This is an optimization exercise on Yosys and OpenROAD, whose aim is small area, not a production implementation. Where RTL was checked, it was by simulation tests only, not by an equivalence proof against the original. Not every run is shown, and edits may drop behaviour that the tests do not exercise. For runs 2, 5 and 6, only the layout was checked, not whether the RTL still works.

`flow/config.mk`:
```
export PLATFORM = sky130hd
export DESIGN_NAME = Top
export DESIGN_NICKNAME = Top
export VERILOG_FILES = /design/flow/design.v
export SDC_FILE = /design/flow/constraint.sdc
export NUM_CORES = 4
export LEC_CHECK = 0
export CAP_MARGIN = 20
export CORE_MARGIN = 2
export CORE_UTILIZATION = 40
export SLEW_MARGIN = 20
```
`flow/constraint.sdc`:
```
create_clock -name core_clock -period 12.0 [get_ports {i_clk}]
set_input_delay 2.4000 -clock core_clock [delete_from_list [all_inputs] [get_ports {i_clk}]]
set_output_delay 2.4000 -clock core_clock [all_outputs]
set_load 0.01 [all_outputs]
```
`flow/design.v`:
```
module Top(
	input i_clk,
	input i_rst,
	input i_start,
	input [31:0] i_init,
	output [3:0] o_random_out,
	output o_idle
);
	parameter IDLE = 2'b00;
	parameter RUN_1 = 2'b01;
	parameter RUN_2 = 2'b10;
	parameter RUN_3 = 2'b11;
	logic [1:0]state, next_state;
	logic [29:0]count, next_count;
	logic [3:0] num;
	logic [3:0] show_num, n_show_num;
	logic [31:0] random, n_random;
	assign o_random_out = show_num;
	assign o_idle = (state == IDLE);
	always_comb begin
		case(state)
			IDLE: begin
				if(i_start == 0) next_state = IDLE;
				else next_state = RUN_1; 
				next_count = 30'b0;
				n_show_num = show_num;
			end
			RUN_1: begin
				if(count == 30'd10000)begin
					next_state = RUN_2;
					next_count = count + 1'b1;
				end
				else if(i_start == 1)begin
					next_state = RUN_1;
					next_count = 0;
				end
				else begin
					next_state = RUN_1;
					next_count = count + 1'b1;
				end
				if(count == 30'd500) n_show_num = num;
				else if(count == 30'd1000) n_show_num = num;
				else if(count == 30'd1500) n_show_num = num;
				else if(count == 30'd2000) n_show_num = num;
				else if(count == 30'd2500) n_show_num = num;
				else if(count == 30'd3000) n_show_num = num;
				else if(count == 30'd3500) n_show_num = num;
				else if(count == 30'd4000) n_show_num = num;
				else if(count == 30'd4500) n_show_num = num;
				else if(count == 30'd5000) n_show_num = num;
				else if(count == 30'd5500) n_show_num = num;
				else if(count == 30'd6000) n_show_num = num;
				else if(count == 30'd6500) n_show_num = num;
				else if(count == 30'd7000) n_show_num = num;
				else if(count == 30'd7500) n_show_num = num;
				else if(count == 30'd8000) n_show_num = num;
				else if(count == 30'd8500) n_show_num = num;
				else if(count == 30'd9000) n_show_num = num;
				else if(count == 30'd9500) n_show_num = num;
				else if(count == 30'd10000) n_show_num = num;
				else n_show_num = show_num;
			end
			RUN_2: begin
				if(count == 30'd20000)begin
					next_state = RUN_3;
					next_count = count + 1'b1;
				end
				else if(i_start == 1)begin
					next_state = RUN_1;
					next_count = 0;
				end
				else begin 
					next_state = RUN_2;
					next_count = count + 1'b1;
				end
				if(count == 30'd11000) n_show_num = num;
				else if(count == 30'd12000) n_show_num = num;
				else if(count == 30'd13000) n_show_num = num;
				else if(count == 30'd14000) n_show_num = num;
				else if(count == 30'd15000) n_show_num = num;
				else if(count == 30'd16000) n_show_num = num;
				else if(count == 30'd17000) n_show_num = num;
				else if(count == 30'd18000) n_show_num = num;
				else if(count == 30'd19000) n_show_num = num;
				else if(count == 30'd20000) n_show_num = num;
				else n_show_num = show_num;
			end
			RUN_3: begin
				if(count == 30'd30000)begin
					next_state = IDLE;
					next_count = count + 1'b1;
				end
				else if(i_start == 1)begin
					next_state = RUN_1;
					next_count = 0;
				end
				else begin 
					next_state = RUN_3;
					next_count = count + 1'b1;		
				end
				if(count == 30'd22500) n_show_num = num;	
				else if(count == 30'd25000) n_show_num = num;
				else if(count == 30'd27500) n_show_num = num;
				else if(count == 30'd30000) n_show_num = num;
				else n_show_num = show_num;	
			end
		endcase
	end
	assign n_random = random*16807 % 2147483647;
	assign num = random[27:24];
	always_ff@(posedge i_clk) begin
		if(~i_rst)begin
			state <= IDLE;
			count <= 30'd0;
			show_num <= 4'd0;
			random <= i_init;
		end
		else begin
			state <= next_state;
			count <= next_count;
			show_num <= n_show_num;
			random <= n_random;
		end
	end
endmodule
```
`flow/run.sh`:
```
#!/bin/bash
# synth_recipe.tcl (not shown) runs the flow's synth.tcl, then flattens the netlist and writes it again
# the make line also repeats each setting of config.mk as NAME=value (left out here)
make -C /OpenROAD-flow-scripts/flow DESIGN_CONFIG=/design/flow/config.mk WORK_HOME=/design/flow/orfs CLKGATE_MAP_FILE= SYNTH_SCRIPT=/design/flow/synth_recipe.tcl finish
```
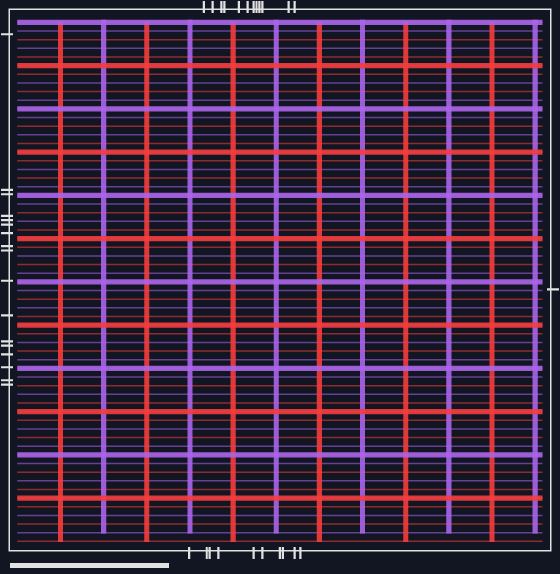
run_1/power_grid.png
The bar under the picture is 50 µm long. Pins as bars on the die edge.
legend:
  red:
    net: VSS
  purple:
    net: VDD
signal pins: 40
met1 rails: 61
rows: 60
met4 straps: 12

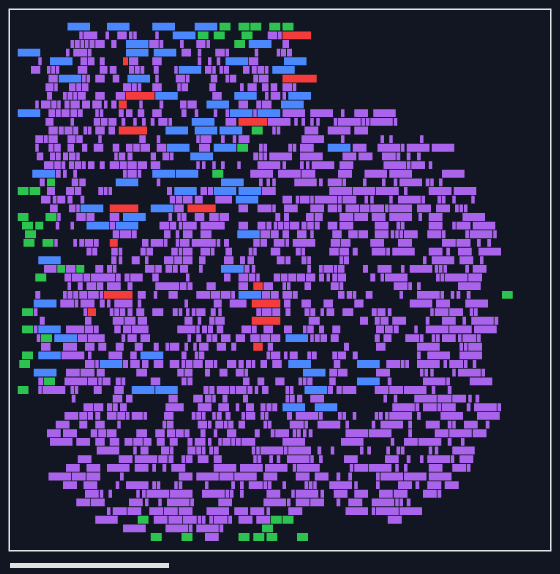
run_1/placement_by_type.png
The bar under the picture is 50 µm long.
legend:
  green:
    class: remaining buffers and delay cells
    cells: 43
    share_of_their_area: 3.7%
  red:
    class: clock drivers and dummy loads
    cells: 16
    share_of_their_area: 2.6%
  blue:
    class: sequential cells
    cells: 68
    share_of_their_area: 12%
  purple:
    class: combinational and other logic
    cells: 1203
    share_of_their_area: 82%

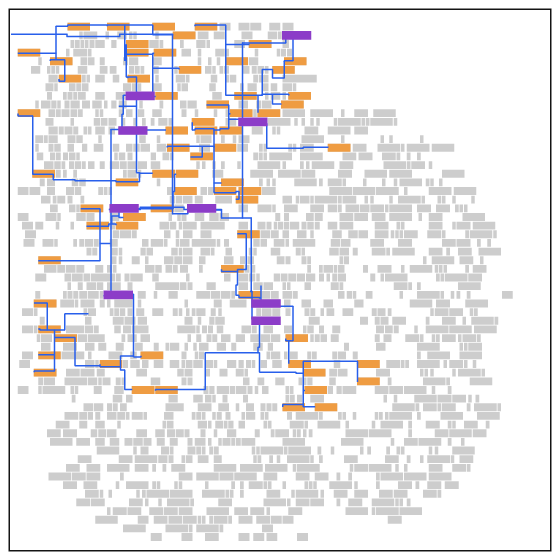
run_1/clk_routes.png
legend:
  purple:
    item: clock drivers
    count: 9
  orange:
    item: flip-flops
    count: 68
  blue:
    item: clock wires
    length: 1250 µm
routed clock nets: 10

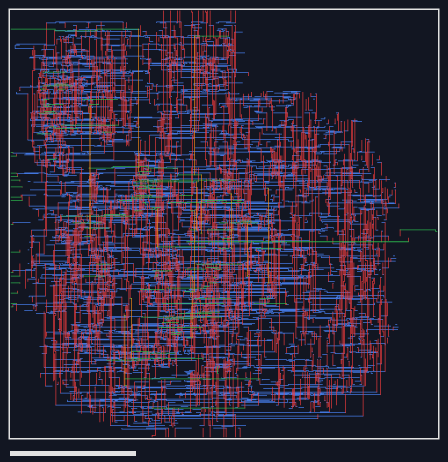
run_1/wires.png
The bar under the picture is 50 µm long.
legend:
  green:
    layer: metal 3
    wire_length: 1080 µm
  blue:
    layer: metal 1
    wire_length: 14000 µm
  red:
    layer: metal 2
    wire_length: 13700 µm
  orange:
    layer: metal 4
    wire_length: 409 µm

==> flow_summary.yaml, run 1 <==
outcome:
  status: "no timing/DRC/antenna violations"
final_layout:
  multi_input_combinational_cell_count: 961
  flow.area_growth_from_synthesis_pct: 8.36
  fill_cell_instance_count_of_the_final_layout: 2685
  seq-cell-share_pct: 11.4
  layout.sequential_cells: 68
  layout_common_cells: "241 x sky130_fd_sc_hd__inv_1, 140 x sky130_fd_sc_hd__ha_1, 113 x sky130_fd_sc_hd__fa_1, 102 x sky130_fd_sc_hd__nor2_1, 87 x sky130_fd_sc_hd__nand2_1"
  proportion_of_cell_area_occupied_by_multi_input_gates_pct: 71.3
  layout.non_clock_buffers: 43
  register_area_mm2: 0.00136
  largest_reg_flops: 32
  mostFrequentLayoutCell: "sky130_fd_sc_hd__inv_1"
  fin_cells: 1671
  clock_buffer_and_inverter_area_fraction_after_layout_pct: 2.52
  insertedDiodeCount: 0
  largest_registers: "random: 32 flops, count: 30 flops, show_num: 4 flops"
  nClkBuffers: 9
  n_all_inverters: 242
  finish.net_count: 1613
  multiInputGateArea_mm2: 0.00850
  top_reg_by_flops: "random"
  layout.core_utilization_pct: 44.2
  final_design_area_no_fill_mm2: 0.0119
  buffer_area_share_pct: 3.53
  layout-drive-gt1-share_pct: 3.91
  largest_class: "multi-input gates"
worst_setup_path:
  cp_slowest_cell: "sky130_fd_sc_hd__xnor2_1"
  timing.critical_path.slowest_cell_delay_ns: 0.82
  timing.critical_path.required_ns: 12.23
  worst-r2r-cell-count: 31
  critical_path_class: "reg2reg"
  end_kind: "register"
  cp.depth: 31
  cp.buffers_inverters: 6
  worst-r2r-setup-slack_ns: 2.44
  timing.critical_path.fanout_max: 24
  crit-reg2reg-launch: "random[14]$_DFF_P_"
  timing.critical_path.mode_cell: "sky130_fd_sc_hd__inv_1"
  cp-start-kind: "register"
  critical_path.top_delay_family: "adder cells"
  critPathCapture: "random[10]$_DFF_P_"
  critPathLaunch: "random[14]$_DFF_P_"
  arrival_ns: 9.79
  timing.rr.end: "random[10]$_DFF_P_"
clock_tree:
  cts_max_level: 3
  postCtsHoldBufs: 0
  cts_post_setup_buffers_inserted: 0
  ctsRootBufferMaster: "sky130_fd_sc_hd__clkbuf_16"
  cts.sink_count: 68
  clk_pin_slew_ns: 0.07
  post_cts_sizing_count: 0
  worstSkewPairLatency_ns: 0.34
  tritoncts: "yes"
  cts_inserted_buffers: 9
timing:
  fin_tns_setup_ns: 0
  tightestPinTransition_ns: 1.03
  timing.final.setup_violations: 0
  slew-limit-headroom_pct: 30.8
  period_minus_slack_ns: 9.56
  layout_setup_ws_ns: 2.44
  rsz0062_at_grt: "no"
  final.setup_skew_ns: 0.00893
  max_freq_mhz: 105
  worst_hold_slack_ns: 0.465
  part_of_the_cycle_the_worst_path_needs_pct: 79.7
  drv_slew: 0
  final_hold_viol_count: 0
synth:
  asyncSetResetFlopFracSynth_pct: 0
  synth.cell_area_mm2: 0.0110
  yosys.area_share.xor_xnor_pct: 6.37
  yosysTopAreaCellShare_pct: 20.6
  synth_sequential_area_ratio_pct: 12.4
  synth_mux_area_share_pct: 0.876
  synth-main-ff-cell: "sky130_fd_sc_hd__dfxtp_1"
  synth_top_family_by_area: "adder cells"
  netlist_top_cells_area: "sky130_fd_sc_hd__fa_1 21%, sky130_fd_sc_hd__ha_1 16%, sky130_fd_sc_hd__dfxtp_1 12%"
  dominant_cell_by_count_in_the_synthesized_netlist: "sky130_fd_sc_hd__inv_1"
  seq_cells_post_synth: 68
  ys_warn_count: 1
  syn-instance-count: 1320
  synth-compound-area-share_pct: 13.0
  post_synth_most_frequent_cells: "241 x sky130_fd_sc_hd__inv_1, 140 x sky130_fd_sc_hd__ha_1, 113 x sky130_fd_sc_hd__fa_1"
  netlist.top_cell.by_area: "sky130_fd_sc_hd__fa_1"
  synthSimpleGateAreaFrac_pct: 20.5
  yosys.area_share.adder_pct: 36.5
  synth_enable_flop_cells: 0
  synth_area_per_cell_um2: 8.33
  synth.lib_cells_used.distinct: 92
die:
  initial_utilization_pct: 40.8
  die_height_um: 170
  tapCellCount: 341
  core_mm2: 0.0270
  num_rows: 60
  die_area_mm2: 0.0288
  die_extent_in_x_um: 170
  io_pins: 40
route:
  drt-met1-wl_um: 14000
  topRoutingLayerUsed: "met4"
  met2RoutedLength_um: 13700
  detail_route.vias_per_cell: 5.49
  route.antenna.remaining_nets: 0
  drt_pass1_iterations: 5
  detailroute.via_count: 9173
  drt-wirelength-per-cell_um: 17.5
  route.detailed.drc: 0
  first_iter_violations: 584
  route.final.wire_length_um: 29200
  routed-wl-met3_um: 1080
grt:
  via_count_of_the_first_global_routing_pass: 9035
  grt_first_pass_wirelength_um: 48100
  grt.met1_usage_pct: 30.0
  gr-usage-met3_pct: 1.70
  grt_start_max_net_pins: 36
  top_usage_layer: "met2"
  grt_antenna_before_repair: 0
  globalRouteTotalUtil_pct: 21.2
  gr-usage-met2_pct: 35.4
  global_route.overflow_total: 0
placed_design:
  post-place-ws_ns: 2.63
  gpl.final_weighted_congestion: 0.924
  place_hpwl_um: 23900
  io_buffer_count: 39
  dpl_cell_area_mm2: 0.0116
  placed_cells: 1655
worst_hold_path:
  hold_path_depth: 1
  worstHoldStart: "count[0]$_SDFF_PN0_"
  hold_class: "reg2reg"
  timing.hold.worst_endpoint: "count[0]$_SDFF_PN0_"
job:
  maxCapViolations: 0
run_1/congestion.png
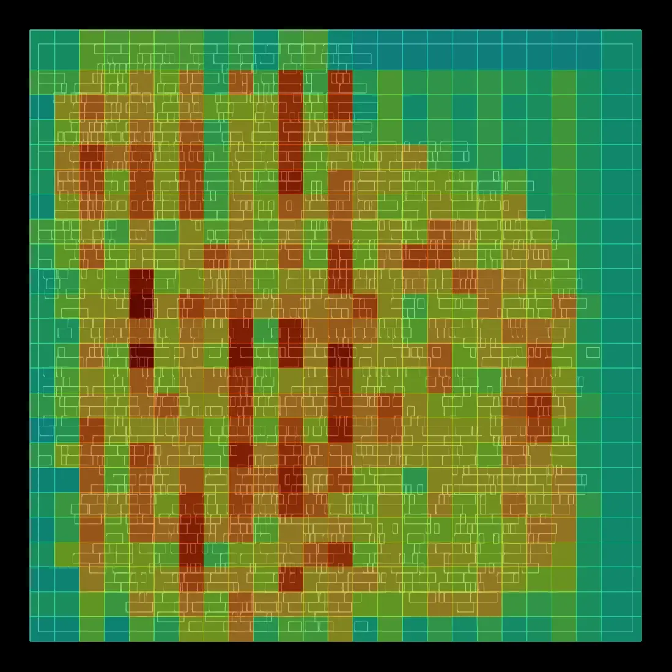

--- run 2 (changed files replaced; the others as in run 1) ---
==> flow/design.v <==
module Top(
	input i_clk,
	input i_rst,
	input i_start,
	input [31:0] i_init,
	output [3:0] o_random_out,
	output o_idle
);
  logic [31:0] P;
  logic        raw;
  logic        idle;
  logic [8:0]  r;
  logic [5:0]  q;
  logic [3:0]  show;
  assign o_random_out = show;
  assign o_idle = idle;
  wire [30:0] b = P[30:0];
  wire        a = P[31];
  wire [31:0] nb = {1'b1, ~b};
  wire        ones = &b[30:1];
  wire        corner = ones & (b[0] | a);
  wire        e1  = a & ~raw;
  wire        ne1 = ~e1;
  wire        t31 = raw & a;
  wire        ovr = corner & ~raw;
  wire [31:0] kprod = (a & b[0]) ? 32'd16807 : 32'd0;
  wire [31:0] pnext;
  assign pnext = ovr ? kprod : prod;
  wire [31:0] prod;
  wire ys1 = ~(nb[0] ^ e1);
  wire yc2 = nb[0] | e1;
  wire ys3 = nb[1] ^ e1 ^ yc2;
  wire yc4 = (nb[1] & e1) | (yc2 & (nb[1] ^ e1));
  wire ys5 = nb[2] ^ e1 ^ yc4;
  wire yc6 = (nb[2] & e1) | (yc4 & (nb[2] ^ e1));
  wire ys7 = b[0] ^ nb[3] ^ yc6;
  wire yc8 = (b[0] & nb[3]) | (yc6 & (b[0] ^ nb[3]));
  wire ys9 = b[1] ^ nb[4] ^ yc8;
  wire yc10 = (b[1] & nb[4]) | (yc8 & (b[1] ^ nb[4]));
  wire ys11 = b[2] ^ nb[5] ^ yc10;
  wire yc12 = (b[2] & nb[5]) | (yc10 & (b[2] ^ nb[5]));
  wire ys13 = b[3] ^ nb[6] ^ yc12;
  wire yc14 = (b[3] & nb[6]) | (yc12 & (b[3] ^ nb[6]));
  wire ys15 = b[4] ^ nb[7] ^ yc14;
  wire yc16 = (b[4] & nb[7]) | (yc14 & (b[4] ^ nb[7]));
  wire ys17 = b[5] ^ nb[8] ^ yc16;
  wire yc18 = (b[5] & nb[8]) | (yc16 & (b[5] ^ nb[8]));
  wire ys19 = b[6] ^ nb[9] ^ yc18;
  wire yc20 = (b[6] & nb[9]) | (yc18 & (b[6] ^ nb[9]));
  wire ys21 = b[7] ^ nb[10] ^ yc20;
  wire yc22 = (b[7] & nb[10]) | (yc20 & (b[7] ^ nb[10]));
  wire ys23 = b[8] ^ nb[11] ^ yc22;
  wire yc24 = (b[8] & nb[11]) | (yc22 & (b[8] ^ nb[11]));
  wire ys25 = b[9] ^ nb[12] ^ yc24;
  wire yc26 = (b[9] & nb[12]) | (yc24 & (b[9] ^ nb[12]));
  wire ys27 = b[10] ^ nb[13] ^ yc26;
  wire yc28 = (b[10] & nb[13]) | (yc26 & (b[10] ^ nb[13]));
  wire ys29 = b[11] ^ nb[14] ^ yc28;
  wire yc30 = (b[11] & nb[14]) | (yc28 & (b[11] ^ nb[14]));
  wire ys31 = b[12] ^ nb[15] ^ yc30;
  wire yc32 = (b[12] & nb[15]) | (yc30 & (b[12] ^ nb[15]));
  wire ys33 = b[13] ^ nb[16] ^ yc32;
  wire yc34 = (b[13] & nb[16]) | (yc32 & (b[13] ^ nb[16]));
  wire ys35 = b[14] ^ nb[17] ^ yc34;
  wire yc36 = (b[14] & nb[17]) | (yc34 & (b[14] ^ nb[17]));
  wire ys37 = b[15] ^ nb[18] ^ yc36;
  wire yc38 = (b[15] & nb[18]) | (yc36 & (b[15] ^ nb[18]));
  wire ys39 = b[16] ^ nb[19] ^ yc38;
  wire yc40 = (b[16] & nb[19]) | (yc38 & (b[16] ^ nb[19]));
  wire ys41 = b[17] ^ nb[20] ^ yc40;
  wire yc42 = (b[17] & nb[20]) | (yc40 & (b[17] ^ nb[20]));
  wire ys43 = b[18] ^ nb[21] ^ yc42;
  wire yc44 = (b[18] & nb[21]) | (yc42 & (b[18] ^ nb[21]));
  wire ys45 = b[19] ^ nb[22] ^ yc44;
  wire yc46 = (b[19] & nb[22]) | (yc44 & (b[19] ^ nb[22]));
  wire ys47 = b[20] ^ nb[23] ^ yc46;
  wire yc48 = (b[20] & nb[23]) | (yc46 & (b[20] ^ nb[23]));
  wire ys49 = b[21] ^ nb[24] ^ yc48;
  wire yc50 = (b[21] & nb[24]) | (yc48 & (b[21] ^ nb[24]));
  wire ys51 = b[22] ^ nb[25] ^ yc50;
  wire yc52 = (b[22] & nb[25]) | (yc50 & (b[22] ^ nb[25]));
  wire ys53 = b[23] ^ nb[26] ^ yc52;
  wire yc54 = (b[23] & nb[26]) | (yc52 & (b[23] ^ nb[26]));
  wire ys55 = b[24] ^ nb[27] ^ yc54;
  wire yc56 = (b[24] & nb[27]) | (yc54 & (b[24] ^ nb[27]));
  wire ys57 = b[25] ^ nb[28] ^ yc56;
  wire yc58 = (b[25] & nb[28]) | (yc56 & (b[25] ^ nb[28]));
  wire ys59 = b[26] ^ nb[29] ^ yc58;
  wire yc60 = (b[26] & nb[29]) | (yc58 & (b[26] ^ nb[29]));
  wire ys61 = b[27] ^ nb[30] ^ yc60;
  wire yc62 = (b[27] & nb[30]) | (yc60 & (b[27] ^ nb[30]));
  wire ys63 = ~(b[28] ^ yc62);
  wire yc64 = b[28] | yc62;
  wire y0_ = ys1;
  wire y1_ = ys3;
  wire y2_ = ys5;
  wire y3_ = ys7;
  wire y4_ = ys9;
  wire y5_ = ys11;
  wire y6_ = ys13;
  wire y7_ = ys15;
  wire y8_ = ys17;
  wire y9_ = ys19;
  wire y10_ = ys21;
  wire y11_ = ys23;
  wire y12_ = ys25;
  wire y13_ = ys27;
  wire y14_ = ys29;
  wire y15_ = ys31;
  wire y16_ = ys33;
  wire y17_ = ys35;
  wire y18_ = ys37;
  wire y19_ = ys39;
  wire y20_ = ys41;
  wire y21_ = ys43;
  wire y22_ = ys45;
  wire y23_ = ys47;
  wire y24_ = ys49;
  wire y25_ = ys51;
  wire y26_ = ys53;
  wire y27_ = ys55;
  wire y28_ = ys57;
  wire y29_ = ys59;
  wire y30_ = ys61;
  wire y31_ = ys63;
  wire ps65 = nb[0] ^ ne1 ^ y5_;
  wire pc66 = (nb[0] & ne1) | (y5_ & (nb[0] ^ ne1));
  wire ps67 = nb[1] ^ y0_ ^ y6_;
  wire pc68 = (nb[1] & y0_) | (y6_ & (nb[1] ^ y0_));
  wire ps69 = pc66 ^ ps67;
  wire pc70 = pc66 & ps67;
  wire ps71 = nb[2] ^ y1_ ^ y7_;
  wire pc72 = (nb[2] & y1_) | (y7_ & (nb[2] ^ y1_));
  wire ps73 = pc68 ^ pc70 ^ ps71;
  wire pc74 = (pc68 & pc70) | (ps71 & (pc68 ^ pc70));
  wire ps75 = nb[3] ^ y2_ ^ y8_;
  wire pc76 = (nb[3] & y2_) | (y8_ & (nb[3] ^ y2_));
  wire ps77 = pc72 ^ pc74 ^ ps75;
  wire pc78 = (pc72 & pc74) | (ps75 & (pc72 ^ pc74));
  wire ps79 = nb[4] ^ y3_ ^ y9_;
  wire pc80 = (nb[4] & y3_) | (y9_ & (nb[4] ^ y3_));
  wire ps81 = pc76 ^ pc78 ^ ps79;
  wire pc82 = (pc76 & pc78) | (ps79 & (pc76 ^ pc78));
  wire ps83 = nb[5] ^ y4_ ^ y10_;
  wire pc84 = (nb[5] & y4_) | (y10_ & (nb[5] ^ y4_));
  wire ps85 = pc80 ^ pc82 ^ ps83;
  wire pc86 = (pc80 & pc82) | (ps83 & (pc80 ^ pc82));
  wire ps87 = nb[6] ^ y5_ ^ y11_;
  wire pc88 = (nb[6] & y5_) | (y11_ & (nb[6] ^ y5_));
  wire ps89 = pc84 ^ pc86 ^ ps87;
  wire pc90 = (pc84 & pc86) | (ps87 & (pc84 ^ pc86));
  wire ps91 = nb[7] ^ y6_ ^ y12_;
  wire pc92 = (nb[7] & y6_) | (y12_ & (nb[7] ^ y6_));
  wire ps93 = pc88 ^ pc90 ^ ps91;
  wire pc94 = (pc88 & pc90) | (ps91 & (pc88 ^ pc90));
  wire ps95 = nb[8] ^ y7_ ^ y13_;
  wire pc96 = (nb[8] & y7_) | (y13_ & (nb[8] ^ y7_));
  wire ps97 = pc92 ^ pc94 ^ ps95;
  wire pc98 = (pc92 & pc94) | (ps95 & (pc92 ^ pc94));
  wire ps99 = b[0] ^ nb[9] ^ e1;
  wire pc100 = (b[0] & nb[9]) | (e1 & (b[0] ^ nb[9]));
  wire ps101 = ps99 ^ y8_ ^ y14_;
  wire pc102 = (ps99 & y8_) | (y14_ & (ps99 ^ y8_));
  wire ps103 = pc96 ^ pc98 ^ ps101;
  wire pc104 = (pc96 & pc98) | (ps101 & (pc96 ^ pc98));
  wire ps105 = b[1] ^ nb[10] ^ pc100;
  wire pc106 = (b[1] & nb[10]) | (pc100 & (b[1] ^ nb[10]));
  wire ps107 = ps105 ^ y9_ ^ y15_;
  wire pc108 = (ps105 & y9_) | (y15_ & (ps105 ^ y9_));
  wire ps109 = pc102 ^ pc104 ^ ps107;
  wire pc110 = (pc102 & pc104) | (ps107 & (pc102 ^ pc104));
  wire ps111 = b[2] ^ nb[11] ^ pc106;
  wire pc112 = (b[2] & nb[11]) | (pc106 & (b[2] ^ nb[11]));
  wire ps113 = ps111 ^ y10_ ^ y16_;
  wire pc114 = (ps111 & y10_) | (y16_ & (ps111 ^ y10_));
  wire ps115 = pc108 ^ pc110 ^ ps113;
  wire pc116 = (pc108 & pc110) | (ps113 & (pc108 ^ pc110));
  wire ps117 = b[3] ^ nb[12] ^ pc112;
  wire pc118 = (b[3] & nb[12]) | (pc112 & (b[3] ^ nb[12]));
  wire ps119 = ps117 ^ y11_ ^ y17_;
  wire pc120 = (ps117 & y11_) | (y17_ & (ps117 ^ y11_));
  wire ps121 = pc114 ^ pc116 ^ ps119;
  wire pc122 = (pc114 & pc116) | (ps119 & (pc114 ^ pc116));
  wire ps123 = b[4] ^ nb[13] ^ pc118;
  wire pc124 = (b[4] & nb[13]) | (pc118 & (b[4] ^ nb[13]));
  wire ps125 = ps123 ^ y12_ ^ y18_;
  wire pc126 = (ps123 & y12_) | (y18_ & (ps123 ^ y12_));
  wire ps127 = pc120 ^ pc122 ^ ps125;
  wire pc128 = (pc120 & pc122) | (ps125 & (pc120 ^ pc122));
  wire ps129 = b[5] ^ nb[14] ^ pc124;
  wire pc130 = (b[5] & nb[14]) | (pc124 & (b[5] ^ nb[14]));
  wire ps131 = ps129 ^ y13_ ^ y19_;
  wire pc132 = (ps129 & y13_) | (y19_ & (ps129 ^ y13_));
  wire ps133 = pc126 ^ pc128 ^ ps131;
  wire pc134 = (pc126 & pc128) | (ps131 & (pc126 ^ pc128));
  wire ps135 = b[6] ^ nb[15] ^ pc130;
  wire pc136 = (b[6] & nb[15]) | (pc130 & (b[6] ^ nb[15]));
  wire ps137 = ps135 ^ y14_ ^ y20_;
  wire pc138 = (ps135 & y14_) | (y20_ & (ps135 ^ y14_));
  wire ps139 = pc132 ^ pc134 ^ ps137;
  wire pc140 = (pc132 & pc134) | (ps137 & (pc132 ^ pc134));
  wire ps141 = b[7] ^ nb[16] ^ pc136;
  wire pc142 = (b[7] & nb[16]) | (pc136 & (b[7] ^ nb[16]));
  wire ps143 = ps141 ^ y15_ ^ y21_;
  wire pc144 = (ps141 & y15_) | (y21_ & (ps141 ^ y15_));
  wire ps145 = pc138 ^ pc140 ^ ps143;
  wire pc146 = (pc138 & pc140) | (ps143 & (pc138 ^ pc140));
  wire ps147 = b[8] ^ nb[17] ^ pc142;
  wire pc148 = (b[8] & nb[17]) | (pc142 & (b[8] ^ nb[17]));
  wire ps149 = ps147 ^ y16_ ^ y22_;
  wire pc150 = (ps147 & y16_) | (y22_ & (ps147 ^ y16_));
  wire ps151 = pc144 ^ pc146 ^ ps149;
  wire pc152 = (pc144 & pc146) | (ps149 & (pc144 ^ pc146));
  wire ps153 = b[9] ^ nb[18] ^ pc148;
  wire pc154 = (b[9] & nb[18]) | (pc148 & (b[9] ^ nb[18]));
  wire ps155 = ps153 ^ y17_ ^ y23_;
  wire pc156 = (ps153 & y17_) | (y23_ & (ps153 ^ y17_));
  wire ps157 = pc150 ^ pc152 ^ ps155;
  wire pc158 = (pc150 & pc152) | (ps155 & (pc150 ^ pc152));
  wire ps159 = b[10] ^ nb[19] ^ pc154;
  wire pc160 = (b[10] & nb[19]) | (pc154 & (b[10] ^ nb[19]));
  wire ps161 = ps159 ^ y18_ ^ y24_;
  wire pc162 = (ps159 & y18_) | (y24_ & (ps159 ^ y18_));
  wire ps163 = pc156 ^ pc158 ^ ps161;
  wire pc164 = (pc156 & pc158) | (ps161 & (pc156 ^ pc158));
  wire ps165 = b[11] ^ nb[20] ^ pc160;
  wire pc166 = (b[11] & nb[20]) | (pc160 & (b[11] ^ nb[20]));
  wire ps167 = ps165 ^ y19_ ^ y25_;
  wire pc168 = (ps165 & y19_) | (y25_ & (ps165 ^ y19_));
  wire ps169 = pc162 ^ pc164 ^ ps167;
  wire pc170 = (pc162 & pc164) | (ps167 & (pc162 ^ pc164));
  wire ps171 = b[12] ^ nb[21] ^ pc166;
  wire pc172 = (b[12] & nb[21]) | (pc166 & (b[12] ^ nb[21]));
  wire ps173 = ps171 ^ y20_ ^ y26_;
  wire pc174 = (ps171 & y20_) | (y26_ & (ps171 ^ y20_));
  wire ps175 = pc168 ^ pc170 ^ ps173;
  wire pc176 = (pc168 & pc170) | (ps173 & (pc168 ^ pc170));
  wire ps177 = b[13] ^ nb[22] ^ pc172;
  wire pc178 = (b[13] & nb[22]) | (pc172 & (b[13] ^ nb[22]));
  wire ps179 = ps177 ^ y21_ ^ y27_;
  wire pc180 = (ps177 & y21_) | (y27_ & (ps177 ^ y21_));
  wire ps181 = pc174 ^ pc176 ^ ps179;
  wire pc182 = (pc174 & pc176) | (ps179 & (pc174 ^ pc176));
  wire ps183 = b[14] ^ nb[23] ^ pc178;
  wire pc184 = (b[14] & nb[23]) | (pc178 & (b[14] ^ nb[23]));
  wire ps185 = ps183 ^ y22_ ^ y28_;
  wire pc186 = (ps183 & y22_) | (y28_ & (ps183 ^ y22_));
  wire ps187 = pc180 ^ pc182 ^ ps185;
  wire pc188 = (pc180 & pc182) | (ps185 & (pc180 ^ pc182));
  wire ps189 = b[15] ^ nb[24] ^ pc184;
  wire pc190 = (b[15] & nb[24]) | (pc184 & (b[15] ^ nb[24]));
  wire ps191 = ps189 ^ y23_ ^ y29_;
  wire pc192 = (ps189 & y23_) | (y29_ & (ps189 ^ y23_));
  wire ps193 = pc186 ^ pc188 ^ ps191;
  wire pc194 = (pc186 & pc188) | (ps191 & (pc186 ^ pc188));
  wire ps195 = b[16] ^ nb[25] ^ pc190;
  wire pc196 = (b[16] & nb[25]) | (pc190 & (b[16] ^ nb[25]));
  wire ps197 = ps195 ^ y24_ ^ y30_;
  wire pc198 = (ps195 & y24_) | (y30_ & (ps195 ^ y24_));
  wire ps199 = pc192 ^ pc194 ^ ps197;
  wire pc200 = (pc192 & pc194) | (ps197 & (pc192 ^ pc194));
  wire ps201 = b[17] ^ nb[26] ^ t31;
  wire ps203 = ps201 ^ pc196 ^ y25_;
  wire ps205 = ps203 ^ y31_ ^ pc198;
  wire ps207 = pc200 ^ ps205;
  assign prod = {ps207, ps199, ps193, ps187, ps181, ps175, ps169, ps163, ps157, ps151, ps145, ps139, ps133, ps127, ps121, ps115, ps109, ps103, ps97, ps93, ps89, ps85, ps81, ps77, ps73, ps69, ps65, y4_, y3_, y2_, y1_, y0_};
  wire        cy24 = a & (&b[23:0]);
  wire [3:0]  num = corner ? 4'd0 : (b[27:24] + {3'd0, cy24});
  wire r0 = (r == 9'd0);
  wire rlast = (r == 9'd499);
  logic hq;
  always_comb begin
    hq = 1'b0;
    if (q >= 6'd1 && q <= 6'd20) hq = 1'b1;
    if (q >= 6'd22 && q <= 6'd40 && !q[0]) hq = 1'b1;
    if (q == 6'd45 || q == 6'd50 || q == 6'd55 || q == 6'd60) hq = 1'b1;
  end
  wire endpt = r0 & (q == 6'd20 || q == 6'd40 || q == 6'd60);
  wire fin   = r0 & (q == 6'd60);
  wire sample = ~idle & r0 & hq;
  wire clr = idle | (i_start & ~endpt);
  always_ff @(posedge i_clk) begin
    if (~i_rst) begin
      P <= i_init;
      raw <= 1'b1;
      idle <= 1'b1;
      show <= 4'd0;
    end else begin
      P <= pnext;
      raw <= 1'b0;
      idle <= idle ? ~i_start : fin;
      if (sample) show <= num;
    end
  end
  always_ff @(posedge i_clk) begin
    if (clr) begin
      r <= 9'd0;
      q <= 6'd0;
    end else if (rlast) begin
      r <= 9'd0;
      q <= q + 6'd1;
    end else begin
      r <= r + 9'd1;
    end
  end
endmodule
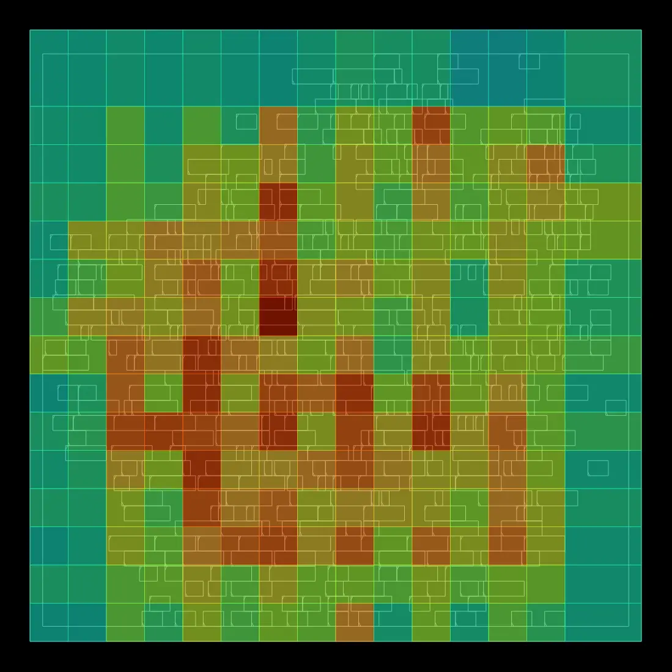
run_2/congestion.png
GR Util met2: 31.7%
total routing usage reported by global routing: 19.1%

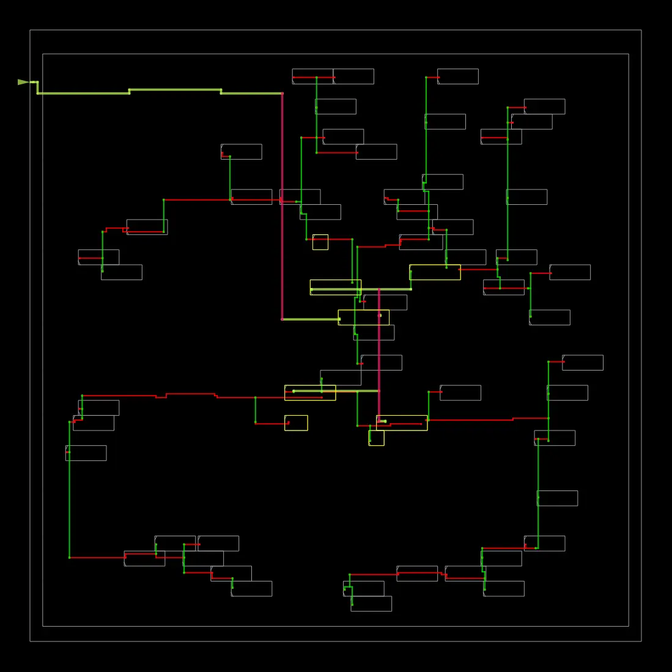
run_2/clocks.png
sinks on the clock net: 53
clock buffers created by TritonCTS: 5

==> run 2 against run 1 <==
  * The layout now fails its checks (negative setup slack)
  * Clock-buffer cell count decreased by 4
  * Register-to-register slack got worse by 3.6 ns
  * Global-route usage decreased by 2.1 points
  * Sequential share of layout area increased by 7.7 points
  * Final cell count decreased by 63%
  * First-iteration DRC count decreased by 72%
  * Sequential cell count decreased by 15
  * Synthesized cell count decreased by 70%
  * Setup slack got worse by 3.6 ns
  * Clock skew decreased by 0.0029 ns
  * Critical path type unchanged
  * Highest routed layer unchanged
==> flow_summary.yaml, run 2 <==
outcome:
  status: "complete, but fails checks"
  check-failures: "negative setup slack"
final_layout:
  largest_reg_flops: 32
  final_design_area_no_fill_mm2: 0.00557
  n_all_inverters: 80
  proportion_of_cell_area_occupied_by_multi_input_gates_pct: 57.9
  largest_registers: "P: 32 flops, r: 9 flops, q: 6 flops"
  fill_cell_instance_count_of_the_final_layout: 997
  largest_class: "multi-input gates"
  layout.sequential_cells: 53
  multi_input_combinational_cell_count: 256
  mostFrequentLayoutCell: "sky130_fd_sc_hd__inv_1"
  fin_cells: 610
  multiInputGateArea_mm2: 0.00323
  layout-drive-gt1-share_pct: 20.2
  register_area_mm2: 0.00106
  buffer_area_share_pct: 11.7
  layout_common_cells: "73 x sky130_fd_sc_hd__inv_1, 58 x sky130_fd_sc_hd__fa_1, 51 x sky130_fd_sc_hd__dfxtp_1, 39 x sky130_fd_sc_hd__fa_2, 39 x sky130_fd_sc_hd__clkdlybuf4s50_1"
  clock_buffer_and_inverter_area_fraction_after_layout_pct: 2.72
  finish.net_count: 613
  layout.core_utilization_pct: 50.9
timing:
  final_hold_viol_count: 0
  period_minus_slack_ns: 13.19
  max_freq_mhz: 75.8
  tightestPinTransition_ns: 0.822
  worst_hold_slack_ns: 0.460
  fin_tns_setup_ns: -2.20
  final.setup_skew_ns: 0.00598
  timing.final.setup_violations: 3
  rsz0062_at_grt: "yes"
  layout_setup_ws_ns: -1.19
worst_setup_path:
  cp-start-kind: "register"
  worst-r2r-setup-slack_ns: -1.19
  timing.critical_path.slowest_cell_delay_ns: 0.58
  arrival_ns: 13.40
  end_kind: "register"
  critical_path_class: "reg2reg"
  cp.depth: 44
  critical_path.top_delay_family: "adder cells"
  timing.critical_path.required_ns: 12.21
  cp_slowest_cell: "sky130_fd_sc_hd__fa_1"
  critPathLaunch: "raw$_DFF_P_"
  timing.rr.end: "P[31]$_DFF_P_"
  timing.critical_path.mode_cell: "sky130_fd_sc_hd__fa_2"
clock_tree:
  clk_pin_slew_ns: 0.08
  post_cts_sizing_count: 2
  worstSkewPairLatency_ns: 0.29
  tritoncts: "yes"
  postCtsHoldBufs: 0
route:
  drt-wirelength-per-cell_um: 17.0
  topRoutingLayerUsed: "met4"
  drt-met1-wl_um: 4870
  detail_route.vias_per_cell: 5.02
  route.detailed.drc: 0
  route.antenna.remaining_nets: 0
  met2RoutedLength_um: 4990
  first_iter_violations: 163
  drt_pass1_iterations: 4
job:
  maxCapViolations: 0
die:
  die_height_um: 110
  die_extent_in_x_um: 110
  core_mm2: 0.0109
  io_pins: 40
  num_rows: 38
  die_area_mm2: 0.0122
  initial_utilization_pct: 41.4
synth:
  synth-main-ff-cell: "sky130_fd_sc_hd__dfxtp_1"
  yosys.area_share.xor_xnor_pct: 4.45
  syn-instance-count: 401
  netlist.top_cell.by_area: "sky130_fd_sc_hd__fa_1"
  synth_sequential_area_ratio_pct: 23.4
  post_synth_most_frequent_cells: "97 x sky130_fd_sc_hd__fa_1, 79 x sky130_fd_sc_hd__inv_1, 53 x sky130_fd_sc_hd__dfxtp_1"
  dominant_cell_by_count_in_the_synthesized_netlist: "sky130_fd_sc_hd__fa_1"
  netlist_top_cells_area: "sky130_fd_sc_hd__fa_1 43%, sky130_fd_sc_hd__dfxtp_1 23%, sky130_fd_sc_hd__inv_1 6.5%"
  synth-compound-area-share_pct: 8.01
  asyncSetResetFlopFracSynth_pct: 0
  synth.cell_area_mm2: 0.00453
  ys_warn_count: 1
  synth_top_family_by_area: "adder cells"
  seq_cells_post_synth: 53
  yosysTopAreaCellShare_pct: 42.9
  synthSimpleGateAreaFrac_pct: 8.76
  yosys.area_share.adder_pct: 46.2
  synth_mux_area_share_pct: 1.11
worst_hold_path:
  timing.hold.worst_endpoint: "show[3]$_SDFFE_PN0P_"
  hold_path_depth: 2
  worstHoldStart: "show[3]$_SDFFE_PN0P_"
  hold_class: "reg2reg"
grt:
  top_usage_layer: "met2"
  global_route.overflow_total: 0
  grt.met1_usage_pct: 27.1
  grt_first_pass_wirelength_um: 17400
  grt_start_max_net_pins: 36
  grt_antenna_before_repair: 0
  gr-usage-met3_pct: 2.94
placed_design:
  place_hpwl_um: 8590
  io_buffer_count: 39
  dpl_cell_area_mm2: 0.00540
  post-place-ws_ns: -1.22
  placed_cells: 601
  gpl.final_weighted_congestion: 0.929
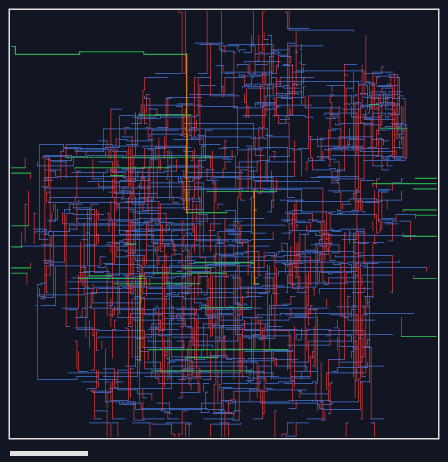
run_2/wires.png
The bar under the picture is 20 µm long.
legend:
  orange:
    layer: metal 4
    wire_length: 86.4 µm
  green:
    layer: metal 3
    wire_length: 427 µm
  red:
    layer: metal 2
    wire_length: 4990 µm
  blue:
    layer: metal 1
    wire_length: 4870 µm

run_2/power_grid.png
The bar under the picture is 20 µm long. Pins as bars on the die edge.
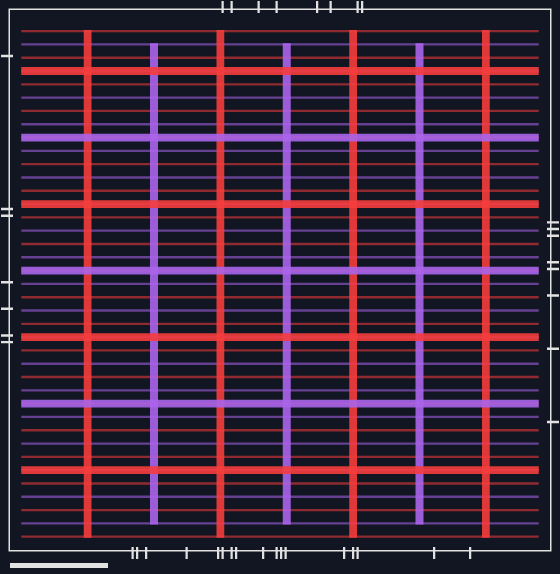

--- run 3 (changed files replaced; the others as in run 2) ---
removed: flow/run.sh
==> flow/design.v <==
module Top(
	input i_clk,
	input i_rst,
	input i_start,
	input [31:0] i_init,
	output [3:0] o_random_out,
	output o_idle
);
  localparam M = 23;
  logic [31:0] s;
  logic        c;
  logic        raw;
  logic        idle;
  logic [8:0]  r;
  logic [5:0]  q;
  logic [3:0]  show;
  assign o_random_out = show;
  assign o_idle = idle;
  wire [31:0] ns = ~s;
  wire        nc = ~c;
  wire        hi_ones = &s[30:M];
  wire        a = s[31] ^ (c & hi_ones);
  wire        ones = (&s[M-1:1]) & (&s[30:M+1]) & (s[M] ^ c);
  wire        corner = ones & (s[0] | a);
  wire        e1  = a & ~raw;
  wire        ne1 = ~e1;
  wire        t31 = raw ? s[31] : (c & hi_ones);
  wire [31:0] prod;
  wire        prod_c;
  wire ys1 = ~(ns[0] ^ e1);
  wire yc2 = ns[0] | e1;
  wire ys3 = ns[1] ^ e1 ^ yc2;
  wire yc4 = (ns[1] & e1) | (yc2 & (ns[1] ^ e1));
  wire ys5 = ns[2] ^ e1 ^ yc4;
  wire yc6 = (ns[2] & e1) | (yc4 & (ns[2] ^ e1));
  wire ys7 = s[0] ^ ns[3] ^ yc6;
  wire yc8 = (s[0] & ns[3]) | (yc6 & (s[0] ^ ns[3]));
  wire ys9 = s[1] ^ ns[4] ^ yc8;
  wire yc10 = (s[1] & ns[4]) | (yc8 & (s[1] ^ ns[4]));
  wire ys11 = s[2] ^ ns[5] ^ yc10;
  wire yc12 = (s[2] & ns[5]) | (yc10 & (s[2] ^ ns[5]));
  wire ys13 = s[3] ^ ns[6] ^ yc12;
  wire yc14 = (s[3] & ns[6]) | (yc12 & (s[3] ^ ns[6]));
  wire ys15 = s[4] ^ ns[7] ^ yc14;
  wire yc16 = (s[4] & ns[7]) | (yc14 & (s[4] ^ ns[7]));
  wire ys17 = s[5] ^ ns[8] ^ yc16;
  wire yc18 = (s[5] & ns[8]) | (yc16 & (s[5] ^ ns[8]));
  wire ys19 = s[6] ^ ns[9] ^ yc18;
  wire yc20 = (s[6] & ns[9]) | (yc18 & (s[6] ^ ns[9]));
  wire ys21 = s[7] ^ ns[10] ^ yc20;
  wire yc22 = (s[7] & ns[10]) | (yc20 & (s[7] ^ ns[10]));
  wire ys23 = s[8] ^ ns[11] ^ yc22;
  wire yc24 = (s[8] & ns[11]) | (yc22 & (s[8] ^ ns[11]));
  wire ys25 = s[9] ^ ns[12] ^ yc24;
  wire yc26 = (s[9] & ns[12]) | (yc24 & (s[9] ^ ns[12]));
  wire ys27 = s[10] ^ ns[13] ^ yc26;
  wire yc28 = (s[10] & ns[13]) | (yc26 & (s[10] ^ ns[13]));
  wire ys29 = s[11] ^ ns[14] ^ yc28;
  wire yc30 = (s[11] & ns[14]) | (yc28 & (s[11] ^ ns[14]));
  wire ys31 = s[12] ^ ns[15] ^ yc30;
  wire yc32 = (s[12] & ns[15]) | (yc30 & (s[12] ^ ns[15]));
  wire ys33 = s[13] ^ ns[16];
  wire yc34 = s[13] & ns[16];
  wire ys35 = s[14] ^ ns[17] ^ yc34;
  wire yc36 = (s[14] & ns[17]) | (yc34 & (s[14] ^ ns[17]));
  wire ys37 = s[15] ^ ns[18] ^ yc36;
  wire yc38 = (s[15] & ns[18]) | (yc36 & (s[15] ^ ns[18]));
  wire ys39 = s[16] ^ ns[19] ^ yc38;
  wire yc40 = (s[16] & ns[19]) | (yc38 & (s[16] ^ ns[19]));
  wire ys41 = s[17] ^ ns[20] ^ yc40;
  wire yc42 = (s[17] & ns[20]) | (yc40 & (s[17] ^ ns[20]));
  wire ys43 = s[18] ^ ns[21] ^ yc42;
  wire yc44 = (s[18] & ns[21]) | (yc42 & (s[18] ^ ns[21]));
  wire ys45 = s[19] ^ ns[22] ^ yc44;
  wire yc46 = (s[19] & ns[22]) | (yc44 & (s[19] ^ ns[22]));
  wire ys47 = s[20] ^ ns[23] ^ yc46;
  wire yc48 = (s[20] & ns[23]) | (yc46 & (s[20] ^ ns[23]));
  wire ys49 = s[21] ^ ns[24] ^ yc48;
  wire yc50 = (s[21] & ns[24]) | (yc48 & (s[21] ^ ns[24]));
  wire ys51 = s[22] ^ ns[25] ^ yc50;
  wire yc52 = (s[22] & ns[25]) | (yc50 & (s[22] ^ ns[25]));
  wire ys53 = s[23] ^ ns[26] ^ yc52;
  wire yc54 = (s[23] & ns[26]) | (yc52 & (s[23] ^ ns[26]));
  wire ys55 = s[24] ^ ns[27] ^ yc54;
  wire yc56 = (s[24] & ns[27]) | (yc54 & (s[24] ^ ns[27]));
  wire ys57 = s[25] ^ ns[28] ^ yc56;
  wire yc58 = (s[25] & ns[28]) | (yc56 & (s[25] ^ ns[28]));
  wire ys59 = s[26] ^ ns[29] ^ yc58;
  wire yc60 = (s[26] & ns[29]) | (yc58 & (s[26] ^ ns[29]));
  wire ys61 = s[27] ^ ns[30] ^ yc60;
  wire yc62 = (s[27] & ns[30]) | (yc60 & (s[27] ^ ns[30]));
  wire ys63 = ~(s[28] ^ yc62);
  wire y0_ = ys1;
  wire y1_ = ys3;
  wire y2_ = ys5;
  wire y3_ = ys7;
  wire y4_ = ys9;
  wire y5_ = ys11;
  wire y6_ = ys13;
  wire y7_ = ys15;
  wire y8_ = ys17;
  wire y9_ = ys19;
  wire y10_ = ys21;
  wire y11_ = ys23;
  wire y12_ = ys25;
  wire y13_ = ys27;
  wire y14_ = ys29;
  wire y15_ = ys31;
  wire y16_ = ys33;
  wire y17_ = ys35;
  wire y18_ = ys37;
  wire y19_ = ys39;
  wire y20_ = ys41;
  wire y21_ = ys43;
  wire y22_ = ys45;
  wire y23_ = ys47;
  wire y24_ = ys49;
  wire y25_ = ys51;
  wire y26_ = ys53;
  wire y27_ = ys55;
  wire y28_ = ys57;
  wire y29_ = ys59;
  wire y30_ = ys61;
  wire y31_ = ys63;
  wire yk16_ = yc32;
  wire ps65 = ns[0] ^ ne1 ^ y5_;
  wire pc66 = (ns[0] & ne1) | (y5_ & (ns[0] ^ ne1));
  wire ps67 = ns[1] ^ y0_ ^ y6_;
  wire pc68 = (ns[1] & y0_) | (y6_ & (ns[1] ^ y0_));
  wire ps69 = ns[2] ^ y1_ ^ y7_;
  wire pc70 = (ns[2] & y1_) | (y7_ & (ns[2] ^ y1_));
  wire ps71 = ns[3] ^ y2_ ^ y8_;
  wire pc72 = (ns[3] & y2_) | (y8_ & (ns[3] ^ y2_));
  wire ps73 = ns[4] ^ y3_ ^ y9_;
  wire pc74 = (ns[4] & y3_) | (y9_ & (ns[4] ^ y3_));
  wire ps75 = ns[5] ^ y4_ ^ y10_;
  wire pc76 = (ns[5] & y4_) | (y10_ & (ns[5] ^ y4_));
  wire ps77 = ns[6] ^ y5_ ^ y11_;
  wire pc78 = (ns[6] & y5_) | (y11_ & (ns[6] ^ y5_));
  wire ps79 = ns[7] ^ y6_ ^ y12_;
  wire pc80 = (ns[7] & y6_) | (y12_ & (ns[7] ^ y6_));
  wire ps81 = ns[8] ^ y7_ ^ y13_;
  wire pc82 = (ns[8] & y7_) | (y13_ & (ns[8] ^ y7_));
  wire ps83 = s[0] ^ ns[9] ^ e1;
  wire pc84 = (s[0] & ns[9]) | (e1 & (s[0] ^ ns[9]));
  wire ps85 = ps83 ^ y8_ ^ y14_;
  wire pc86 = (ps83 & y8_) | (y14_ & (ps83 ^ y8_));
  wire ps87 = s[1] ^ ns[10] ^ pc84;
  wire pc88 = (s[1] & ns[10]) | (pc84 & (s[1] ^ ns[10]));
  wire ps89 = ps87 ^ y9_ ^ y15_;
  wire pc90 = (ps87 & y9_) | (y15_ & (ps87 ^ y9_));
  wire ps91 = s[2] ^ ns[11] ^ y16_;
  wire pc92 = (s[2] & ns[11]) | (y16_ & (s[2] ^ ns[11]));
  wire ps93 = ps91 ^ pc88 ^ y10_;
  wire pc94 = (ps91 & pc88) | (y10_ & (ps91 ^ pc88));
  wire ps95 = ps93 ^ yk16_ ^ pc90;
  wire pc96 = (ps93 & yk16_) | (pc90 & (ps93 ^ yk16_));
  wire ps97 = s[3] ^ ns[12] ^ pc92;
  wire pc98 = (s[3] & ns[12]) | (pc92 & (s[3] ^ ns[12]));
  wire ps99 = y17_ ^ ps97 ^ y11_;
  wire pc100 = (y17_ & ps97) | (y11_ & (y17_ ^ ps97));
  wire ps101 = pc94 ^ ps99 ^ pc96;
  wire pc102 = (pc94 & ps99) | (pc96 & (pc94 ^ ps99));
  wire ps103 = s[4] ^ ns[13] ^ pc98;
  wire pc104 = (s[4] & ns[13]) | (pc98 & (s[4] ^ ns[13]));
  wire ps105 = y18_ ^ ps103 ^ y12_;
  wire pc106 = (y18_ & ps103) | (y12_ & (y18_ ^ ps103));
  wire ps107 = pc100 ^ ps105 ^ pc102;
  wire pc108 = (pc100 & ps105) | (pc102 & (pc100 ^ ps105));
  wire ps109 = s[5] ^ ns[14] ^ pc104;
  wire pc110 = (s[5] & ns[14]) | (pc104 & (s[5] ^ ns[14]));
  wire ps111 = y19_ ^ ps109 ^ y13_;
  wire pc112 = (y19_ & ps109) | (y13_ & (y19_ ^ ps109));
  wire ps113 = pc106 ^ ps111 ^ pc108;
  wire pc114 = (pc106 & ps111) | (pc108 & (pc106 ^ ps111));
  wire ps115 = s[6] ^ ns[15] ^ pc110;
  wire pc116 = (s[6] & ns[15]) | (pc110 & (s[6] ^ ns[15]));
  wire ps117 = y20_ ^ ps115 ^ y14_;
  wire pc118 = (y20_ & ps115) | (y14_ & (y20_ ^ ps115));
  wire ps119 = pc112 ^ ps117 ^ pc114;
  wire pc120 = (pc112 & ps117) | (pc114 & (pc112 ^ ps117));
  wire ps121 = s[7] ^ ns[16] ^ pc116;
  wire pc122 = (s[7] & ns[16]) | (pc116 & (s[7] ^ ns[16]));
  wire ps123 = y21_ ^ ps121 ^ y15_;
  wire pc124 = (y21_ & ps121) | (y15_ & (y21_ ^ ps121));
  wire ps125 = pc118 ^ ps123 ^ pc120;
  wire pc126 = (pc118 & ps123) | (pc120 & (pc118 ^ ps123));
  wire ps127 = s[8] ^ ns[17] ^ y16_;
  wire pc128 = (s[8] & ns[17]) | (y16_ & (s[8] ^ ns[17]));
  wire ps129 = ps127 ^ pc122 ^ y22_;
  wire pc130 = (ps127 & pc122) | (y22_ & (ps127 ^ pc122));
  wire ps131 = ps129 ^ yk16_ ^ pc124;
  wire pc132 = (ps129 & yk16_) | (pc124 & (ps129 ^ yk16_));
  wire ps133 = s[9] ^ c ^ ns[18];
  wire pc134 = (s[9] & c) | (ns[18] & (s[9] ^ c));
  wire ps135 = ps133 ^ pc128 ^ y17_;
  wire pc136 = (ps133 & pc128) | (y17_ & (ps133 ^ pc128));
  wire ps137 = ps135 ^ y23_ ^ pc130;
  wire pc138 = (ps135 & y23_) | (pc130 & (ps135 ^ y23_));
  wire ps139 = s[10] ^ c ^ ns[19];
  wire pc140 = (s[10] & c) | (ns[19] & (s[10] ^ c));
  wire ps141 = pc134 ^ ps139 ^ y18_;
  wire pc142 = (pc134 & ps139) | (y18_ & (pc134 ^ ps139));
  wire ps143 = pc136 ^ ps141 ^ y24_;
  wire pc144 = (pc136 & ps141) | (y24_ & (pc136 ^ ps141));
  wire ps145 = s[11] ^ c ^ ns[20];
  wire pc146 = (s[11] & c) | (ns[20] & (s[11] ^ c));
  wire ps147 = pc140 ^ ps145 ^ y19_;
  wire pc148 = (pc140 & ps145) | (y19_ & (pc140 ^ ps145));
  wire ps149 = pc142 ^ ps147 ^ y25_;
  wire pc150 = (pc142 & ps147) | (y25_ & (pc142 ^ ps147));
  wire ps151 = s[12] ^ ns[21] ^ pc146;
  wire pc152 = (s[12] & ns[21]) | (pc146 & (s[12] ^ ns[21]));
  wire ps153 = ps151 ^ y20_ ^ pc148;
  wire pc154 = (ps151 & y20_) | (pc148 & (ps151 ^ y20_));
  wire ps155 = ps153 ^ y26_ ^ pc150;
  wire pc156 = (ps153 & y26_) | (pc150 & (ps153 ^ y26_));
  wire ps157 = s[13] ^ ns[22] ^ pc152;
  wire pc158 = (s[13] & ns[22]) | (pc152 & (s[13] ^ ns[22]));
  wire ps159 = ps157 ^ y21_ ^ pc154;
  wire pc160 = (ps157 & y21_) | (pc154 & (ps157 ^ y21_));
  wire ps161 = ps159 ^ y27_ ^ pc156;
  wire pc162 = (ps159 & y27_) | (pc156 & (ps159 ^ y27_));
  wire ps163 = s[14] ^ c ^ ns[23];
  wire pc164 = (s[14] & c) | (ns[23] & (s[14] ^ c));
  wire ps165 = ps163 ^ pc158 ^ y22_;
  wire pc166 = (ps163 & pc158) | (y22_ & (ps163 ^ pc158));
  wire ps167 = pc160 ^ ps165 ^ y28_;
  wire pc168 = (pc160 & ps165) | (y28_ & (pc160 ^ ps165));
  wire ps169 = s[15] ^ ns[24] ^ pc164;
  wire pc170 = (s[15] & ns[24]) | (pc164 & (s[15] ^ ns[24]));
  wire ps171 = ps169 ^ y23_ ^ pc166;
  wire pc172 = (ps169 & y23_) | (pc166 & (ps169 ^ y23_));
  wire ps173 = ps171 ^ y29_ ^ pc168;
  wire pc174 = (ps171 & y29_) | (pc168 & (ps171 ^ y29_));
  wire ps175 = s[16] ^ c ^ ns[25];
  wire pc176 = (s[16] & c) | (ns[25] & (s[16] ^ c));
  wire ps177 = ps175 ^ pc170 ^ y24_;
  wire pc178 = (ps175 & pc170) | (y24_ & (ps175 ^ pc170));
  wire ps179 = pc172 ^ ps177 ^ y30_;
  wire pc180 = (pc172 & ps177) | (y30_ & (pc172 ^ ps177));
  wire ps181 = s[17] ^ c ^ ns[26];
  wire ps183 = pc176 ^ ps181 ^ t31;
  wire ps185 = ps183 ^ y25_ ^ pc178;
  wire ps187 = ps185 ^ y31_ ^ pc180;
  wire ps189 = pc66 ^ ps67;
  wire pc190 = pc66 & ps67;
  wire ps191 = pc68 ^ pc190 ^ ps69;
  wire pc192 = (pc68 & pc190) | (ps69 & (pc68 ^ pc190));
  wire ps193 = pc70 ^ ps71 ^ pc192;
  wire pc194 = (pc70 & ps71) | (pc192 & (pc70 ^ ps71));
  wire ps195 = pc72 ^ ps73 ^ pc194;
  wire pc196 = (pc72 & ps73) | (pc194 & (pc72 ^ ps73));
  wire ps197 = pc74 ^ ps75 ^ pc196;
  wire pc198 = (pc74 & ps75) | (pc196 & (pc74 ^ ps75));
  wire ps199 = pc76 ^ ps77 ^ pc198;
  wire pc200 = (pc76 & ps77) | (pc198 & (pc76 ^ ps77));
  wire ps201 = pc78 ^ ps79 ^ pc200;
  wire pc202 = (pc78 & ps79) | (pc200 & (pc78 ^ ps79));
  wire ps203 = pc80 ^ ps81 ^ pc202;
  wire pc204 = (pc80 & ps81) | (pc202 & (pc80 ^ ps81));
  wire ps205 = pc82 ^ ps85 ^ pc204;
  wire pc206 = (pc82 & ps85) | (pc204 & (pc82 ^ ps85));
  wire ps207 = pc86 ^ ps89 ^ pc206;
  wire pc208 = (pc86 & ps89) | (pc206 & (pc86 ^ ps89));
  wire ps209 = ps95 ^ pc208;
  wire pc210 = ps95 & pc208;
  wire ps211 = pc210 ^ ps101;
  wire pc212 = pc210 & ps101;
  wire ps213 = pc212 ^ ps107;
  wire pc214 = pc212 & ps107;
  wire ps215 = pc214 ^ ps113;
  wire pc216 = pc214 & ps113;
  wire ps217 = pc216 ^ ps119;
  wire pc218 = pc216 & ps119;
  wire ps219 = pc218 ^ ps125;
  wire pc220 = pc218 & ps125;
  wire ps221 = ps131 ^ pc126 ^ pc220;
  wire pc222 = (ps131 & pc126) | (pc220 & (ps131 ^ pc126));
  wire ps223 = ps137 ^ pc132;
  wire pc224 = ps137 & pc132;
  wire ps225 = pc138 ^ ps143 ^ pc224;
  wire pc226 = (pc138 & ps143) | (pc224 & (pc138 ^ ps143));
  wire ps227 = pc144 ^ ps149 ^ pc226;
  wire pc228 = (pc144 & ps149) | (pc226 & (pc144 ^ ps149));
  wire ps229 = ps155 ^ pc228;
  wire pc230 = ps155 & pc228;
  wire ps231 = ps161 ^ pc230;
  wire pc232 = ps161 & pc230;
  wire ps233 = pc162 ^ ps167 ^ pc232;
  wire pc234 = (pc162 & ps167) | (pc232 & (pc162 ^ ps167));
  wire ps235 = ps173 ^ pc234;
  wire pc236 = ps173 & pc234;
  wire ps237 = pc174 ^ ps179 ^ pc236;
  wire pc238 = (pc174 & ps179) | (pc236 & (pc174 ^ ps179));
  wire ps239 = ps187 ^ pc238;
  assign prod = {ps239, ps237, ps235, ps233, ps231, ps229, ps227, ps225, ps223, ps221, ps219, ps217, ps215, ps213, ps211, ps209, ps207, ps205, ps203, ps201, ps199, ps197, ps195, ps193, ps191, ps189, ps65, y4_, y3_, y2_, y1_, y0_};
  assign prod_c = pc222;
  wire        ovr = corner & ~raw;
  wire [31:0] s_next = ovr ? ((a & s[0]) ? 32'd16807 : 32'd0) : prod;
  wire        c_next = prod_c & ~ovr;
  localparam [23:0] HM = {24{1'b1}} << M;
  localparam [23:0] MK = ~(24'd1 << M);
  wire        inc24 = c & (&(s[23:0] | ~HM));
  wire        low_ones = (&(s[23:0] | ~MK)) & (s[M] ^ c);
  wire        cy24 = inc24 | (a & low_ones);
  wire [3:0]  num = corner ? 4'd0 : (s[27:24] + {3'd0, cy24});
  wire r0 = (r == 9'd0);
  wire rlast = (r == 9'd499);
  logic hq;
  always_comb begin
    hq = 1'b0;
    if (q >= 6'd1 && q <= 6'd20) hq = 1'b1;
    if (q >= 6'd22 && q <= 6'd40 && !q[0]) hq = 1'b1;
    if (q == 6'd45 || q == 6'd50 || q == 6'd55 || q == 6'd60) hq = 1'b1;
  end
  wire endpt = r0 & (q == 6'd20 || q == 6'd40 || q == 6'd60);
  wire fin   = r0 & (q == 6'd60);
  wire sample = ~idle & r0 & hq;
  wire clr = idle | (i_start & ~endpt);
  always_ff @(posedge i_clk) begin
    if (~i_rst) begin
      s <= i_init;
      c <= 1'b0;
      raw <= 1'b1;
      idle <= 1'b1;
      show <= 4'd0;
    end else begin
      s <= s_next;
      c <= c_next;
      raw <= 1'b0;
      idle <= idle ? ~i_start : fin;
      if (sample) show <= num;
    end
  end
  always_ff @(posedge i_clk) begin
    if (clr) begin
      r <= 9'd0;
      q <= 6'd0;
    end else if (rlast) begin
      r <= 9'd0;
      q <= q + 6'd1;
    end else begin
      r <= r + 9'd1;
    end
  end
endmodule
==> flow/flow/run.sh <==
#!/bin/bash
# Layout flow: the standard synthesis, then a netlist pass (flow/fixinv.py)
# that sets cells to their smallest drive strength and removes inverters
# around full adders (function unchanged, registers untouched), then the
# standard ORFS flow with minimum-size port buffers and power recovery
# (downsizing of non-critical cells) after global routing.
set -euo pipefail
R=orfs/results/${FLOW_PLATFORM}/Top/base
LIB=${FLOW_HOME}/platforms/${FLOW_PLATFORM}/lib/sky130_fd_sc_hd__tt_025C_1v80.lib
bash standard.sh synth > synth_make.log 2>&1
python3 flow/fixinv.py "$R/1_2_yosys.v" "$R/1_2_yosys.fixinv.v" --downsize "$LIB" > fixinv.log 2>&1
cp "$R/1_2_yosys.v" "$R/1_2_yosys.orig.v"
cp "$R/1_2_yosys.fixinv.v" "$R/1_2_yosys.v"
rm -f "$R/1_synth.odb" "$R/1_synth.sdc"
export BUFFER_PORTS_ARGS="-buffer_cell sky130_fd_sc_hd__buf_1"
export RECOVER_POWER=100
bash standard.sh finish > layout_make.log 2>&1
==> flow/flow/fixinv.py <==
#!/usr/bin/env python3
"""Removes inverters around full adders in a Yosys netlist.

A full adder is self-dual: FA(~a, ~b, ~c) = (~sum, ~cout). Yosys's extract_fa
often builds adders whose inputs and outputs pass through inverters. This
script treats every inverter as a literal (net, phase), chooses for every
full adder whether to flip it (feed it complemented inputs, which
complements both outputs), and then re-inserts one inverter per net whose
complement is still needed. The netlist's function is unchanged; registers
and all other cells are kept as they are.

With --downsize LIB, every cell is first set to the smallest drive strength
of its family in the liberty file (the layout's repair steps size cells up
where timing or slew needs it).

usage: fixinv.py in.v out.v [--downsize LIB]
"""
import re, sys, random

OUTPINS = {"X", "Y", "Q", "Q_N", "SUM", "COUT", "HI", "LO"}
src = open(sys.argv[1]).read()
if "--downsize" in sys.argv:
    lib = open(sys.argv[sys.argv.index("--downsize") + 1]).read()
    area = {m.group(1): float(m.group(2)) for m in re.finditer(
        r'cell\s*\(\s*"?(sky130_fd_sc_hd__\w+)"?\s*\)\s*\{.*?area\s*:\s*([\d.]+)', lib, re.S)}
    fam = {}
    for c, a in area.items():
        mm = re.match(r"(.*)_(\d+)$", c)
        if mm: fam.setdefault(mm.group(1), []).append((a, 0 if mm.group(2) == "1" else 1, c))
    def small(c):
        mm = re.match(r"(.*)_(\d+)$", c)
        if not mm or mm.group(1) not in fam: return c
        return min(fam[mm.group(1)])[2]
    nd = [0]
    def rep(m):
        c = small(m.group(1))
        if c != m.group(1): nd[0] += 1
        return m.group(0).replace(m.group(1), c, 1)
    src = re.sub(r"^\s*(sky130_fd_sc_hd__\w+)\s", rep, src, flags=re.M)
    sys.stderr.write(f"fixinv: downsized {nd[0]} cells\n")
inst_re = re.compile(r"^(\s*)(sky130_fd_sc_hd__\w+)\s+(\S+)\s*\((.*?)\);\n", re.S | re.M)
pin_re = re.compile(r"\.(\w+)\(\s*(.*?)\s*\)(?=\s*[,)]|\s*$)", re.S)

insts = []
for m in inst_re.finditer(src):
    body = m.group(4)
    pins = [(p, n.strip()) for p, n in re.findall(r"\.(\w+)\(([^()]*)\)", body)]
    insts.append({"span": m.span(), "type": m.group(2), "name": m.group(3), "pins": pins})

def is_inv(t): return re.match(r"sky130_fd_sc_hd__(inv|clkinv)_\d+$", t) is not None
def is_fa(t): return re.match(r"sky130_fd_sc_hd__fa_\d+$", t) is not None

# literal of a net: follow inverter chains to a non-inverter driver
inv_of = {}            # inverter output net -> input net
for it in insts:
    if is_inv(it["type"]):
        d = dict(it["pins"]); inv_of[d["Y"]] = d["A"]
def lit(n):
    ph = 0
    seen = 0
    while n in inv_of:
        n = inv_of[n]; ph ^= 1; seen += 1
        if seen > 1000: raise SystemExit("inverter loop")
    return (n, ph)

fas = [it for it in insts if is_fa(it["type"])]
others = [it for it in insts if not is_inv(it["type"])]
fa_out = {}            # base net -> fa index (nets driven by FA outputs)
for i, it in enumerate(fas):
    for p, n in it["pins"]:
        if p in OUTPINS: fa_out[n] = i

# consumers: list of (inst, pin, literal); FA inputs depend on flip
# ports: output port nets must be driven with their literal
port_outs = []
hdr = src[:src.index(");") + 2]
m = re.search(r"module\s+\w+\s*\((.*?)\);", src, re.S)
outs_decl = re.findall(r"^\s*output\s+(\[\d+:\d+\])?\s*(\w+);", src, re.M)
out_nets = set()
for rng, name in outs_decl:
    if rng:
        a, b = map(int, rng[1:-1].split(":"))
        for k in range(min(a, b), max(a, b) + 1): out_nets.add(f"{name}[{k}]")
    else:
        out_nets.add(name)
# a net that is an output port and driven by an inverter: keep it as is
cons = []   # (kind, idx, pin, literal)
for i, it in enumerate(insts):
    if is_inv(it["type"]):
        d = dict(it["pins"])
        if d["Y"] in out_nets:
            cons.append(("port", i, "Y", lit(d["Y"])))
        continue
    for p, n in it["pins"]:
        if p in OUTPINS: continue
        cons.append(("fa" if is_fa(it["type"]) else "cell", i, p, lit(n)))

fa_index = {id(it): k for k, it in enumerate(fas)}
def phys_phase(base, flip):
    k = fa_out.get(base)
    return flip[k] if k is not None else 0

def needed(flip):
    need = set()
    for kind, i, p, (base, ph) in cons:
        req = ph
        if kind == "fa":
            req ^= flip[fa_index[id(insts[i])]]
        if req != phys_phase(base, flip):
            need.add(base)
    return need

flip = [0] * len(fas)
best = len(needed(flip))
start = best
random.seed(1)
improved = True
while improved:
    improved = False
    for k in range(len(fas)):
        flip[k] ^= 1
        c = len(needed(flip))
        if c < best:
            best = c; improved = True
        else:
            flip[k] ^= 1
# a few rounds of pair moves
for _ in range(3):
    improved = False
    for k in range(len(fas)):
        for l in range(k + 1, len(fas)):
            flip[k] ^= 1; flip[l] ^= 1
            c = len(needed(flip))
            if c < best:
                best = c; improved = True
            else:
                flip[k] ^= 1; flip[l] ^= 1
    if not improved: break

need = needed(flip)
def esc(n): return n + " " if n.startswith("\\") else n
invnet = {}
newwires = []
newinsts = []
for k, base in enumerate(sorted(need)):
    nn = f"fixinv_n{k}"
    invnet[base] = nn
    newwires.append(f"  wire {nn};\n")
    newinsts.append(f"  sky130_fd_sc_hd__inv_1 fixinv_i{k} (\n    .A({esc(base)}),\n    .Y({nn})\n  );\n")

def net_for(base, req, flip):
    if req == phys_phase(base, flip): return base
    return invnet[base]

# rewrite instances
out = []
pos = 0
ci = 0
cons_by = {}
for kind, i, p, l in cons:
    cons_by[(i, p)] = (kind, l)
for i, it in enumerate(insts):
    a, b = it["span"]
    out.append(src[pos:a]); pos = b
    if is_inv(it["type"]):
        d = dict(it["pins"])
        if d["Y"] in out_nets:
            base, ph = lit(d["Y"])
            n = net_for(base, ph, flip)
            # drive the port with a buffer-free inverter pair is avoided: use inverter of the literal's complement
            if n == base:
                # need: port = literal(base, ph) and base carries ph physically -> port must equal base
                out.append(f"  sky130_fd_sc_hd__buf_1 {it['name']} (\n    .A({esc(base)}),\n    .X({esc(d['Y'])})\n  );\n")
            else:
                out.append(f"  sky130_fd_sc_hd__inv_1 {it['name']} (\n    .A({esc(base)}),\n    .Y({esc(d['Y'])})\n  );\n")
        continue
    pins = []
    fl = flip[fa_index[id(it)]] if is_fa(it["type"]) else 0
    for p, n in it["pins"]:
        if p in OUTPINS:
            pins.append((p, n)); continue
        kind, (base, ph) = cons_by[(i, p)]
        pins.append((p, net_for(base, ph ^ fl, flip)))
    body = ",\n".join(f"    .{p}({esc(n)})" for p, n in pins)
    out.append(f"  {it['type']} {it['name']} (\n{body}\n  );\n")
out.append(src[pos:])
res = "".join(out)
# declare new wires after the last wire declaration, new cells before endmodule
idx = res.rfind("endmodule")
res = res[:idx] + "".join(newinsts) + res[idx:]
m = list(re.finditer(r"^\s*wire .*;\n", res, re.M))[-1]
res = res[:m.end()] + "".join(newwires) + res[m.end():]
open(sys.argv[2], "w").write(res)
ninv0 = sum(1 for it in insts if is_inv(it["type"]))
sys.stderr.write(f"fixinv: {len(fas)} full adders, {sum(flip)} flipped; inverters {ninv0} -> {len(need)}\n")
==> flow/standard.sh <==
#!/bin/bash
# synth_recipe.tcl (not shown) runs the flow's synth.tcl, then flattens the netlist and writes it again
# the make line also repeats each setting of config.mk as NAME=value (left out here)
make -C /OpenROAD-flow-scripts/flow DESIGN_CONFIG=/design/flow/config.mk WORK_HOME=/design/flow/orfs CLKGATE_MAP_FILE= SYNTH_SCRIPT=/design/flow/synth_recipe.tcl "${@:-finish}"
==> flow/config.mk <==
export PLATFORM = sky130hd
export DESIGN_NAME = Top
export DESIGN_NICKNAME = Top
export VERILOG_FILES = /design/flow/design.v
export SDC_FILE = /design/flow/constraint.sdc
export NUM_CORES = 4
export LEC_CHECK = 0
export CAP_MARGIN = 20
export CORE_MARGIN = 2
export CORE_UTILIZATION = 40
export CTS_BUF_LIST = sky130_fd_sc_hd__clkbuf_8
export GPL_TIMING_DRIVEN = 0
export SLEW_MARGIN = 20
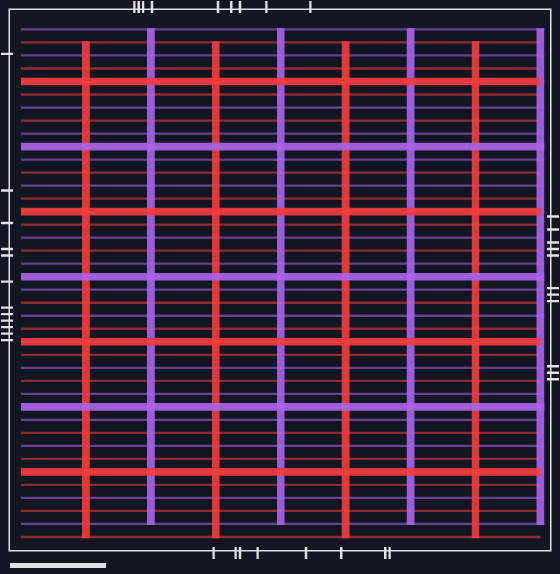
run_3/power_grid.png
The bar under the picture is 20 µm long. Pins as bars on the die edge.
legend:
  red:
    net: VSS
  purple:
    net: VDD
rows: 39
signal pins: 40
met5 straps: 7
met4 straps: 8
met1 rails: 40

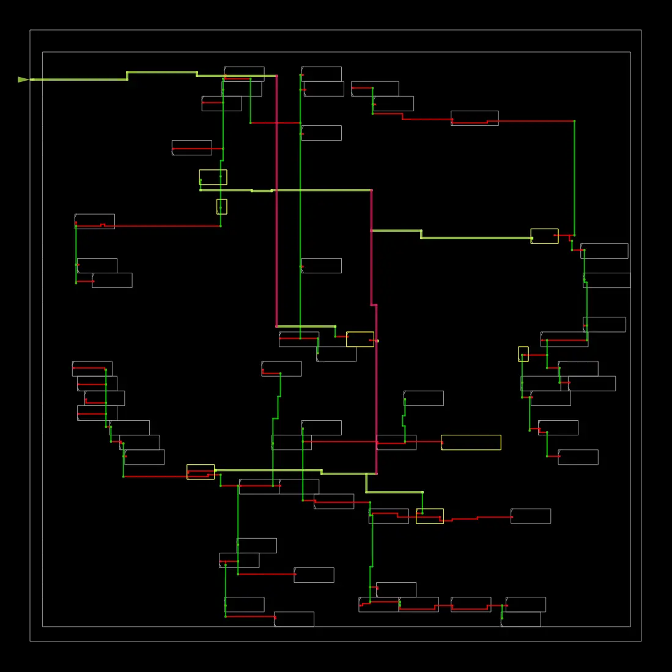
run_3/clocks.png
Seq Cell Count: 54
clock buffers: 5

==> run 3 against run 2 <==
  * The run now finishes clean
  * Final cell count is 1.6% lower
  * Non-clock buffer count is 13 lower
  * Clock-buffer cell count stayed put
  * Clock skew is 0.0034 ns higher
  * Sequential share of layout area is 1.8 points higher
  * Utilization is 5.0 points lower
  * Synthesized cell count is 0.50% higher
  * Critical path type unchanged
  * Sequential cell count is 1 higher
==> flow_summary.yaml, run 3 <==
timing:
  final.setup_skew_ns: 0.00937
  layout_setup_ws_ns: 0.447
  tightestPinTransition_ns: 1.24
  max_freq_mhz: 86.6
  final_hold_viol_count: 0
  period_minus_slack_ns: 11.55
  rsz0062_at_grt: "no"
  fin_tns_setup_ns: 0
  worst_hold_slack_ns: 0.462
  timing.final.setup_violations: 0
  drv_slew: 0
grt:
  top_usage_layer: "met2"
  gr-usage-met3_pct: 5.36
  gr-usage-met2_pct: 30.2
  grt_first_pass_wirelength_um: 18200
  grt.met1_usage_pct: 25.9
  grt_antenna_before_repair: 0
  global_route.overflow_total: 0
  globalRouteTotalUtil_pct: 18.9
  grt_start_max_net_pins: 17
final_layout:
  largest_reg_flops: 32
  largest_registers: "s: 32 flops, r: 9 flops, q: 6 flops"
  multi_input_combinational_cell_count: 286
  mostFrequentLayoutCell: "sky130_fd_sc_hd__fa_1"
  layout.non_clock_buffers: 60
  largest_class: "multi-input gates"
  clock_buffer_and_inverter_area_fraction_after_layout_pct: 2.06
  proportion_of_cell_area_occupied_by_multi_input_gates_pct: 65.3
  layout.core_utilization_pct: 45.9
  buffer_area_share_pct: 4.89
  flow.area_growth_from_synthesis_pct: 11.6
  fill_cell_instance_count_of_the_final_layout: 1081
  fin_cells: 600
  register_area_mm2: 0.00110
  layout-drive-gt1-share_pct: 6.56
  multiInputGateArea_mm2: 0.00346
  final_design_area_no_fill_mm2: 0.00529
  layout_common_cells: "97 x sky130_fd_sc_hd__fa_1, 49 x sky130_fd_sc_hd__inv_1, 47 x sky130_fd_sc_hd__dfxtp_1, 42 x sky130_fd_sc_hd__buf_1, 25 x sky130_fd_sc_hd__ha_1"
  insertedDiodeCount: 0
  finish.net_count: 616
  n_all_inverters: 49
route:
  drt_pass1_iterations: 15
  detail_route.vias_per_cell: 5.17
  route.detailed.drc: 0
  topRoutingLayerUsed: "met4"
  drt-wirelength-per-cell_um: 18.4
  met2RoutedLength_um: 5130
  drt-met1-wl_um: 5100
  first_iter_violations: 142
  route.antenna.remaining_nets: 0
placed_design:
  dpl_cell_area_mm2: 0.00506
  post-place-ws_ns: -0.494
  io_buffer_count: 38
  place_hpwl_um: 9100
  placed_cells: 584
  gpl.final_weighted_congestion: 0.901
worst_hold_path:
  hold_class: "reg2reg"
  hold_path_depth: 2
  timing.hold.worst_endpoint: "show[3]$_SDFFE_PN0P_"
  worstHoldStart: "show[3]$_SDFFE_PN0P_"
job:
  maxCapViolations: 0
outcome:
  status: "no timing/DRC/antenna violations"
worst_setup_path:
  timing.critical_path.slowest_cell_delay_ns: 0.47
  timing.critical_path.mode_cell: "sky130_fd_sc_hd__fa_1"
  critPathLaunch: "s[26]$_DFF_P_"
  cp.depth: 36
  timing.critical_path.required_ns: 12.24
  timing.rr.end: "s[31]$_DFF_P_"
  critical_path.top_delay_family: "adder cells"
  cp_slowest_cell: "sky130_fd_sc_hd__fa_2"
  cp-start-kind: "register"
  critical_path_class: "reg2reg"
  worst-r2r-setup-slack_ns: 0.45
  arrival_ns: 11.79
  end_kind: "register"
synth:
  syn-instance-count: 403
  synth.cell_area_mm2: 0.00474
  ys_warn_count: 1
die:
  io_pins: 40
  num_rows: 39
  die_extent_in_x_um: 113
  initial_utilization_pct: 41.2
  die_height_um: 113
  die_area_mm2: 0.0127
  core_mm2: 0.0115
clock_tree:
  tritoncts: "yes"
  cts_inserted_buffers: 5
  worstSkewPairLatency_ns: 0.34
  post_cts_sizing_count: 3
  cts.sink_count: 54
  clk_pin_slew_ns: 0.10
  postCtsHoldBufs: 0
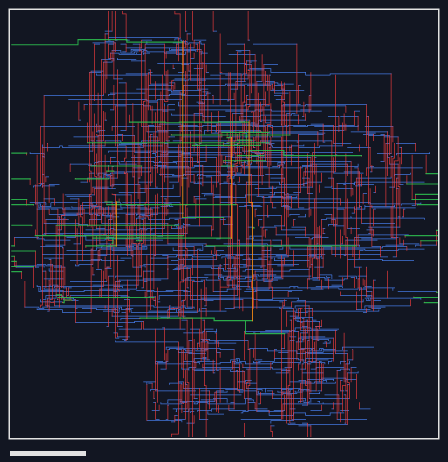
run_3/wires.png
The bar under the picture is 20 µm long.
legend:
  red:
    layer: metal 2
    wire_length: 5130 µm
  green:
    layer: metal 3
    wire_length: 641 µm
  blue:
    layer: metal 1
    wire_length: 5100 µm
  orange:
    layer: metal 4
    wire_length: 138 µm

run_3/placement_by_type.png
The bar under the picture is 20 µm long.
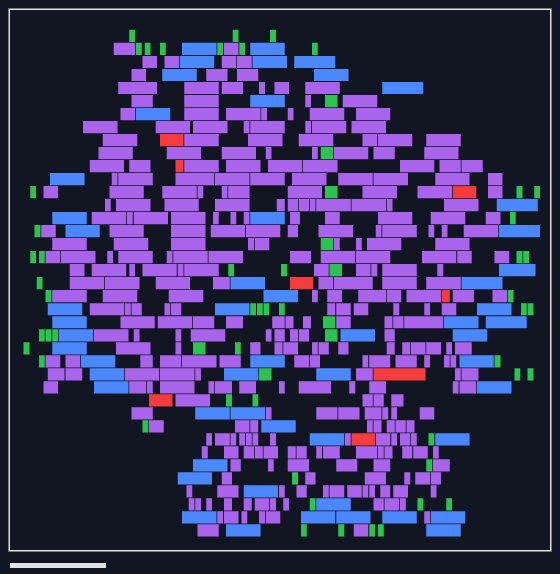

--- run 4 (diff from run 3) ---
==> flow/flow/run.sh (replaced) <==
#!/bin/bash
# Layout flow: the standard synthesis, then a netlist pass that removes
# inverters around full adders (flow/fixinv.py, function unchanged, registers
# untouched), then the standard ORFS flow with minimum-size port buffers.
set -euo pipefail
R=orfs/results/${FLOW_PLATFORM}/Top/base
bash standard.sh synth > synth_make.log 2>&1
python3 flow/fixinv.py "$R/1_2_yosys.v" "$R/1_2_yosys.fixinv.v" > fixinv.log 2>&1
cp "$R/1_2_yosys.v" "$R/1_2_yosys.orig.v"
cp "$R/1_2_yosys.fixinv.v" "$R/1_2_yosys.v"
rm -f "$R/1_synth.odb" "$R/1_synth.sdc"
export BUFFER_PORTS_ARGS="-buffer_cell sky130_fd_sc_hd__buf_1"
bash standard.sh finish > layout_make.log 2>&1
--- a/flow/flow/fixinv.py
+++ b/flow/flow/fixinv.py
@@ -9,35 +9,12 @@
 complement is still needed. The netlist's function is unchanged; registers
 and all other cells are kept as they are.
 
-With --downsize LIB, every cell is first set to the smallest drive strength
-of its family in the liberty file (the layout's repair steps size cells up
-where timing or slew needs it).
-
-usage: fixinv.py in.v out.v [--downsize LIB]
+usage: fixinv.py in.v out.v
 """
 import re, sys, random
 
 OUTPINS = {"X", "Y", "Q", "Q_N", "SUM", "COUT", "HI", "LO"}
 src = open(sys.argv[1]).read()
-if "--downsize" in sys.argv:
-    lib = open(sys.argv[sys.argv.index("--downsize") + 1]).read()
-    area = {m.group(1): float(m.group(2)) for m in re.finditer(
-        r'cell\s*\(\s*"?(sky130_fd_sc_hd__\w+)"?\s*\)\s*\{.*?area\s*:\s*([\d.]+)', lib, re.S)}
-    fam = {}
-    for c, a in area.items():
-        mm = re.match(r"(.*)_(\d+)$", c)
-        if mm: fam.setdefault(mm.group(1), []).append((a, 0 if mm.group(2) == "1" else 1, c))
-    def small(c):
-        mm = re.match(r"(.*)_(\d+)$", c)
-        if not mm or mm.group(1) not in fam: return c
-        return min(fam[mm.group(1)])[2]
-    nd = [0]
-    def rep(m):
-        c = small(m.group(1))
-        if c != m.group(1): nd[0] += 1
-        return m.group(0).replace(m.group(1), c, 1)
-    src = re.sub(r"^\s*(sky130_fd_sc_hd__\w+)\s", rep, src, flags=re.M)
-    sys.stderr.write(f"fixinv: downsized {nd[0]} cells\n")
 inst_re = re.compile(r"^(\s*)(sky130_fd_sc_hd__\w+)\s+(\S+)\s*\((.*?)\);\n", re.S | re.M)
 pin_re = re.compile(r"\.(\w+)\(\s*(.*?)\s*\)(?=\s*[,)]|\s*$)", re.S)
 
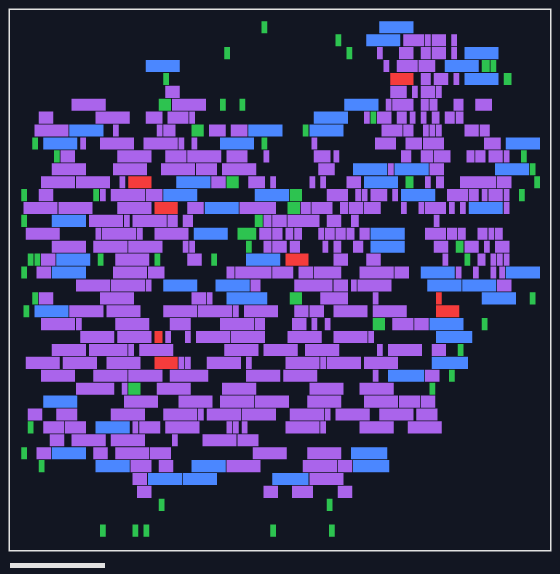
run_4/placement_by_type.png
The bar under the picture is 20 µm long.
legend:
  blue:
    class: sequential cells
    cells: 54
    share_of_their_area: 21%
  red:
    class: clock drivers and dummy loads
    cells: 8
    share_of_their_area: 1.8%
  green:
    class: remaining buffers and delay cells
    cells: 59
    share_of_their_area: 5.1%
  purple:
    class: combinational and other logic
    cells: 335
    share_of_their_area: 72%

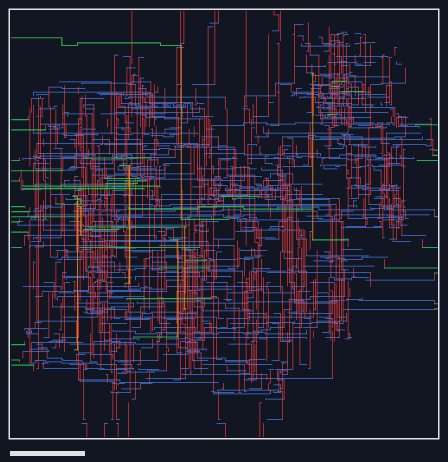
run_4/wires.png
The bar under the picture is 20 µm long.
legend:
  orange:
    layer: metal 4
    wire_length: 218 µm
  blue:
    layer: metal 1
    wire_length: 4890 µm
  green:
    layer: metal 3
    wire_length: 500 µm
  red:
    layer: metal 2
    wire_length: 5440 µm

==> run 4 against run 3 <==
  * Register-to-register slack lost 0.03 ns
  * Maximum frequency shrank 0.27%
  * Design area grew 0.90%
  * Via count grew 0.55%
  * Global-route usage is essentially flat
==> flow_summary.yaml, run 4 <==
outcome:
  status: "no timing/DRC/antenna violations"
grt:
  grt.met1_usage_pct: 25.3
  gr-usage-met2_pct: 31.1
  grt_first_pass_wirelength_um: 18300
  grt_start_max_net_pins: 16
  global_route.overflow_total: 0
  gr-usage-met3_pct: 4.09
  globalRouteTotalUtil_pct: 19.0
  grt_antenna_before_repair: 0
  top_usage_layer: "met2"
placed_design:
  post-place-ws_ns: -0.652
  dpl_cell_area_mm2: 0.00515
  place_hpwl_um: 9170
  placed_cells: 588
  gpl.final_weighted_congestion: 0.878
  io_buffer_count: 38
final_layout:
  largest_registers: "s: 32 flops, r: 9 flops, q: 6 flops"
  proportion_of_cell_area_occupied_by_multi_input_gates_pct: 66.0
  n_all_inverters: 49
  buffer_area_share_pct: 4.97
  top_reg_by_flops: "s"
  insertedDiodeCount: 0
  largest_class: "multi-input gates"
  clock_buffer_and_inverter_area_fraction_after_layout_pct: 1.71
  fin_cells: 603
  layout.non_clock_buffers: 59
  fill_cell_instance_count_of_the_final_layout: 1133
  final_design_area_no_fill_mm2: 0.00534
  layout_common_cells: "97 x sky130_fd_sc_hd__fa_1, 50 x sky130_fd_sc_hd__inv_1, 47 x sky130_fd_sc_hd__dfxtp_1, 39 x sky130_fd_sc_hd__buf_1, 25 x sky130_fd_sc_hd__ha_1"
  register_area_mm2: 0.00109
  multiInputGateArea_mm2: 0.00352
  layout.core_utilization_pct: 44.8
  layout-drive-gt1-share_pct: 8.99
  largest_reg_flops: 32
  layout.sequential_cells: 54
  multi_input_combinational_cell_count: 286
  flow.area_growth_from_synthesis_pct: 10.7
  finish.net_count: 615
  mostFrequentLayoutCell: "sky130_fd_sc_hd__fa_1"
worst_setup_path:
  cp.depth: 37
  timing.critical_path.mode_cell: "sky130_fd_sc_hd__fa_1"
  worst-r2r-setup-slack_ns: 0.42
  cp_slowest_cell: "sky130_fd_sc_hd__fa_2"
  critical_path_class: "reg2reg"
  timing.critical_path.required_ns: 12.23
  timing.critical_path.slowest_cell_delay_ns: 0.48
  critPathLaunch: "s[26]$_DFF_P_"
  critical_path.top_delay_family: "adder cells"
  end_kind: "register"
  timing.rr.end: "s[31]$_DFF_P_"
  arrival_ns: 11.81
  cp-start-kind: "register"
synth:
  synth.cell_area_mm2: 0.00482
  ys_warn_count: 1
  syn-instance-count: 403
timing:
  period_minus_slack_ns: 11.58
  drv_slew: 0
  worst_hold_slack_ns: 0.473
  tightestPinTransition_ns: 0.743
  fin_tns_setup_ns: 0
  timing.final.setup_violations: 0
  final_hold_viol_count: 0
  layout_setup_ws_ns: 0.415
  rsz0062_at_grt: "no"
  max_freq_mhz: 86.3
route:
  detail_route.vias_per_cell: 5.17
  topRoutingLayerUsed: "met4"
  drt_pass1_iterations: 4
  route.detailed.drc: 0
  route.antenna.remaining_nets: 0
  met2RoutedLength_um: 5440
  drt-wirelength-per-cell_um: 18.3
  first_iter_violations: 162
  drt-met1-wl_um: 4890
worst_hold_path:
  hold_class: "reg2reg"
  worstHoldStart: "show[0]$_SDFFE_PN0P_"
  timing.hold.worst_endpoint: "show[0]$_SDFFE_PN0P_"
  hold_path_depth: 2
die:
  io_pins: 40
  core_mm2: 0.0119
  initial_utilization_pct: 40.5
  num_rows: 40
  die_height_um: 114
  die_extent_in_x_um: 114
  die_area_mm2: 0.0130
clock_tree:
  post_cts_sizing_count: 6
  clk_pin_slew_ns: 0.10
  tritoncts: "yes"
  postCtsHoldBufs: 0
  cts_max_level: 2
  cts_inserted_buffers: 5
job:
  maxCapViolations: 0
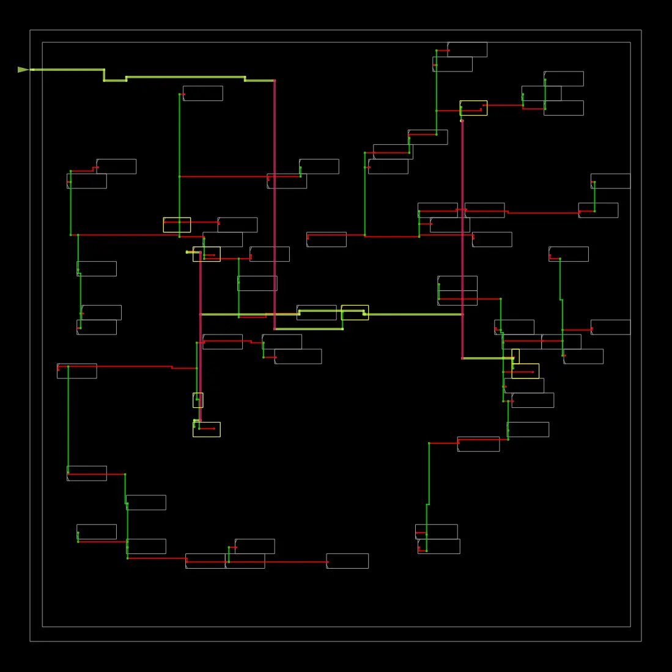
run_4/clocks.png
clock latency of the later-clocked register in the worst-skew pair: 0.33 ns
sinks on the clock net: 54
Layout Skew: 0.0119 ns
clock buffers: 6

run_4/congestion.png
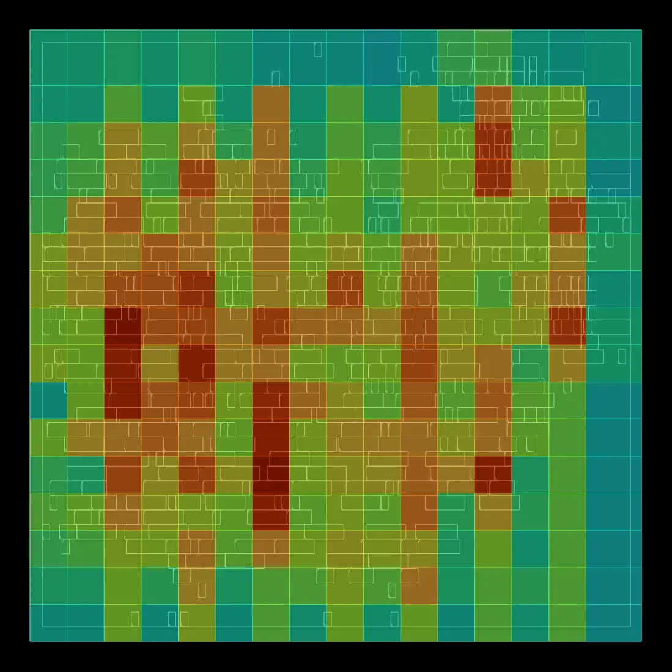

--- run 5: outline of the changes from run 4 ---
flow/design.v: 347 -> 357 lines; modules unchanged: 0
  Top: edited, 347 -> 357 lines
==> flow/flow/run.sh (replaced) <==
#!/bin/bash
# Layout flow: the standard synthesis, then a netlist pass (flow/fixinv.py)
# that sets cells to their smallest drive strength and removes inverters
# around full adders (function unchanged, registers untouched), then the
# standard ORFS flow with minimum-size port buffers and power recovery
# (downsizing of non-critical cells) after global routing.
set -euo pipefail
R=orfs/results/${FLOW_PLATFORM}/Top/base
LIB=${FLOW_HOME}/platforms/${FLOW_PLATFORM}/lib/sky130_fd_sc_hd__tt_025C_1v80.lib
bash standard.sh synth > synth_make.log 2>&1
python3 flow/fixinv.py "$R/1_2_yosys.v" "$R/1_2_yosys.fixinv.v" --downsize "$LIB" > fixinv.log 2>&1
cp "$R/1_2_yosys.v" "$R/1_2_yosys.orig.v"
cp "$R/1_2_yosys.fixinv.v" "$R/1_2_yosys.v"
rm -f "$R/1_synth.odb" "$R/1_synth.sdc"
export BUFFER_PORTS_ARGS="-buffer_cell sky130_fd_sc_hd__buf_1"
export RECOVER_POWER=100
bash standard.sh finish > layout_make.log 2>&1
--- a/flow/flow/fixinv.py
+++ b/flow/flow/fixinv.py
@@ -10,5 +10,9 @@
 and all other cells are kept as they are.
 
-usage: fixinv.py in.v out.v
+With --downsize LIB, every cell is first set to the smallest drive strength
+of its family in the liberty file (the layout's repair steps size cells up
+where timing or slew needs it).
+
+usage: fixinv.py in.v out.v [--downsize LIB]
 """
 import re, sys, random
@@ -16,4 +20,23 @@
 OUTPINS = {"X", "Y", "Q", "Q_N", "SUM", "COUT", "HI", "LO"}
 src = open(sys.argv[1]).read()
+if "--downsize" in sys.argv:
+    lib = open(sys.argv[sys.argv.index("--downsize") + 1]).read()
+    area = {m.group(1): float(m.group(2)) for m in re.finditer(
+        r'cell\s*\(\s*"?(sky130_fd_sc_hd__\w+)"?\s*\)\s*\{.*?area\s*:\s*([\d.]+)', lib, re.S)}
+    fam = {}
+    for c, a in area.items():
+        mm = re.match(r"(.*)_(\d+)$", c)
+        if mm: fam.setdefault(mm.group(1), []).append((a, 0 if mm.group(2) == "1" else 1, c))
+    def small(c):
+        mm = re.match(r"(.*)_(\d+)$", c)
+        if not mm or mm.group(1) not in fam: return c
+        return min(fam[mm.group(1)])[2]
+    nd = [0]
+    def rep(m):
+        c = small(m.group(1))
+        if c != m.group(1): nd[0] += 1
+        return m.group(0).replace(m.group(1), c, 1)
+    src = re.sub(r"^\s*(sky130_fd_sc_hd__\w+)\s", rep, src, flags=re.M)
+    sys.stderr.write(f"fixinv: downsized {nd[0]} cells\n")
 inst_re = re.compile(r"^(\s*)(sky130_fd_sc_hd__\w+)\s+(\S+)\s*\((.*?)\);\n", re.S | re.M)
 pin_re = re.compile(r"\.(\w+)\(\s*(.*?)\s*\)(?=\s*[,)]|\s*$)", re.S)
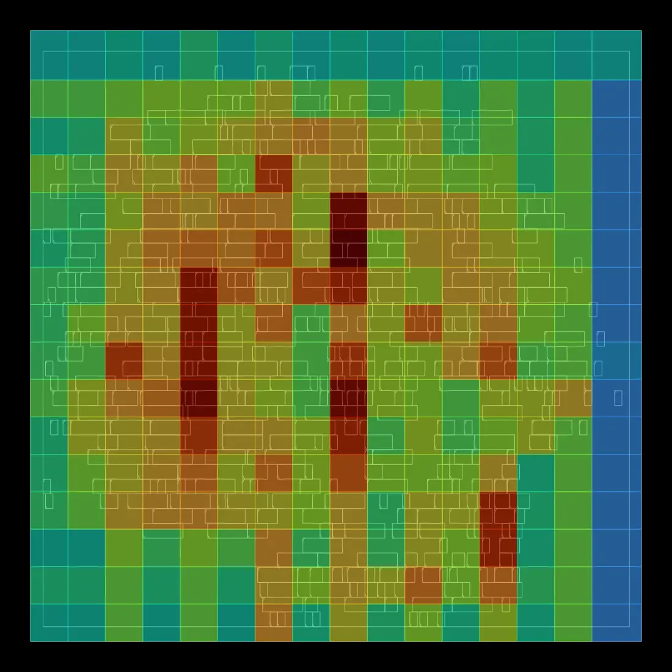
run_5/congestion.png
Routed WL per cell: 18.2 µm
layer with the highest usage after global routing: met2
met1 global-route usage: 25.4%
total routing usage reported by global routing: 18.3%

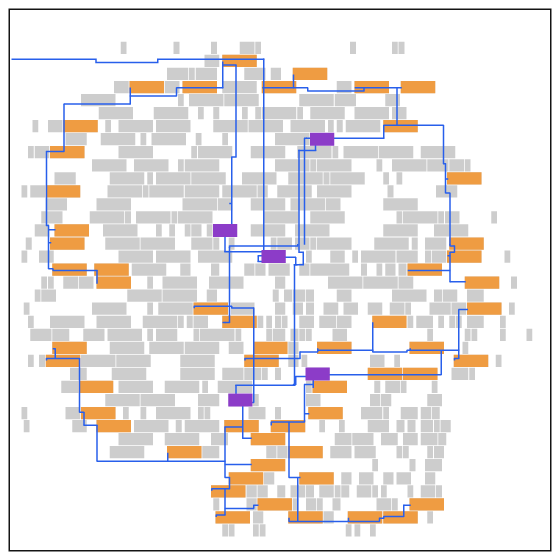
run_5/clk_routes.png
legend:
  orange:
    item: flip-flops
    count: 54
  purple:
    item: clock drivers
    count: 5
  blue:
    item: clock wires
    length: 838 µm
routed clock nets: 6

==> run 5 against run 4 <==
  * Design area is 3.7% lower
  * Sequential cell count stayed put
  * Hold slack worse by 0.0067 ns
  * Die area is 2.1% lower
  * Clock skew is 0.0033 ns lower
  * Sequential share of layout area is 0.57 points higher
  * Clock-buffer cell count stayed put
  * First-iteration DRC count is 22% lower
  * Wire length is 3.4% lower
  * Critical endpoint is now s[22]$_DFF_P_
==> flow_summary.yaml, run 5 <==
timing:
  rsz0062_at_grt: "no"
  layout_setup_ws_ns: 2.27
  max_freq_mhz: 103
  tightestPinTransition_ns: 1.37
  final_hold_viol_count: 0
  fin_tns_setup_ns: 0
  period_minus_slack_ns: 9.73
  drv_slew: 0
  worst_hold_slack_ns: 0.466
  timing.final.setup_violations: 0
final_layout:
  largest_registers: "s: 32 flops, r: 9 flops, q: 6 flops"
  buffer_area_share_pct: 3.72
  layout_common_cells: "102 x sky130_fd_sc_hd__fa_1, 64 x sky130_fd_sc_hd__inv_1, 54 x sky130_fd_sc_hd__dfxtp_1, 42 x sky130_fd_sc_hd__buf_1, 25 x sky130_fd_sc_hd__ha_1"
  layout.sequential_cells: 54
  largest_class: "multi-input gates"
  n_all_inverters: 64
  fin_cells: 586
  finish.net_count: 604
  flow.area_growth_from_synthesis_pct: 8.93
  final_design_area_no_fill_mm2: 0.00514
  proportion_of_cell_area_occupied_by_multi_input_gates_pct: 65.1
  largest_reg_flops: 32
  layout.core_utilization_pct: 44.8
  mostFrequentLayoutCell: "sky130_fd_sc_hd__fa_1"
  multi_input_combinational_cell_count: 266
  insertedDiodeCount: 0
  layout.non_clock_buffers: 51
  layout-drive-gt1-share_pct: 1.81
  top_reg_by_flops: "s"
  register_area_mm2: 0.00108
  clock_buffer_and_inverter_area_fraction_after_layout_pct: 1.95
  multiInputGateArea_mm2: 0.00335
clock_tree:
  cts_max_level: 2
  clk_pin_slew_ns: 0.11
worst_setup_path:
  worst-r2r-setup-slack_ns: 2.27
  cp.depth: 29
  end_kind: "register"
  timing.rr.end: "s[22]$_DFF_P_"
  cp_slowest_cell: "sky130_fd_sc_hd__dfxtp_1"
  timing.critical_path.mode_cell: "sky130_fd_sc_hd__fa_1"
  timing.critical_path.required_ns: 12.23
  critical_path.top_delay_family: "adder cells"
  critical_path_class: "reg2reg"
  arrival_ns: 9.96
  cp-start-kind: "register"
grt:
  gr-usage-met3_pct: 3.35
  grt_antenna_before_repair: 0
  grt_first_pass_wirelength_um: 17900
  grt_start_max_net_pins: 18
  global_route.overflow_total: 0
die:
  initial_utilization_pct: 41.2
  die_extent_in_x_um: 113
  die_area_mm2: 0.0127
  io_pins: 40
  core_mm2: 0.0115
  num_rows: 39
placed_design:
  placed_cells: 578
  place_hpwl_um: 9020
  gpl.final_weighted_congestion: 0.919
  post-place-ws_ns: 2.26
worst_hold_path:
  worstHoldStart: "show[1]$_SDFFE_PN0P_"
  timing.hold.worst_endpoint: "show[1]$_SDFFE_PN0P_"
  hold_class: "reg2reg"
  hold_path_depth: 2
synth:
  syn-instance-count: 397
  ys_warn_count: 1
  synth.cell_area_mm2: 0.00472
route:
  drt-met1-wl_um: 4950
  topRoutingLayerUsed: "met4"
  met2RoutedLength_um: 4970
  route.antenna.remaining_nets: 0
  route.detailed.drc: 0
outcome:
  status: "no timing/DRC/antenna violations"
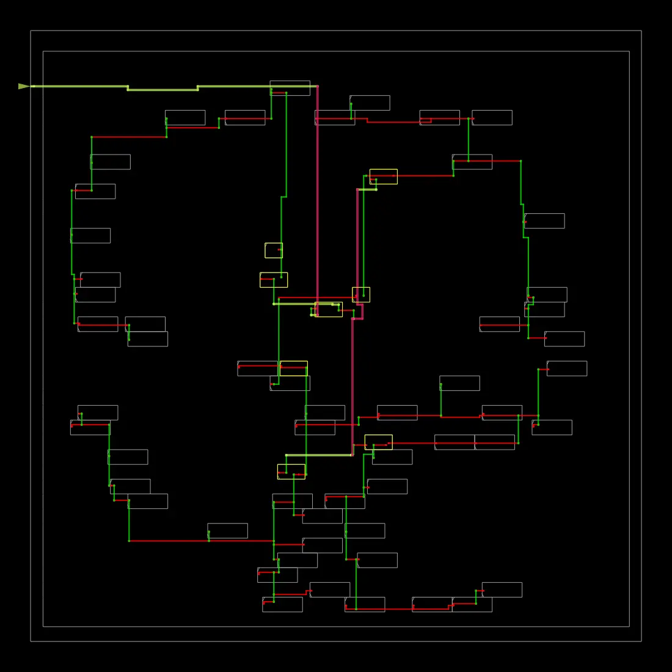
run_5/clocks.png
clock latency of the later-clocked register in the worst-skew pair: 0.32 ns
Layout Skew: 0.00858 ns

run_5/wires.png
The bar under the picture is 20 µm long.
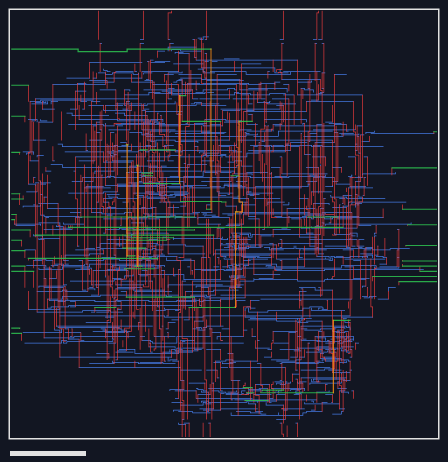

--- run 6 (diff from run 5) ---
--- a/flow/design.v
+++ b/flow/design.v
@@ -313,7 +313,8 @@
   wire        inc24 = c & (&(s[23:0] | ~HM));
   wire        low_ones = (&(s[23:0] | ~MK)) & (s[M] ^ c);
   wire        cy24 = inc24 | (a & low_ones);
-  wire [3:0]  num = corner ? 4'd0 : (s[27:24] + {3'd0, cy24});
+  wire [3:0]  ninc = {cy24 & s[24] & s[25] & s[26], cy24 & s[24] & s[25], cy24 & s[24], cy24};
+  wire [3:0]  num = corner ? 4'd0 : (s[27:24] ^ ninc);
   wire r0 = (r == 9'd0);
   wire rlast = (r == 9'd33);
   wire [8:0] r_step = {r[7:0], ~(r[8] ^ r[4])};
@@ -343,15 +344,14 @@
       if (sample) show <= num;
     end
   end
+  wire [5:0] qt;
+  assign qt[0] = rlast;
+  genvar gi;
+  generate for (gi = 1; gi < 6; gi = gi + 1) begin : g_qt
+    assign qt[gi] = qt[gi-1] & q[gi-1];
+  end endgenerate
   always_ff @(posedge i_clk) begin
-    if (clr) begin
-      r <= 9'd0;
-      q <= 6'd0;
-    end else if (rlast) begin
-      r <= 9'd0;
-      q <= q + 6'd1;
-    end else begin
-      r <= r_step;
-    end
+    r <= (clr | rlast) ? 9'd0 : r_step;
+    q <= clr ? 6'd0 : (q ^ qt);
   end
 endmodule
==> flow/flow/run.sh (replaced) <==
#!/bin/bash
# Layout flow: the standard synthesis, then a netlist pass (flow/fixinv.py)
# that sets cells to their smallest drive strength and removes inverters
# around full adders (function unchanged, registers untouched), then the
# standard ORFS flow with minimum-size port buffers and a clock tree
# without dummy balancing loads; the buffers ABC inserted are removed at
# floorplan (the repair steps add buffers where needed).
set -euo pipefail
R=orfs/results/${FLOW_PLATFORM}/Top/base
LIB=${FLOW_HOME}/platforms/${FLOW_PLATFORM}/lib/sky130_fd_sc_hd__tt_025C_1v80.lib
bash standard.sh synth > synth_make.log 2>&1
python3 flow/fixinv.py "$R/1_2_yosys.v" "$R/1_2_yosys.fixinv.v" --downsize "$LIB" > fixinv.log 2>&1
cp "$R/1_2_yosys.v" "$R/1_2_yosys.orig.v"
cp "$R/1_2_yosys.fixinv.v" "$R/1_2_yosys.v"
rm -f "$R/1_synth.odb" "$R/1_synth.sdc"
export BUFFER_PORTS_ARGS="-buffer_cell sky130_fd_sc_hd__buf_1"
export REMOVE_ABC_BUFFERS=1
export CTS_ARGS="-sink_clustering_enable -repair_clock_nets -dont_use_dummy_load -buf_list sky130_fd_sc_hd__clkbuf_8"
bash standard.sh finish > layout_make.log 2>&1
--- a/flow/flow/fixinv.py
+++ b/flow/flow/fixinv.py
@@ -110,33 +110,43 @@
             need.add(base)
     return need
 
-flip = [0] * len(fas)
-best = len(needed(flip))
-start = best
-random.seed(1)
-improved = True
-while improved:
-    improved = False
-    for k in range(len(fas)):
-        flip[k] ^= 1
-        c = len(needed(flip))
-        if c < best:
-            best = c; improved = True
-        else:
+def descend(flip):
+    best = len(needed(flip))
+    improved = True
+    while improved:
+        improved = False
+        for k in range(len(fas)):
             flip[k] ^= 1
-# a few rounds of pair moves
-for _ in range(3):
-    improved = False
-    for k in range(len(fas)):
-        for l in range(k + 1, len(fas)):
-            flip[k] ^= 1; flip[l] ^= 1
             c = len(needed(flip))
             if c < best:
                 best = c; improved = True
             else:
-                flip[k] ^= 1; flip[l] ^= 1
-    if not improved: break
-
+                flip[k] ^= 1
+        if not improved:
+            for k in range(len(fas)):
+                for l in range(k + 1, len(fas)):
+                    flip[k] ^= 1; flip[l] ^= 1
+                    c = len(needed(flip))
+                    if c < best:
+                        best = c; improved = True
+                        break
+                    flip[k] ^= 1; flip[l] ^= 1
+                if improved: break
+    return best
+
+random.seed(1)
+flip = [0] * len(fas)
+start = len(needed(flip))
+best = descend(flip)
+bestflip = list(flip)
+for it in range(40):
+    f2 = list(bestflip)
+    for k in random.sample(range(len(fas)), max(1, len(fas) // 8)):
+        f2[k] ^= 1
+    c = descend(f2)
+    if c < best:
+        best, bestflip = c, f2
+flip = bestflip
 need = needed(flip)
 def esc(n): return n + " " if n.startswith("\\") else n
 invnet = {}
--- a/flow/config.mk
+++ b/flow/config.mk
@@ -8,6 +8,5 @@
 export CAP_MARGIN = 20
 export CORE_MARGIN = 2
 export CORE_UTILIZATION = 40
-export CTS_BUF_LIST = sky130_fd_sc_hd__clkbuf_8
 export GPL_TIMING_DRIVEN = 0
 export SLEW_MARGIN = 20
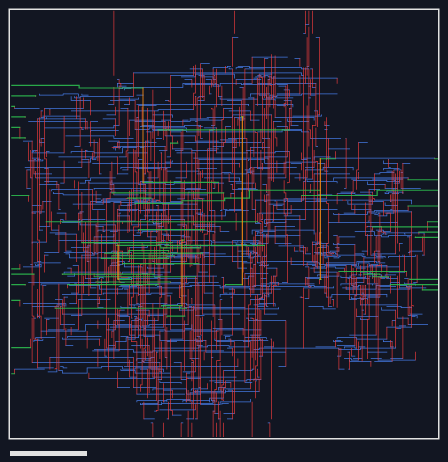
run_6/wires.png
The bar under the picture is 20 µm long.
legend:
  orange:
    layer: metal 4
    wire_length: 125 µm
  blue:
    layer: metal 1
    wire_length: 4370 µm
  red:
    layer: metal 2
    wire_length: 4860 µm
  green:
    layer: metal 3
    wire_length: 728 µm

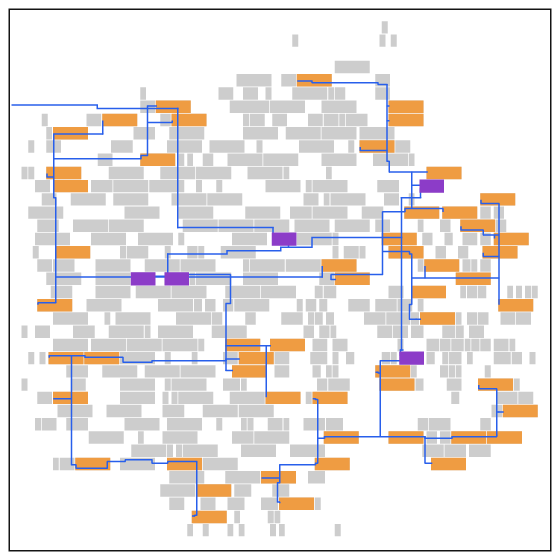
run_6/clk_routes.png
legend:
  blue:
    item: clock wires
    length: 801 µm
  orange:
    item: flip-flops
    count: 54
  purple:
    item: clock drivers
    count: 5
routed clock nets: 6
flops lie: widely spread

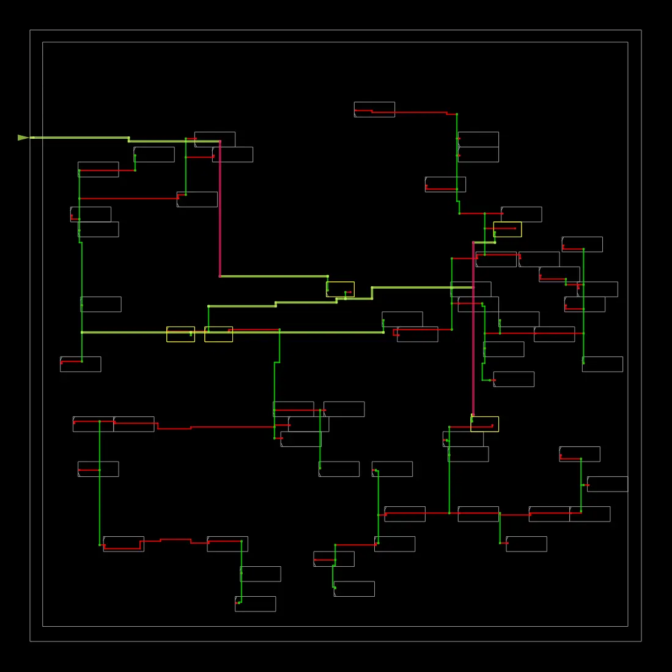
run_6/clocks.png
clock latency of the later-clocked register in the worst-skew pair: 0.33 ns
Layout Skew: 0.0305 ns
clock buffers: 5

==> run 6 against run 5 <==
  * Hold slack worse by 0.0032 ns
  * Sequential cell count unchanged
  * Largest cell class unchanged
  * Critical path type unchanged
  * Design area down 3.9%
  * Final cell count down 7.3%
  * Utilization down 1.0 points
  * Critical path depth up 1
  * First-iteration DRC count up 61%
==> flow_summary.yaml, run 6 <==
outcome:
  status: "no timing/DRC/antenna violations"
final_layout:
  largest_reg_flops: 32
  buffer_area_share_pct: 2.96
  insertedDiodeCount: 0
  finish.net_count: 565
  layout.sequential_cells: 54
  multi_input_combinational_cell_count: 258
  largest_registers: "s: 32 flops, r: 9 flops, q: 6 flops"
  layout.core_utilization_pct: 43.8
  proportion_of_cell_area_occupied_by_multi_input_gates_pct: 66.8
  n_all_inverters: 44
  final_design_area_no_fill_mm2: 0.00494
  layout-drive-gt1-share_pct: 2.00
  flow.area_growth_from_synthesis_pct: 7.87
  top_reg_by_flops: "s"
  layout_common_cells: "102 x sky130_fd_sc_hd__fa_1, 54 x sky130_fd_sc_hd__dfxtp_1, 43 x sky130_fd_sc_hd__inv_1, 39 x sky130_fd_sc_hd__buf_1, 26 x sky130_fd_sc_hd__ha_1"
die:
  io_pins: 40
  die_extent_in_x_um: 111
  core_mm2: 0.0113
  die_area_mm2: 0.0123
worst_setup_path:
  worst-r2r-setup-slack_ns: 1.82
  timing.rr.end: "s[22]$_DFF_P_"
  critical_path_class: "reg2reg"
  cp.depth: 30
  arrival_ns: 10.37
  cp_slowest_cell: "sky130_fd_sc_hd__dfxtp_1"
  timing.critical_path.mode_cell: "sky130_fd_sc_hd__fa_1"
  timing.critical_path.required_ns: 12.20
  critical_path.top_delay_family: "adder cells"
  cp-start-kind: "register"
timing:
  tightestPinTransition_ns: 0.735
  final_hold_viol_count: 0
  drv_slew: 0
  timing.final.setup_violations: 0
  worst_hold_slack_ns: 0.463
  period_minus_slack_ns: 10.18
  rsz0062_at_grt: "no"
grt:
  gr-usage-met3_pct: 4.16
  grt_first_pass_wirelength_um: 17300
  grt.met1_usage_pct: 24.5
  grt_start_max_net_pins: 35
  grt_antenna_before_repair: 0
  top_usage_layer: "met2"
  globalRouteTotalUtil_pct: 18.1
synth:
  ys_warn_count: 1
  synth.cell_area_mm2: 0.00458
worst_hold_path:
  hold_path_depth: 2
  timing.hold.worst_endpoint: "show[1]$_SDFFE_PN0P_"
  worstHoldStart: "show[1]$_SDFFE_PN0P_"
  hold_class: "reg2reg"
placed_design:
  gpl.final_weighted_congestion: 0.898
  placed_cells: 538
route:
  route.detailed.drc: 0
  topRoutingLayerUsed: "met4"
  route.antenna.remaining_nets: 0
clock_tree:
  cts_max_level: 2
run_6/placement_by_type.png
The bar under the picture is 20 µm long.
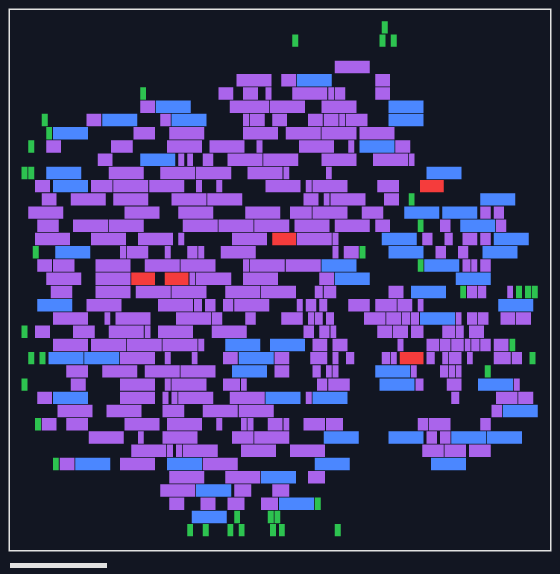

==> run 7: too many edits to list; what changed since run 6 <==
flow/design.v: 357 -> 356 lines; modules unchanged: 0
  Top: edited, 357 -> 356 lines
==> flow/flow/run.sh (replaced) <==
#!/bin/bash
# Layout flow: the standard synthesis, then a netlist pass (flow/fixinv.py)
# that sets cells to their smallest drive strength and removes inverters
# around full adders (function unchanged, registers untouched), then the
# standard ORFS flow with minimum-size port buffers and power recovery
# (downsizing of non-critical cells) after global routing.
set -euo pipefail
R=orfs/results/${FLOW_PLATFORM}/Top/base
LIB=${FLOW_HOME}/platforms/${FLOW_PLATFORM}/lib/sky130_fd_sc_hd__tt_025C_1v80.lib
bash standard.sh synth > synth_make.log 2>&1
python3 flow/fixinv.py "$R/1_2_yosys.v" "$R/1_2_yosys.fixinv.v" --downsize "$LIB" > fixinv.log 2>&1
cp "$R/1_2_yosys.v" "$R/1_2_yosys.orig.v"
cp "$R/1_2_yosys.fixinv.v" "$R/1_2_yosys.v"
rm -f "$R/1_synth.odb" "$R/1_synth.sdc"
export BUFFER_PORTS_ARGS="-buffer_cell sky130_fd_sc_hd__buf_1"
export RECOVER_POWER=100
bash standard.sh finish > layout_make.log 2>&1
--- a/flow/flow/fixinv.py
+++ b/flow/flow/fixinv.py
@@ -111,41 +111,31 @@
     return need
 
-def descend(flip):
-    best = len(needed(flip))
-    improved = True
-    while improved:
-        improved = False
-        for k in range(len(fas)):
+flip = [0] * len(fas)
+best = len(needed(flip))
+start = best
+random.seed(1)
+improved = True
+while improved:
+    improved = False
+    for k in range(len(fas)):
+        flip[k] ^= 1
+        c = len(needed(flip))
+        if c < best:
+            best = c; improved = True
+        else:
             flip[k] ^= 1
+# a few rounds of pair moves
+for _ in range(3):
+    improved = False
+    for k in range(len(fas)):
+        for l in range(k + 1, len(fas)):
+            flip[k] ^= 1; flip[l] ^= 1
             c = len(needed(flip))
             if c < best:
                 best = c; improved = True
             else:
-                flip[k] ^= 1
-        if not improved:
-            for k in range(len(fas)):
-                for l in range(k + 1, len(fas)):
-                    flip[k] ^= 1; flip[l] ^= 1
-                    c = len(needed(flip))
-                    if c < best:
-                        best = c; improved = True
-                        break
-                    flip[k] ^= 1; flip[l] ^= 1
-                if improved: break
-    return best
+                flip[k] ^= 1; flip[l] ^= 1
+    if not improved: break
 
-random.seed(1)
-flip = [0] * len(fas)
-start = len(needed(flip))
-best = descend(flip)
-bestflip = list(flip)
-for it in range(40):
-    f2 = list(bestflip)
-    for k in random.sample(range(len(fas)), max(1, len(fas) // 8)):
-        f2[k] ^= 1
-    c = descend(f2)
-    if c < best:
-        best, bestflip = c, f2
-flip = bestflip
 need = needed(flip)
 def esc(n): return n + " " if n.startswith("\\") else n
--- a/flow/config.mk
+++ b/flow/config.mk
@@ -9,4 +9,5 @@
 export CORE_MARGIN = 2
 export CORE_UTILIZATION = 40
+export CTS_BUF_LIST = sky130_fd_sc_hd__clkbuf_8
 export GPL_TIMING_DRIVEN = 0
 export SLEW_MARGIN = 20
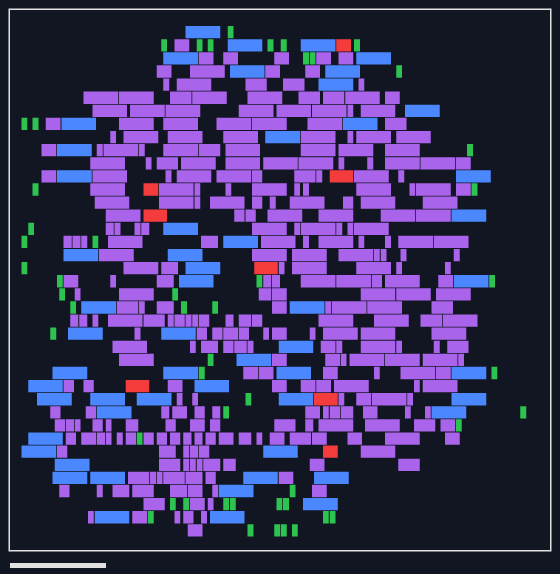
run_7/placement_by_type.png
The bar under the picture is 20 µm long.
legend:
  purple:
    class: combinational and other logic
    cells: 325
    share_of_their_area: 72%
  blue:
    class: sequential cells
    cells: 54
    share_of_their_area: 22%
  red:
    class: clock drivers and dummy loads
    cells: 8
    share_of_their_area: 1.9%
  green:
    class: remaining buffers and delay cells
    cells: 50
    share_of_their_area: 3.8%

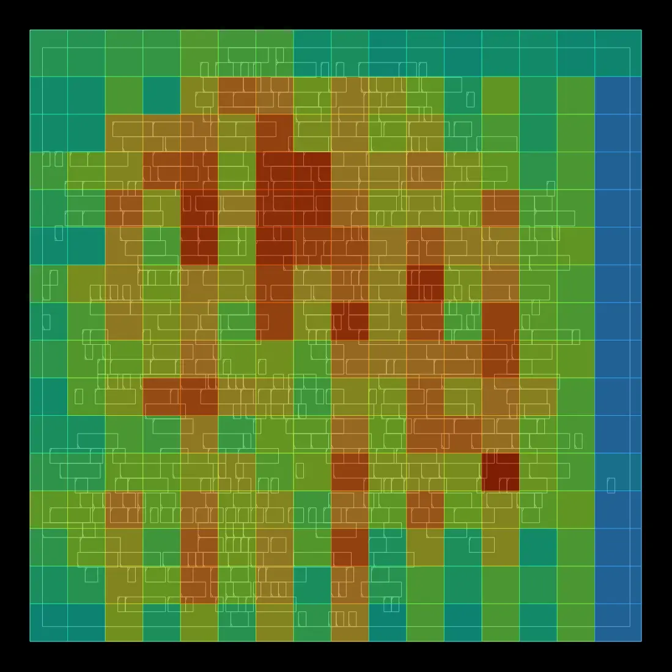
run_7/congestion.png
met1 global-route usage: 25.9%
Routed WL per cell: 18.4 µm
utilization of the core after routing: 44.6%

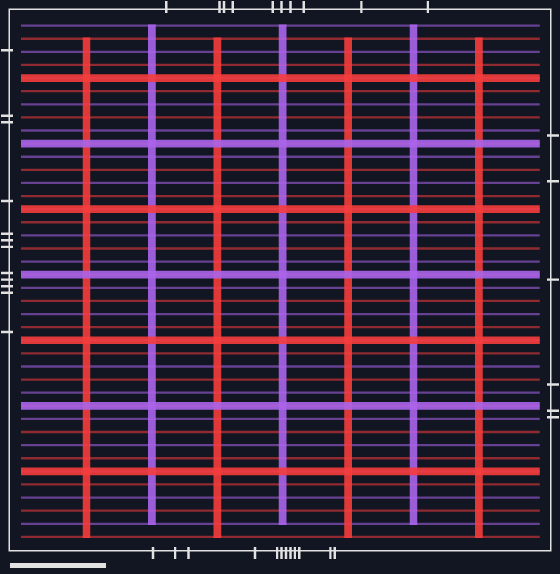
run_7/power_grid.png
The bar under the picture is 20 µm long. Pins as bars on the die edge.
legend:
  purple:
    net: VDD
  red:
    net: VSS
met1 rails: 40
met4 straps: 7
signal pins: 40
met5 straps: 7
rows: 39

==> run 7 against run 6 <==
  * Die area grew 1.9%
  * Synthesized area is 1.9% higher
  * Largest cell class unchanged
  * Clock skew decreased by 0.021 ns
  * Non-clock buffer count grew 11
  * Still clean on timing, DRC and antenna
  * Utilization rose by 0.74 points
==> flow_summary.yaml, run 7 <==
synth:
  ys_warn_count: 1
  synth.cell_area_mm2: 0.00467
  syn-instance-count: 390
final_layout:
  final_design_area_no_fill_mm2: 0.00509
  top_reg_by_flops: "s"
  layout_common_cells: "103 x sky130_fd_sc_hd__fa_1, 60 x sky130_fd_sc_hd__inv_1, 54 x sky130_fd_sc_hd__dfxtp_1, 43 x sky130_fd_sc_hd__buf_1"
  nClkBuffers: 5
  buffer_area_share_pct: 3.69
  largest_reg_flops: 32
  flow.area_growth_from_synthesis_pct: 9.00
  largest_class: "multi-input gates"
  largest_registers: "s: 32 flops, r: 9 flops, q: 6 flops"
  finish.net_count: 597
  insertedDiodeCount: 0
  layout-drive-gt1-share_pct: 1.83
  layout.sequential_cells: 54
  proportion_of_cell_area_occupied_by_multi_input_gates_pct: 65.3
  n_all_inverters: 60
  multi_input_combinational_cell_count: 265
  seq-cell-share_pct: 21.2
clock_tree:
  postCtsHoldBufs: 0
  tritoncts: "yes"
  worstSkewPairLatency_ns: 0.33
  cts_max_level: 2
route:
  routed-wl-met3_um: 460
  topRoutingLayerUsed: "met4"
  route.final.wire_length_um: 10700
  route.antenna.remaining_nets: 0
  route.detailed.drc: 0
placed_design:
  placed_cells: 572
  gpl.final_weighted_congestion: 0.901
worst_setup_path:
  timing.critical_path.required_ns: 12.26
  critical_path_class: "reg2reg"
  worst-r2r-setup-slack_ns: 2.65
  timing.rr.end: "s[19]$_DFF_P_"
  cp_slowest_cell: "sky130_fd_sc_hd__fa_1"
  arrival_ns: 9.62
  cp.depth: 28
  critical_path.top_delay_family: "adder cells"
  cp-start-kind: "register"
  timing.critical_path.mode_cell: "sky130_fd_sc_hd__fa_1"
worst_hold_path:
  worstHoldStart: "r[3]$_SDFF_PP0_"
  hold_class: "reg2reg"
  timing.hold.worst_endpoint: "r[4]$_SDFF_PP0_"
  hold_path_depth: 1
timing:
  final.setup_skew_ns: 0.00914
  layout_setup_ws_ns: 2.65
  worst_hold_slack_ns: 0.476
  max_freq_mhz: 107
  timing.final.setup_violations: 0
  drv_slew: 0
  tightestPinTransition_ns: 1.22
  period_minus_slack_ns: 9.35
  final_hold_viol_count: 0
  rsz0062_at_grt: "no"
grt:
  gr-usage-met3_pct: 3.83
  grt_start_max_net_pins: 20
  global_route.overflow_total: 0
  grt_first_pass_wirelength_um: 17700
  top_usage_layer: "met2"
  globalRouteTotalUtil_pct: 18.5
  grt_antenna_before_repair: 0
die:
  core_mm2: 0.0114
  die_extent_in_x_um: 112
  die_area_mm2: 0.0126
  io_pins: 40
outcome:
  status: "no timing/DRC/antenna violations"

==> layout pictures side by side <==
Clock wires, drivers and flops.
shot_01.png
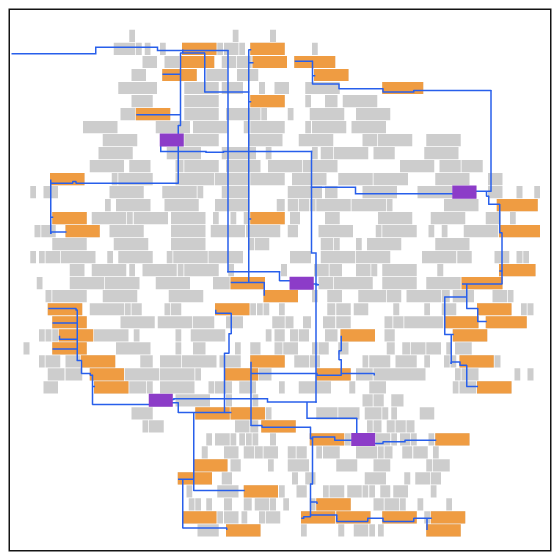
shot_02.png
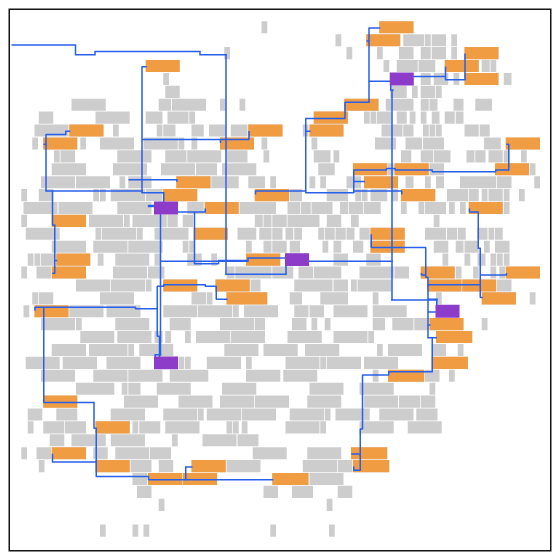
shot_03.png
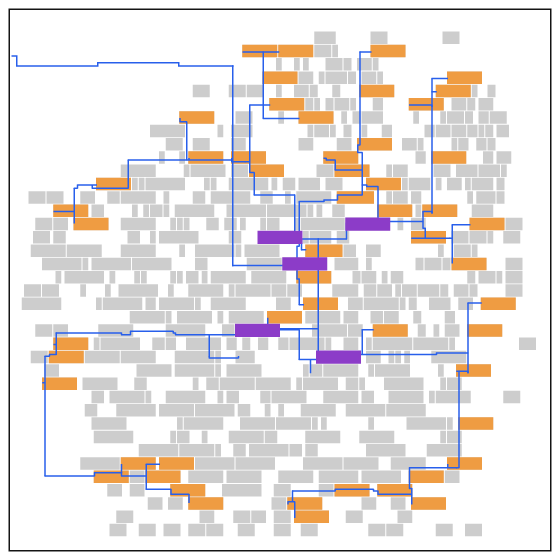
shot_04.png
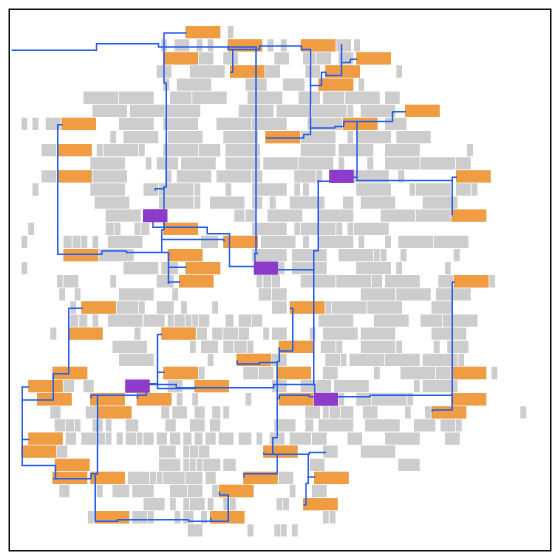
| from | picture |
|---|---|
| run 4 | shot_02.png |
| run 3 | shot_01.png |
| run 7 | shot_04.png |
| run 2 | shot_03.png |

Key to shot_01.png:
legend:
  orange:
    item: flip-flops
    count: 54
  blue:
    item: clock wires
    length: 893 µm
  purple:
    item: clock drivers
    count: 5
flops lie: widely spread


==> screenshots <==
Power grid.
The bar under the picture is 20 µm long. Pins as bars on the die edge.
panel A
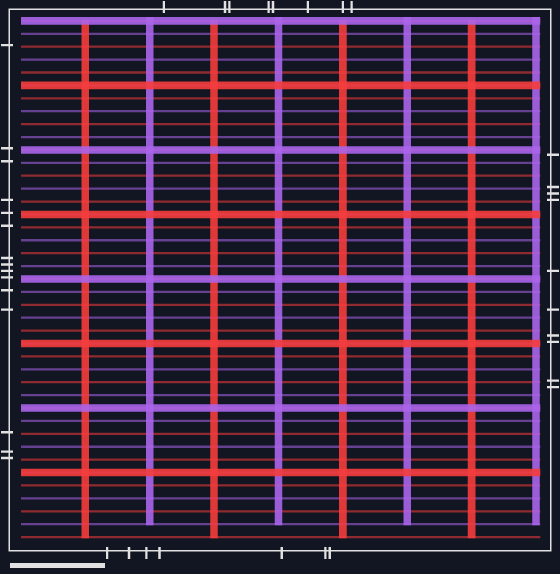
panel B
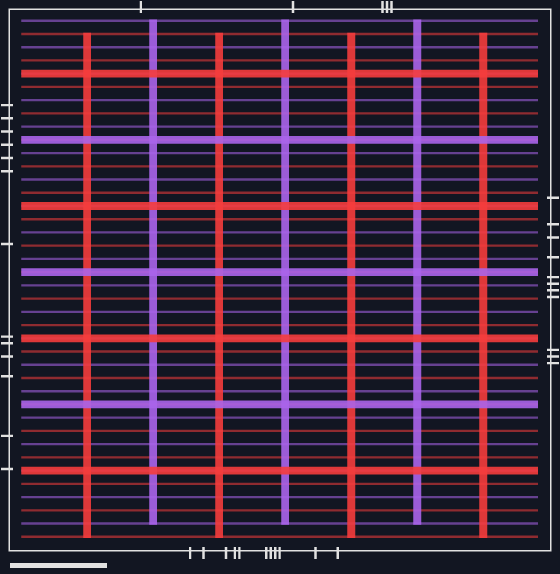
panel B -> run 6
panel A -> run 4

==> what the ideal ports hide <==
The results above use ideal ports. As a check the final layouts listed here were re-extracted and re-timed, cells and wires unchanged.
Step 1: set_driving_cell puts a clkbuf_16 on i_clk and a buf_2 on each other input, an assumption about the parent block.
Step 2, shift: input delay + t, output delay - t, t = (earliest + latest rising clock arrival at the registers) / 2. This alone moves slack from input paths to output paths.
Slacks: ideal / step 1 / step 2; pairs: ideal / step 1.
run	t, ns	setup slack, ns	hold WS [ns]	latest minus earliest clock arrival (ns)	worst data-port slew with drivers (ns)
run 1	0.380	2.442 / 2.442 / 2.442	0.465 / 0.465 / 0.465	0.009 / 0.008	0.06
run 2	0.328	-1.193 / -1.193 / -1.193	0.460 / 0.460 / 0.460	0.006 / 0.006	0.04
run 3	0.372	0.447 / 0.447 / 0.447	0.462 / 0.462 / 0.462	0.010 / 0.010	0.05
run 4	0.362	0.415 / 0.415 / 0.415	0.473 / 0.473 / 0.473	0.012 / 0.012	0.04
run 5	0.349	2.266 / 2.266 / 2.266	0.466 / 0.466 / 0.466	0.009 / 0.009	0.03
run 6	0.343	1.825 / 1.825 / 1.825	0.463 / 0.463 / 0.463	0.031 / 0.032	0.05
run 7	0.361	2.649 / 2.649 / 2.649	0.476 / 0.476 / 0.476	0.009 / 0.009	0.03
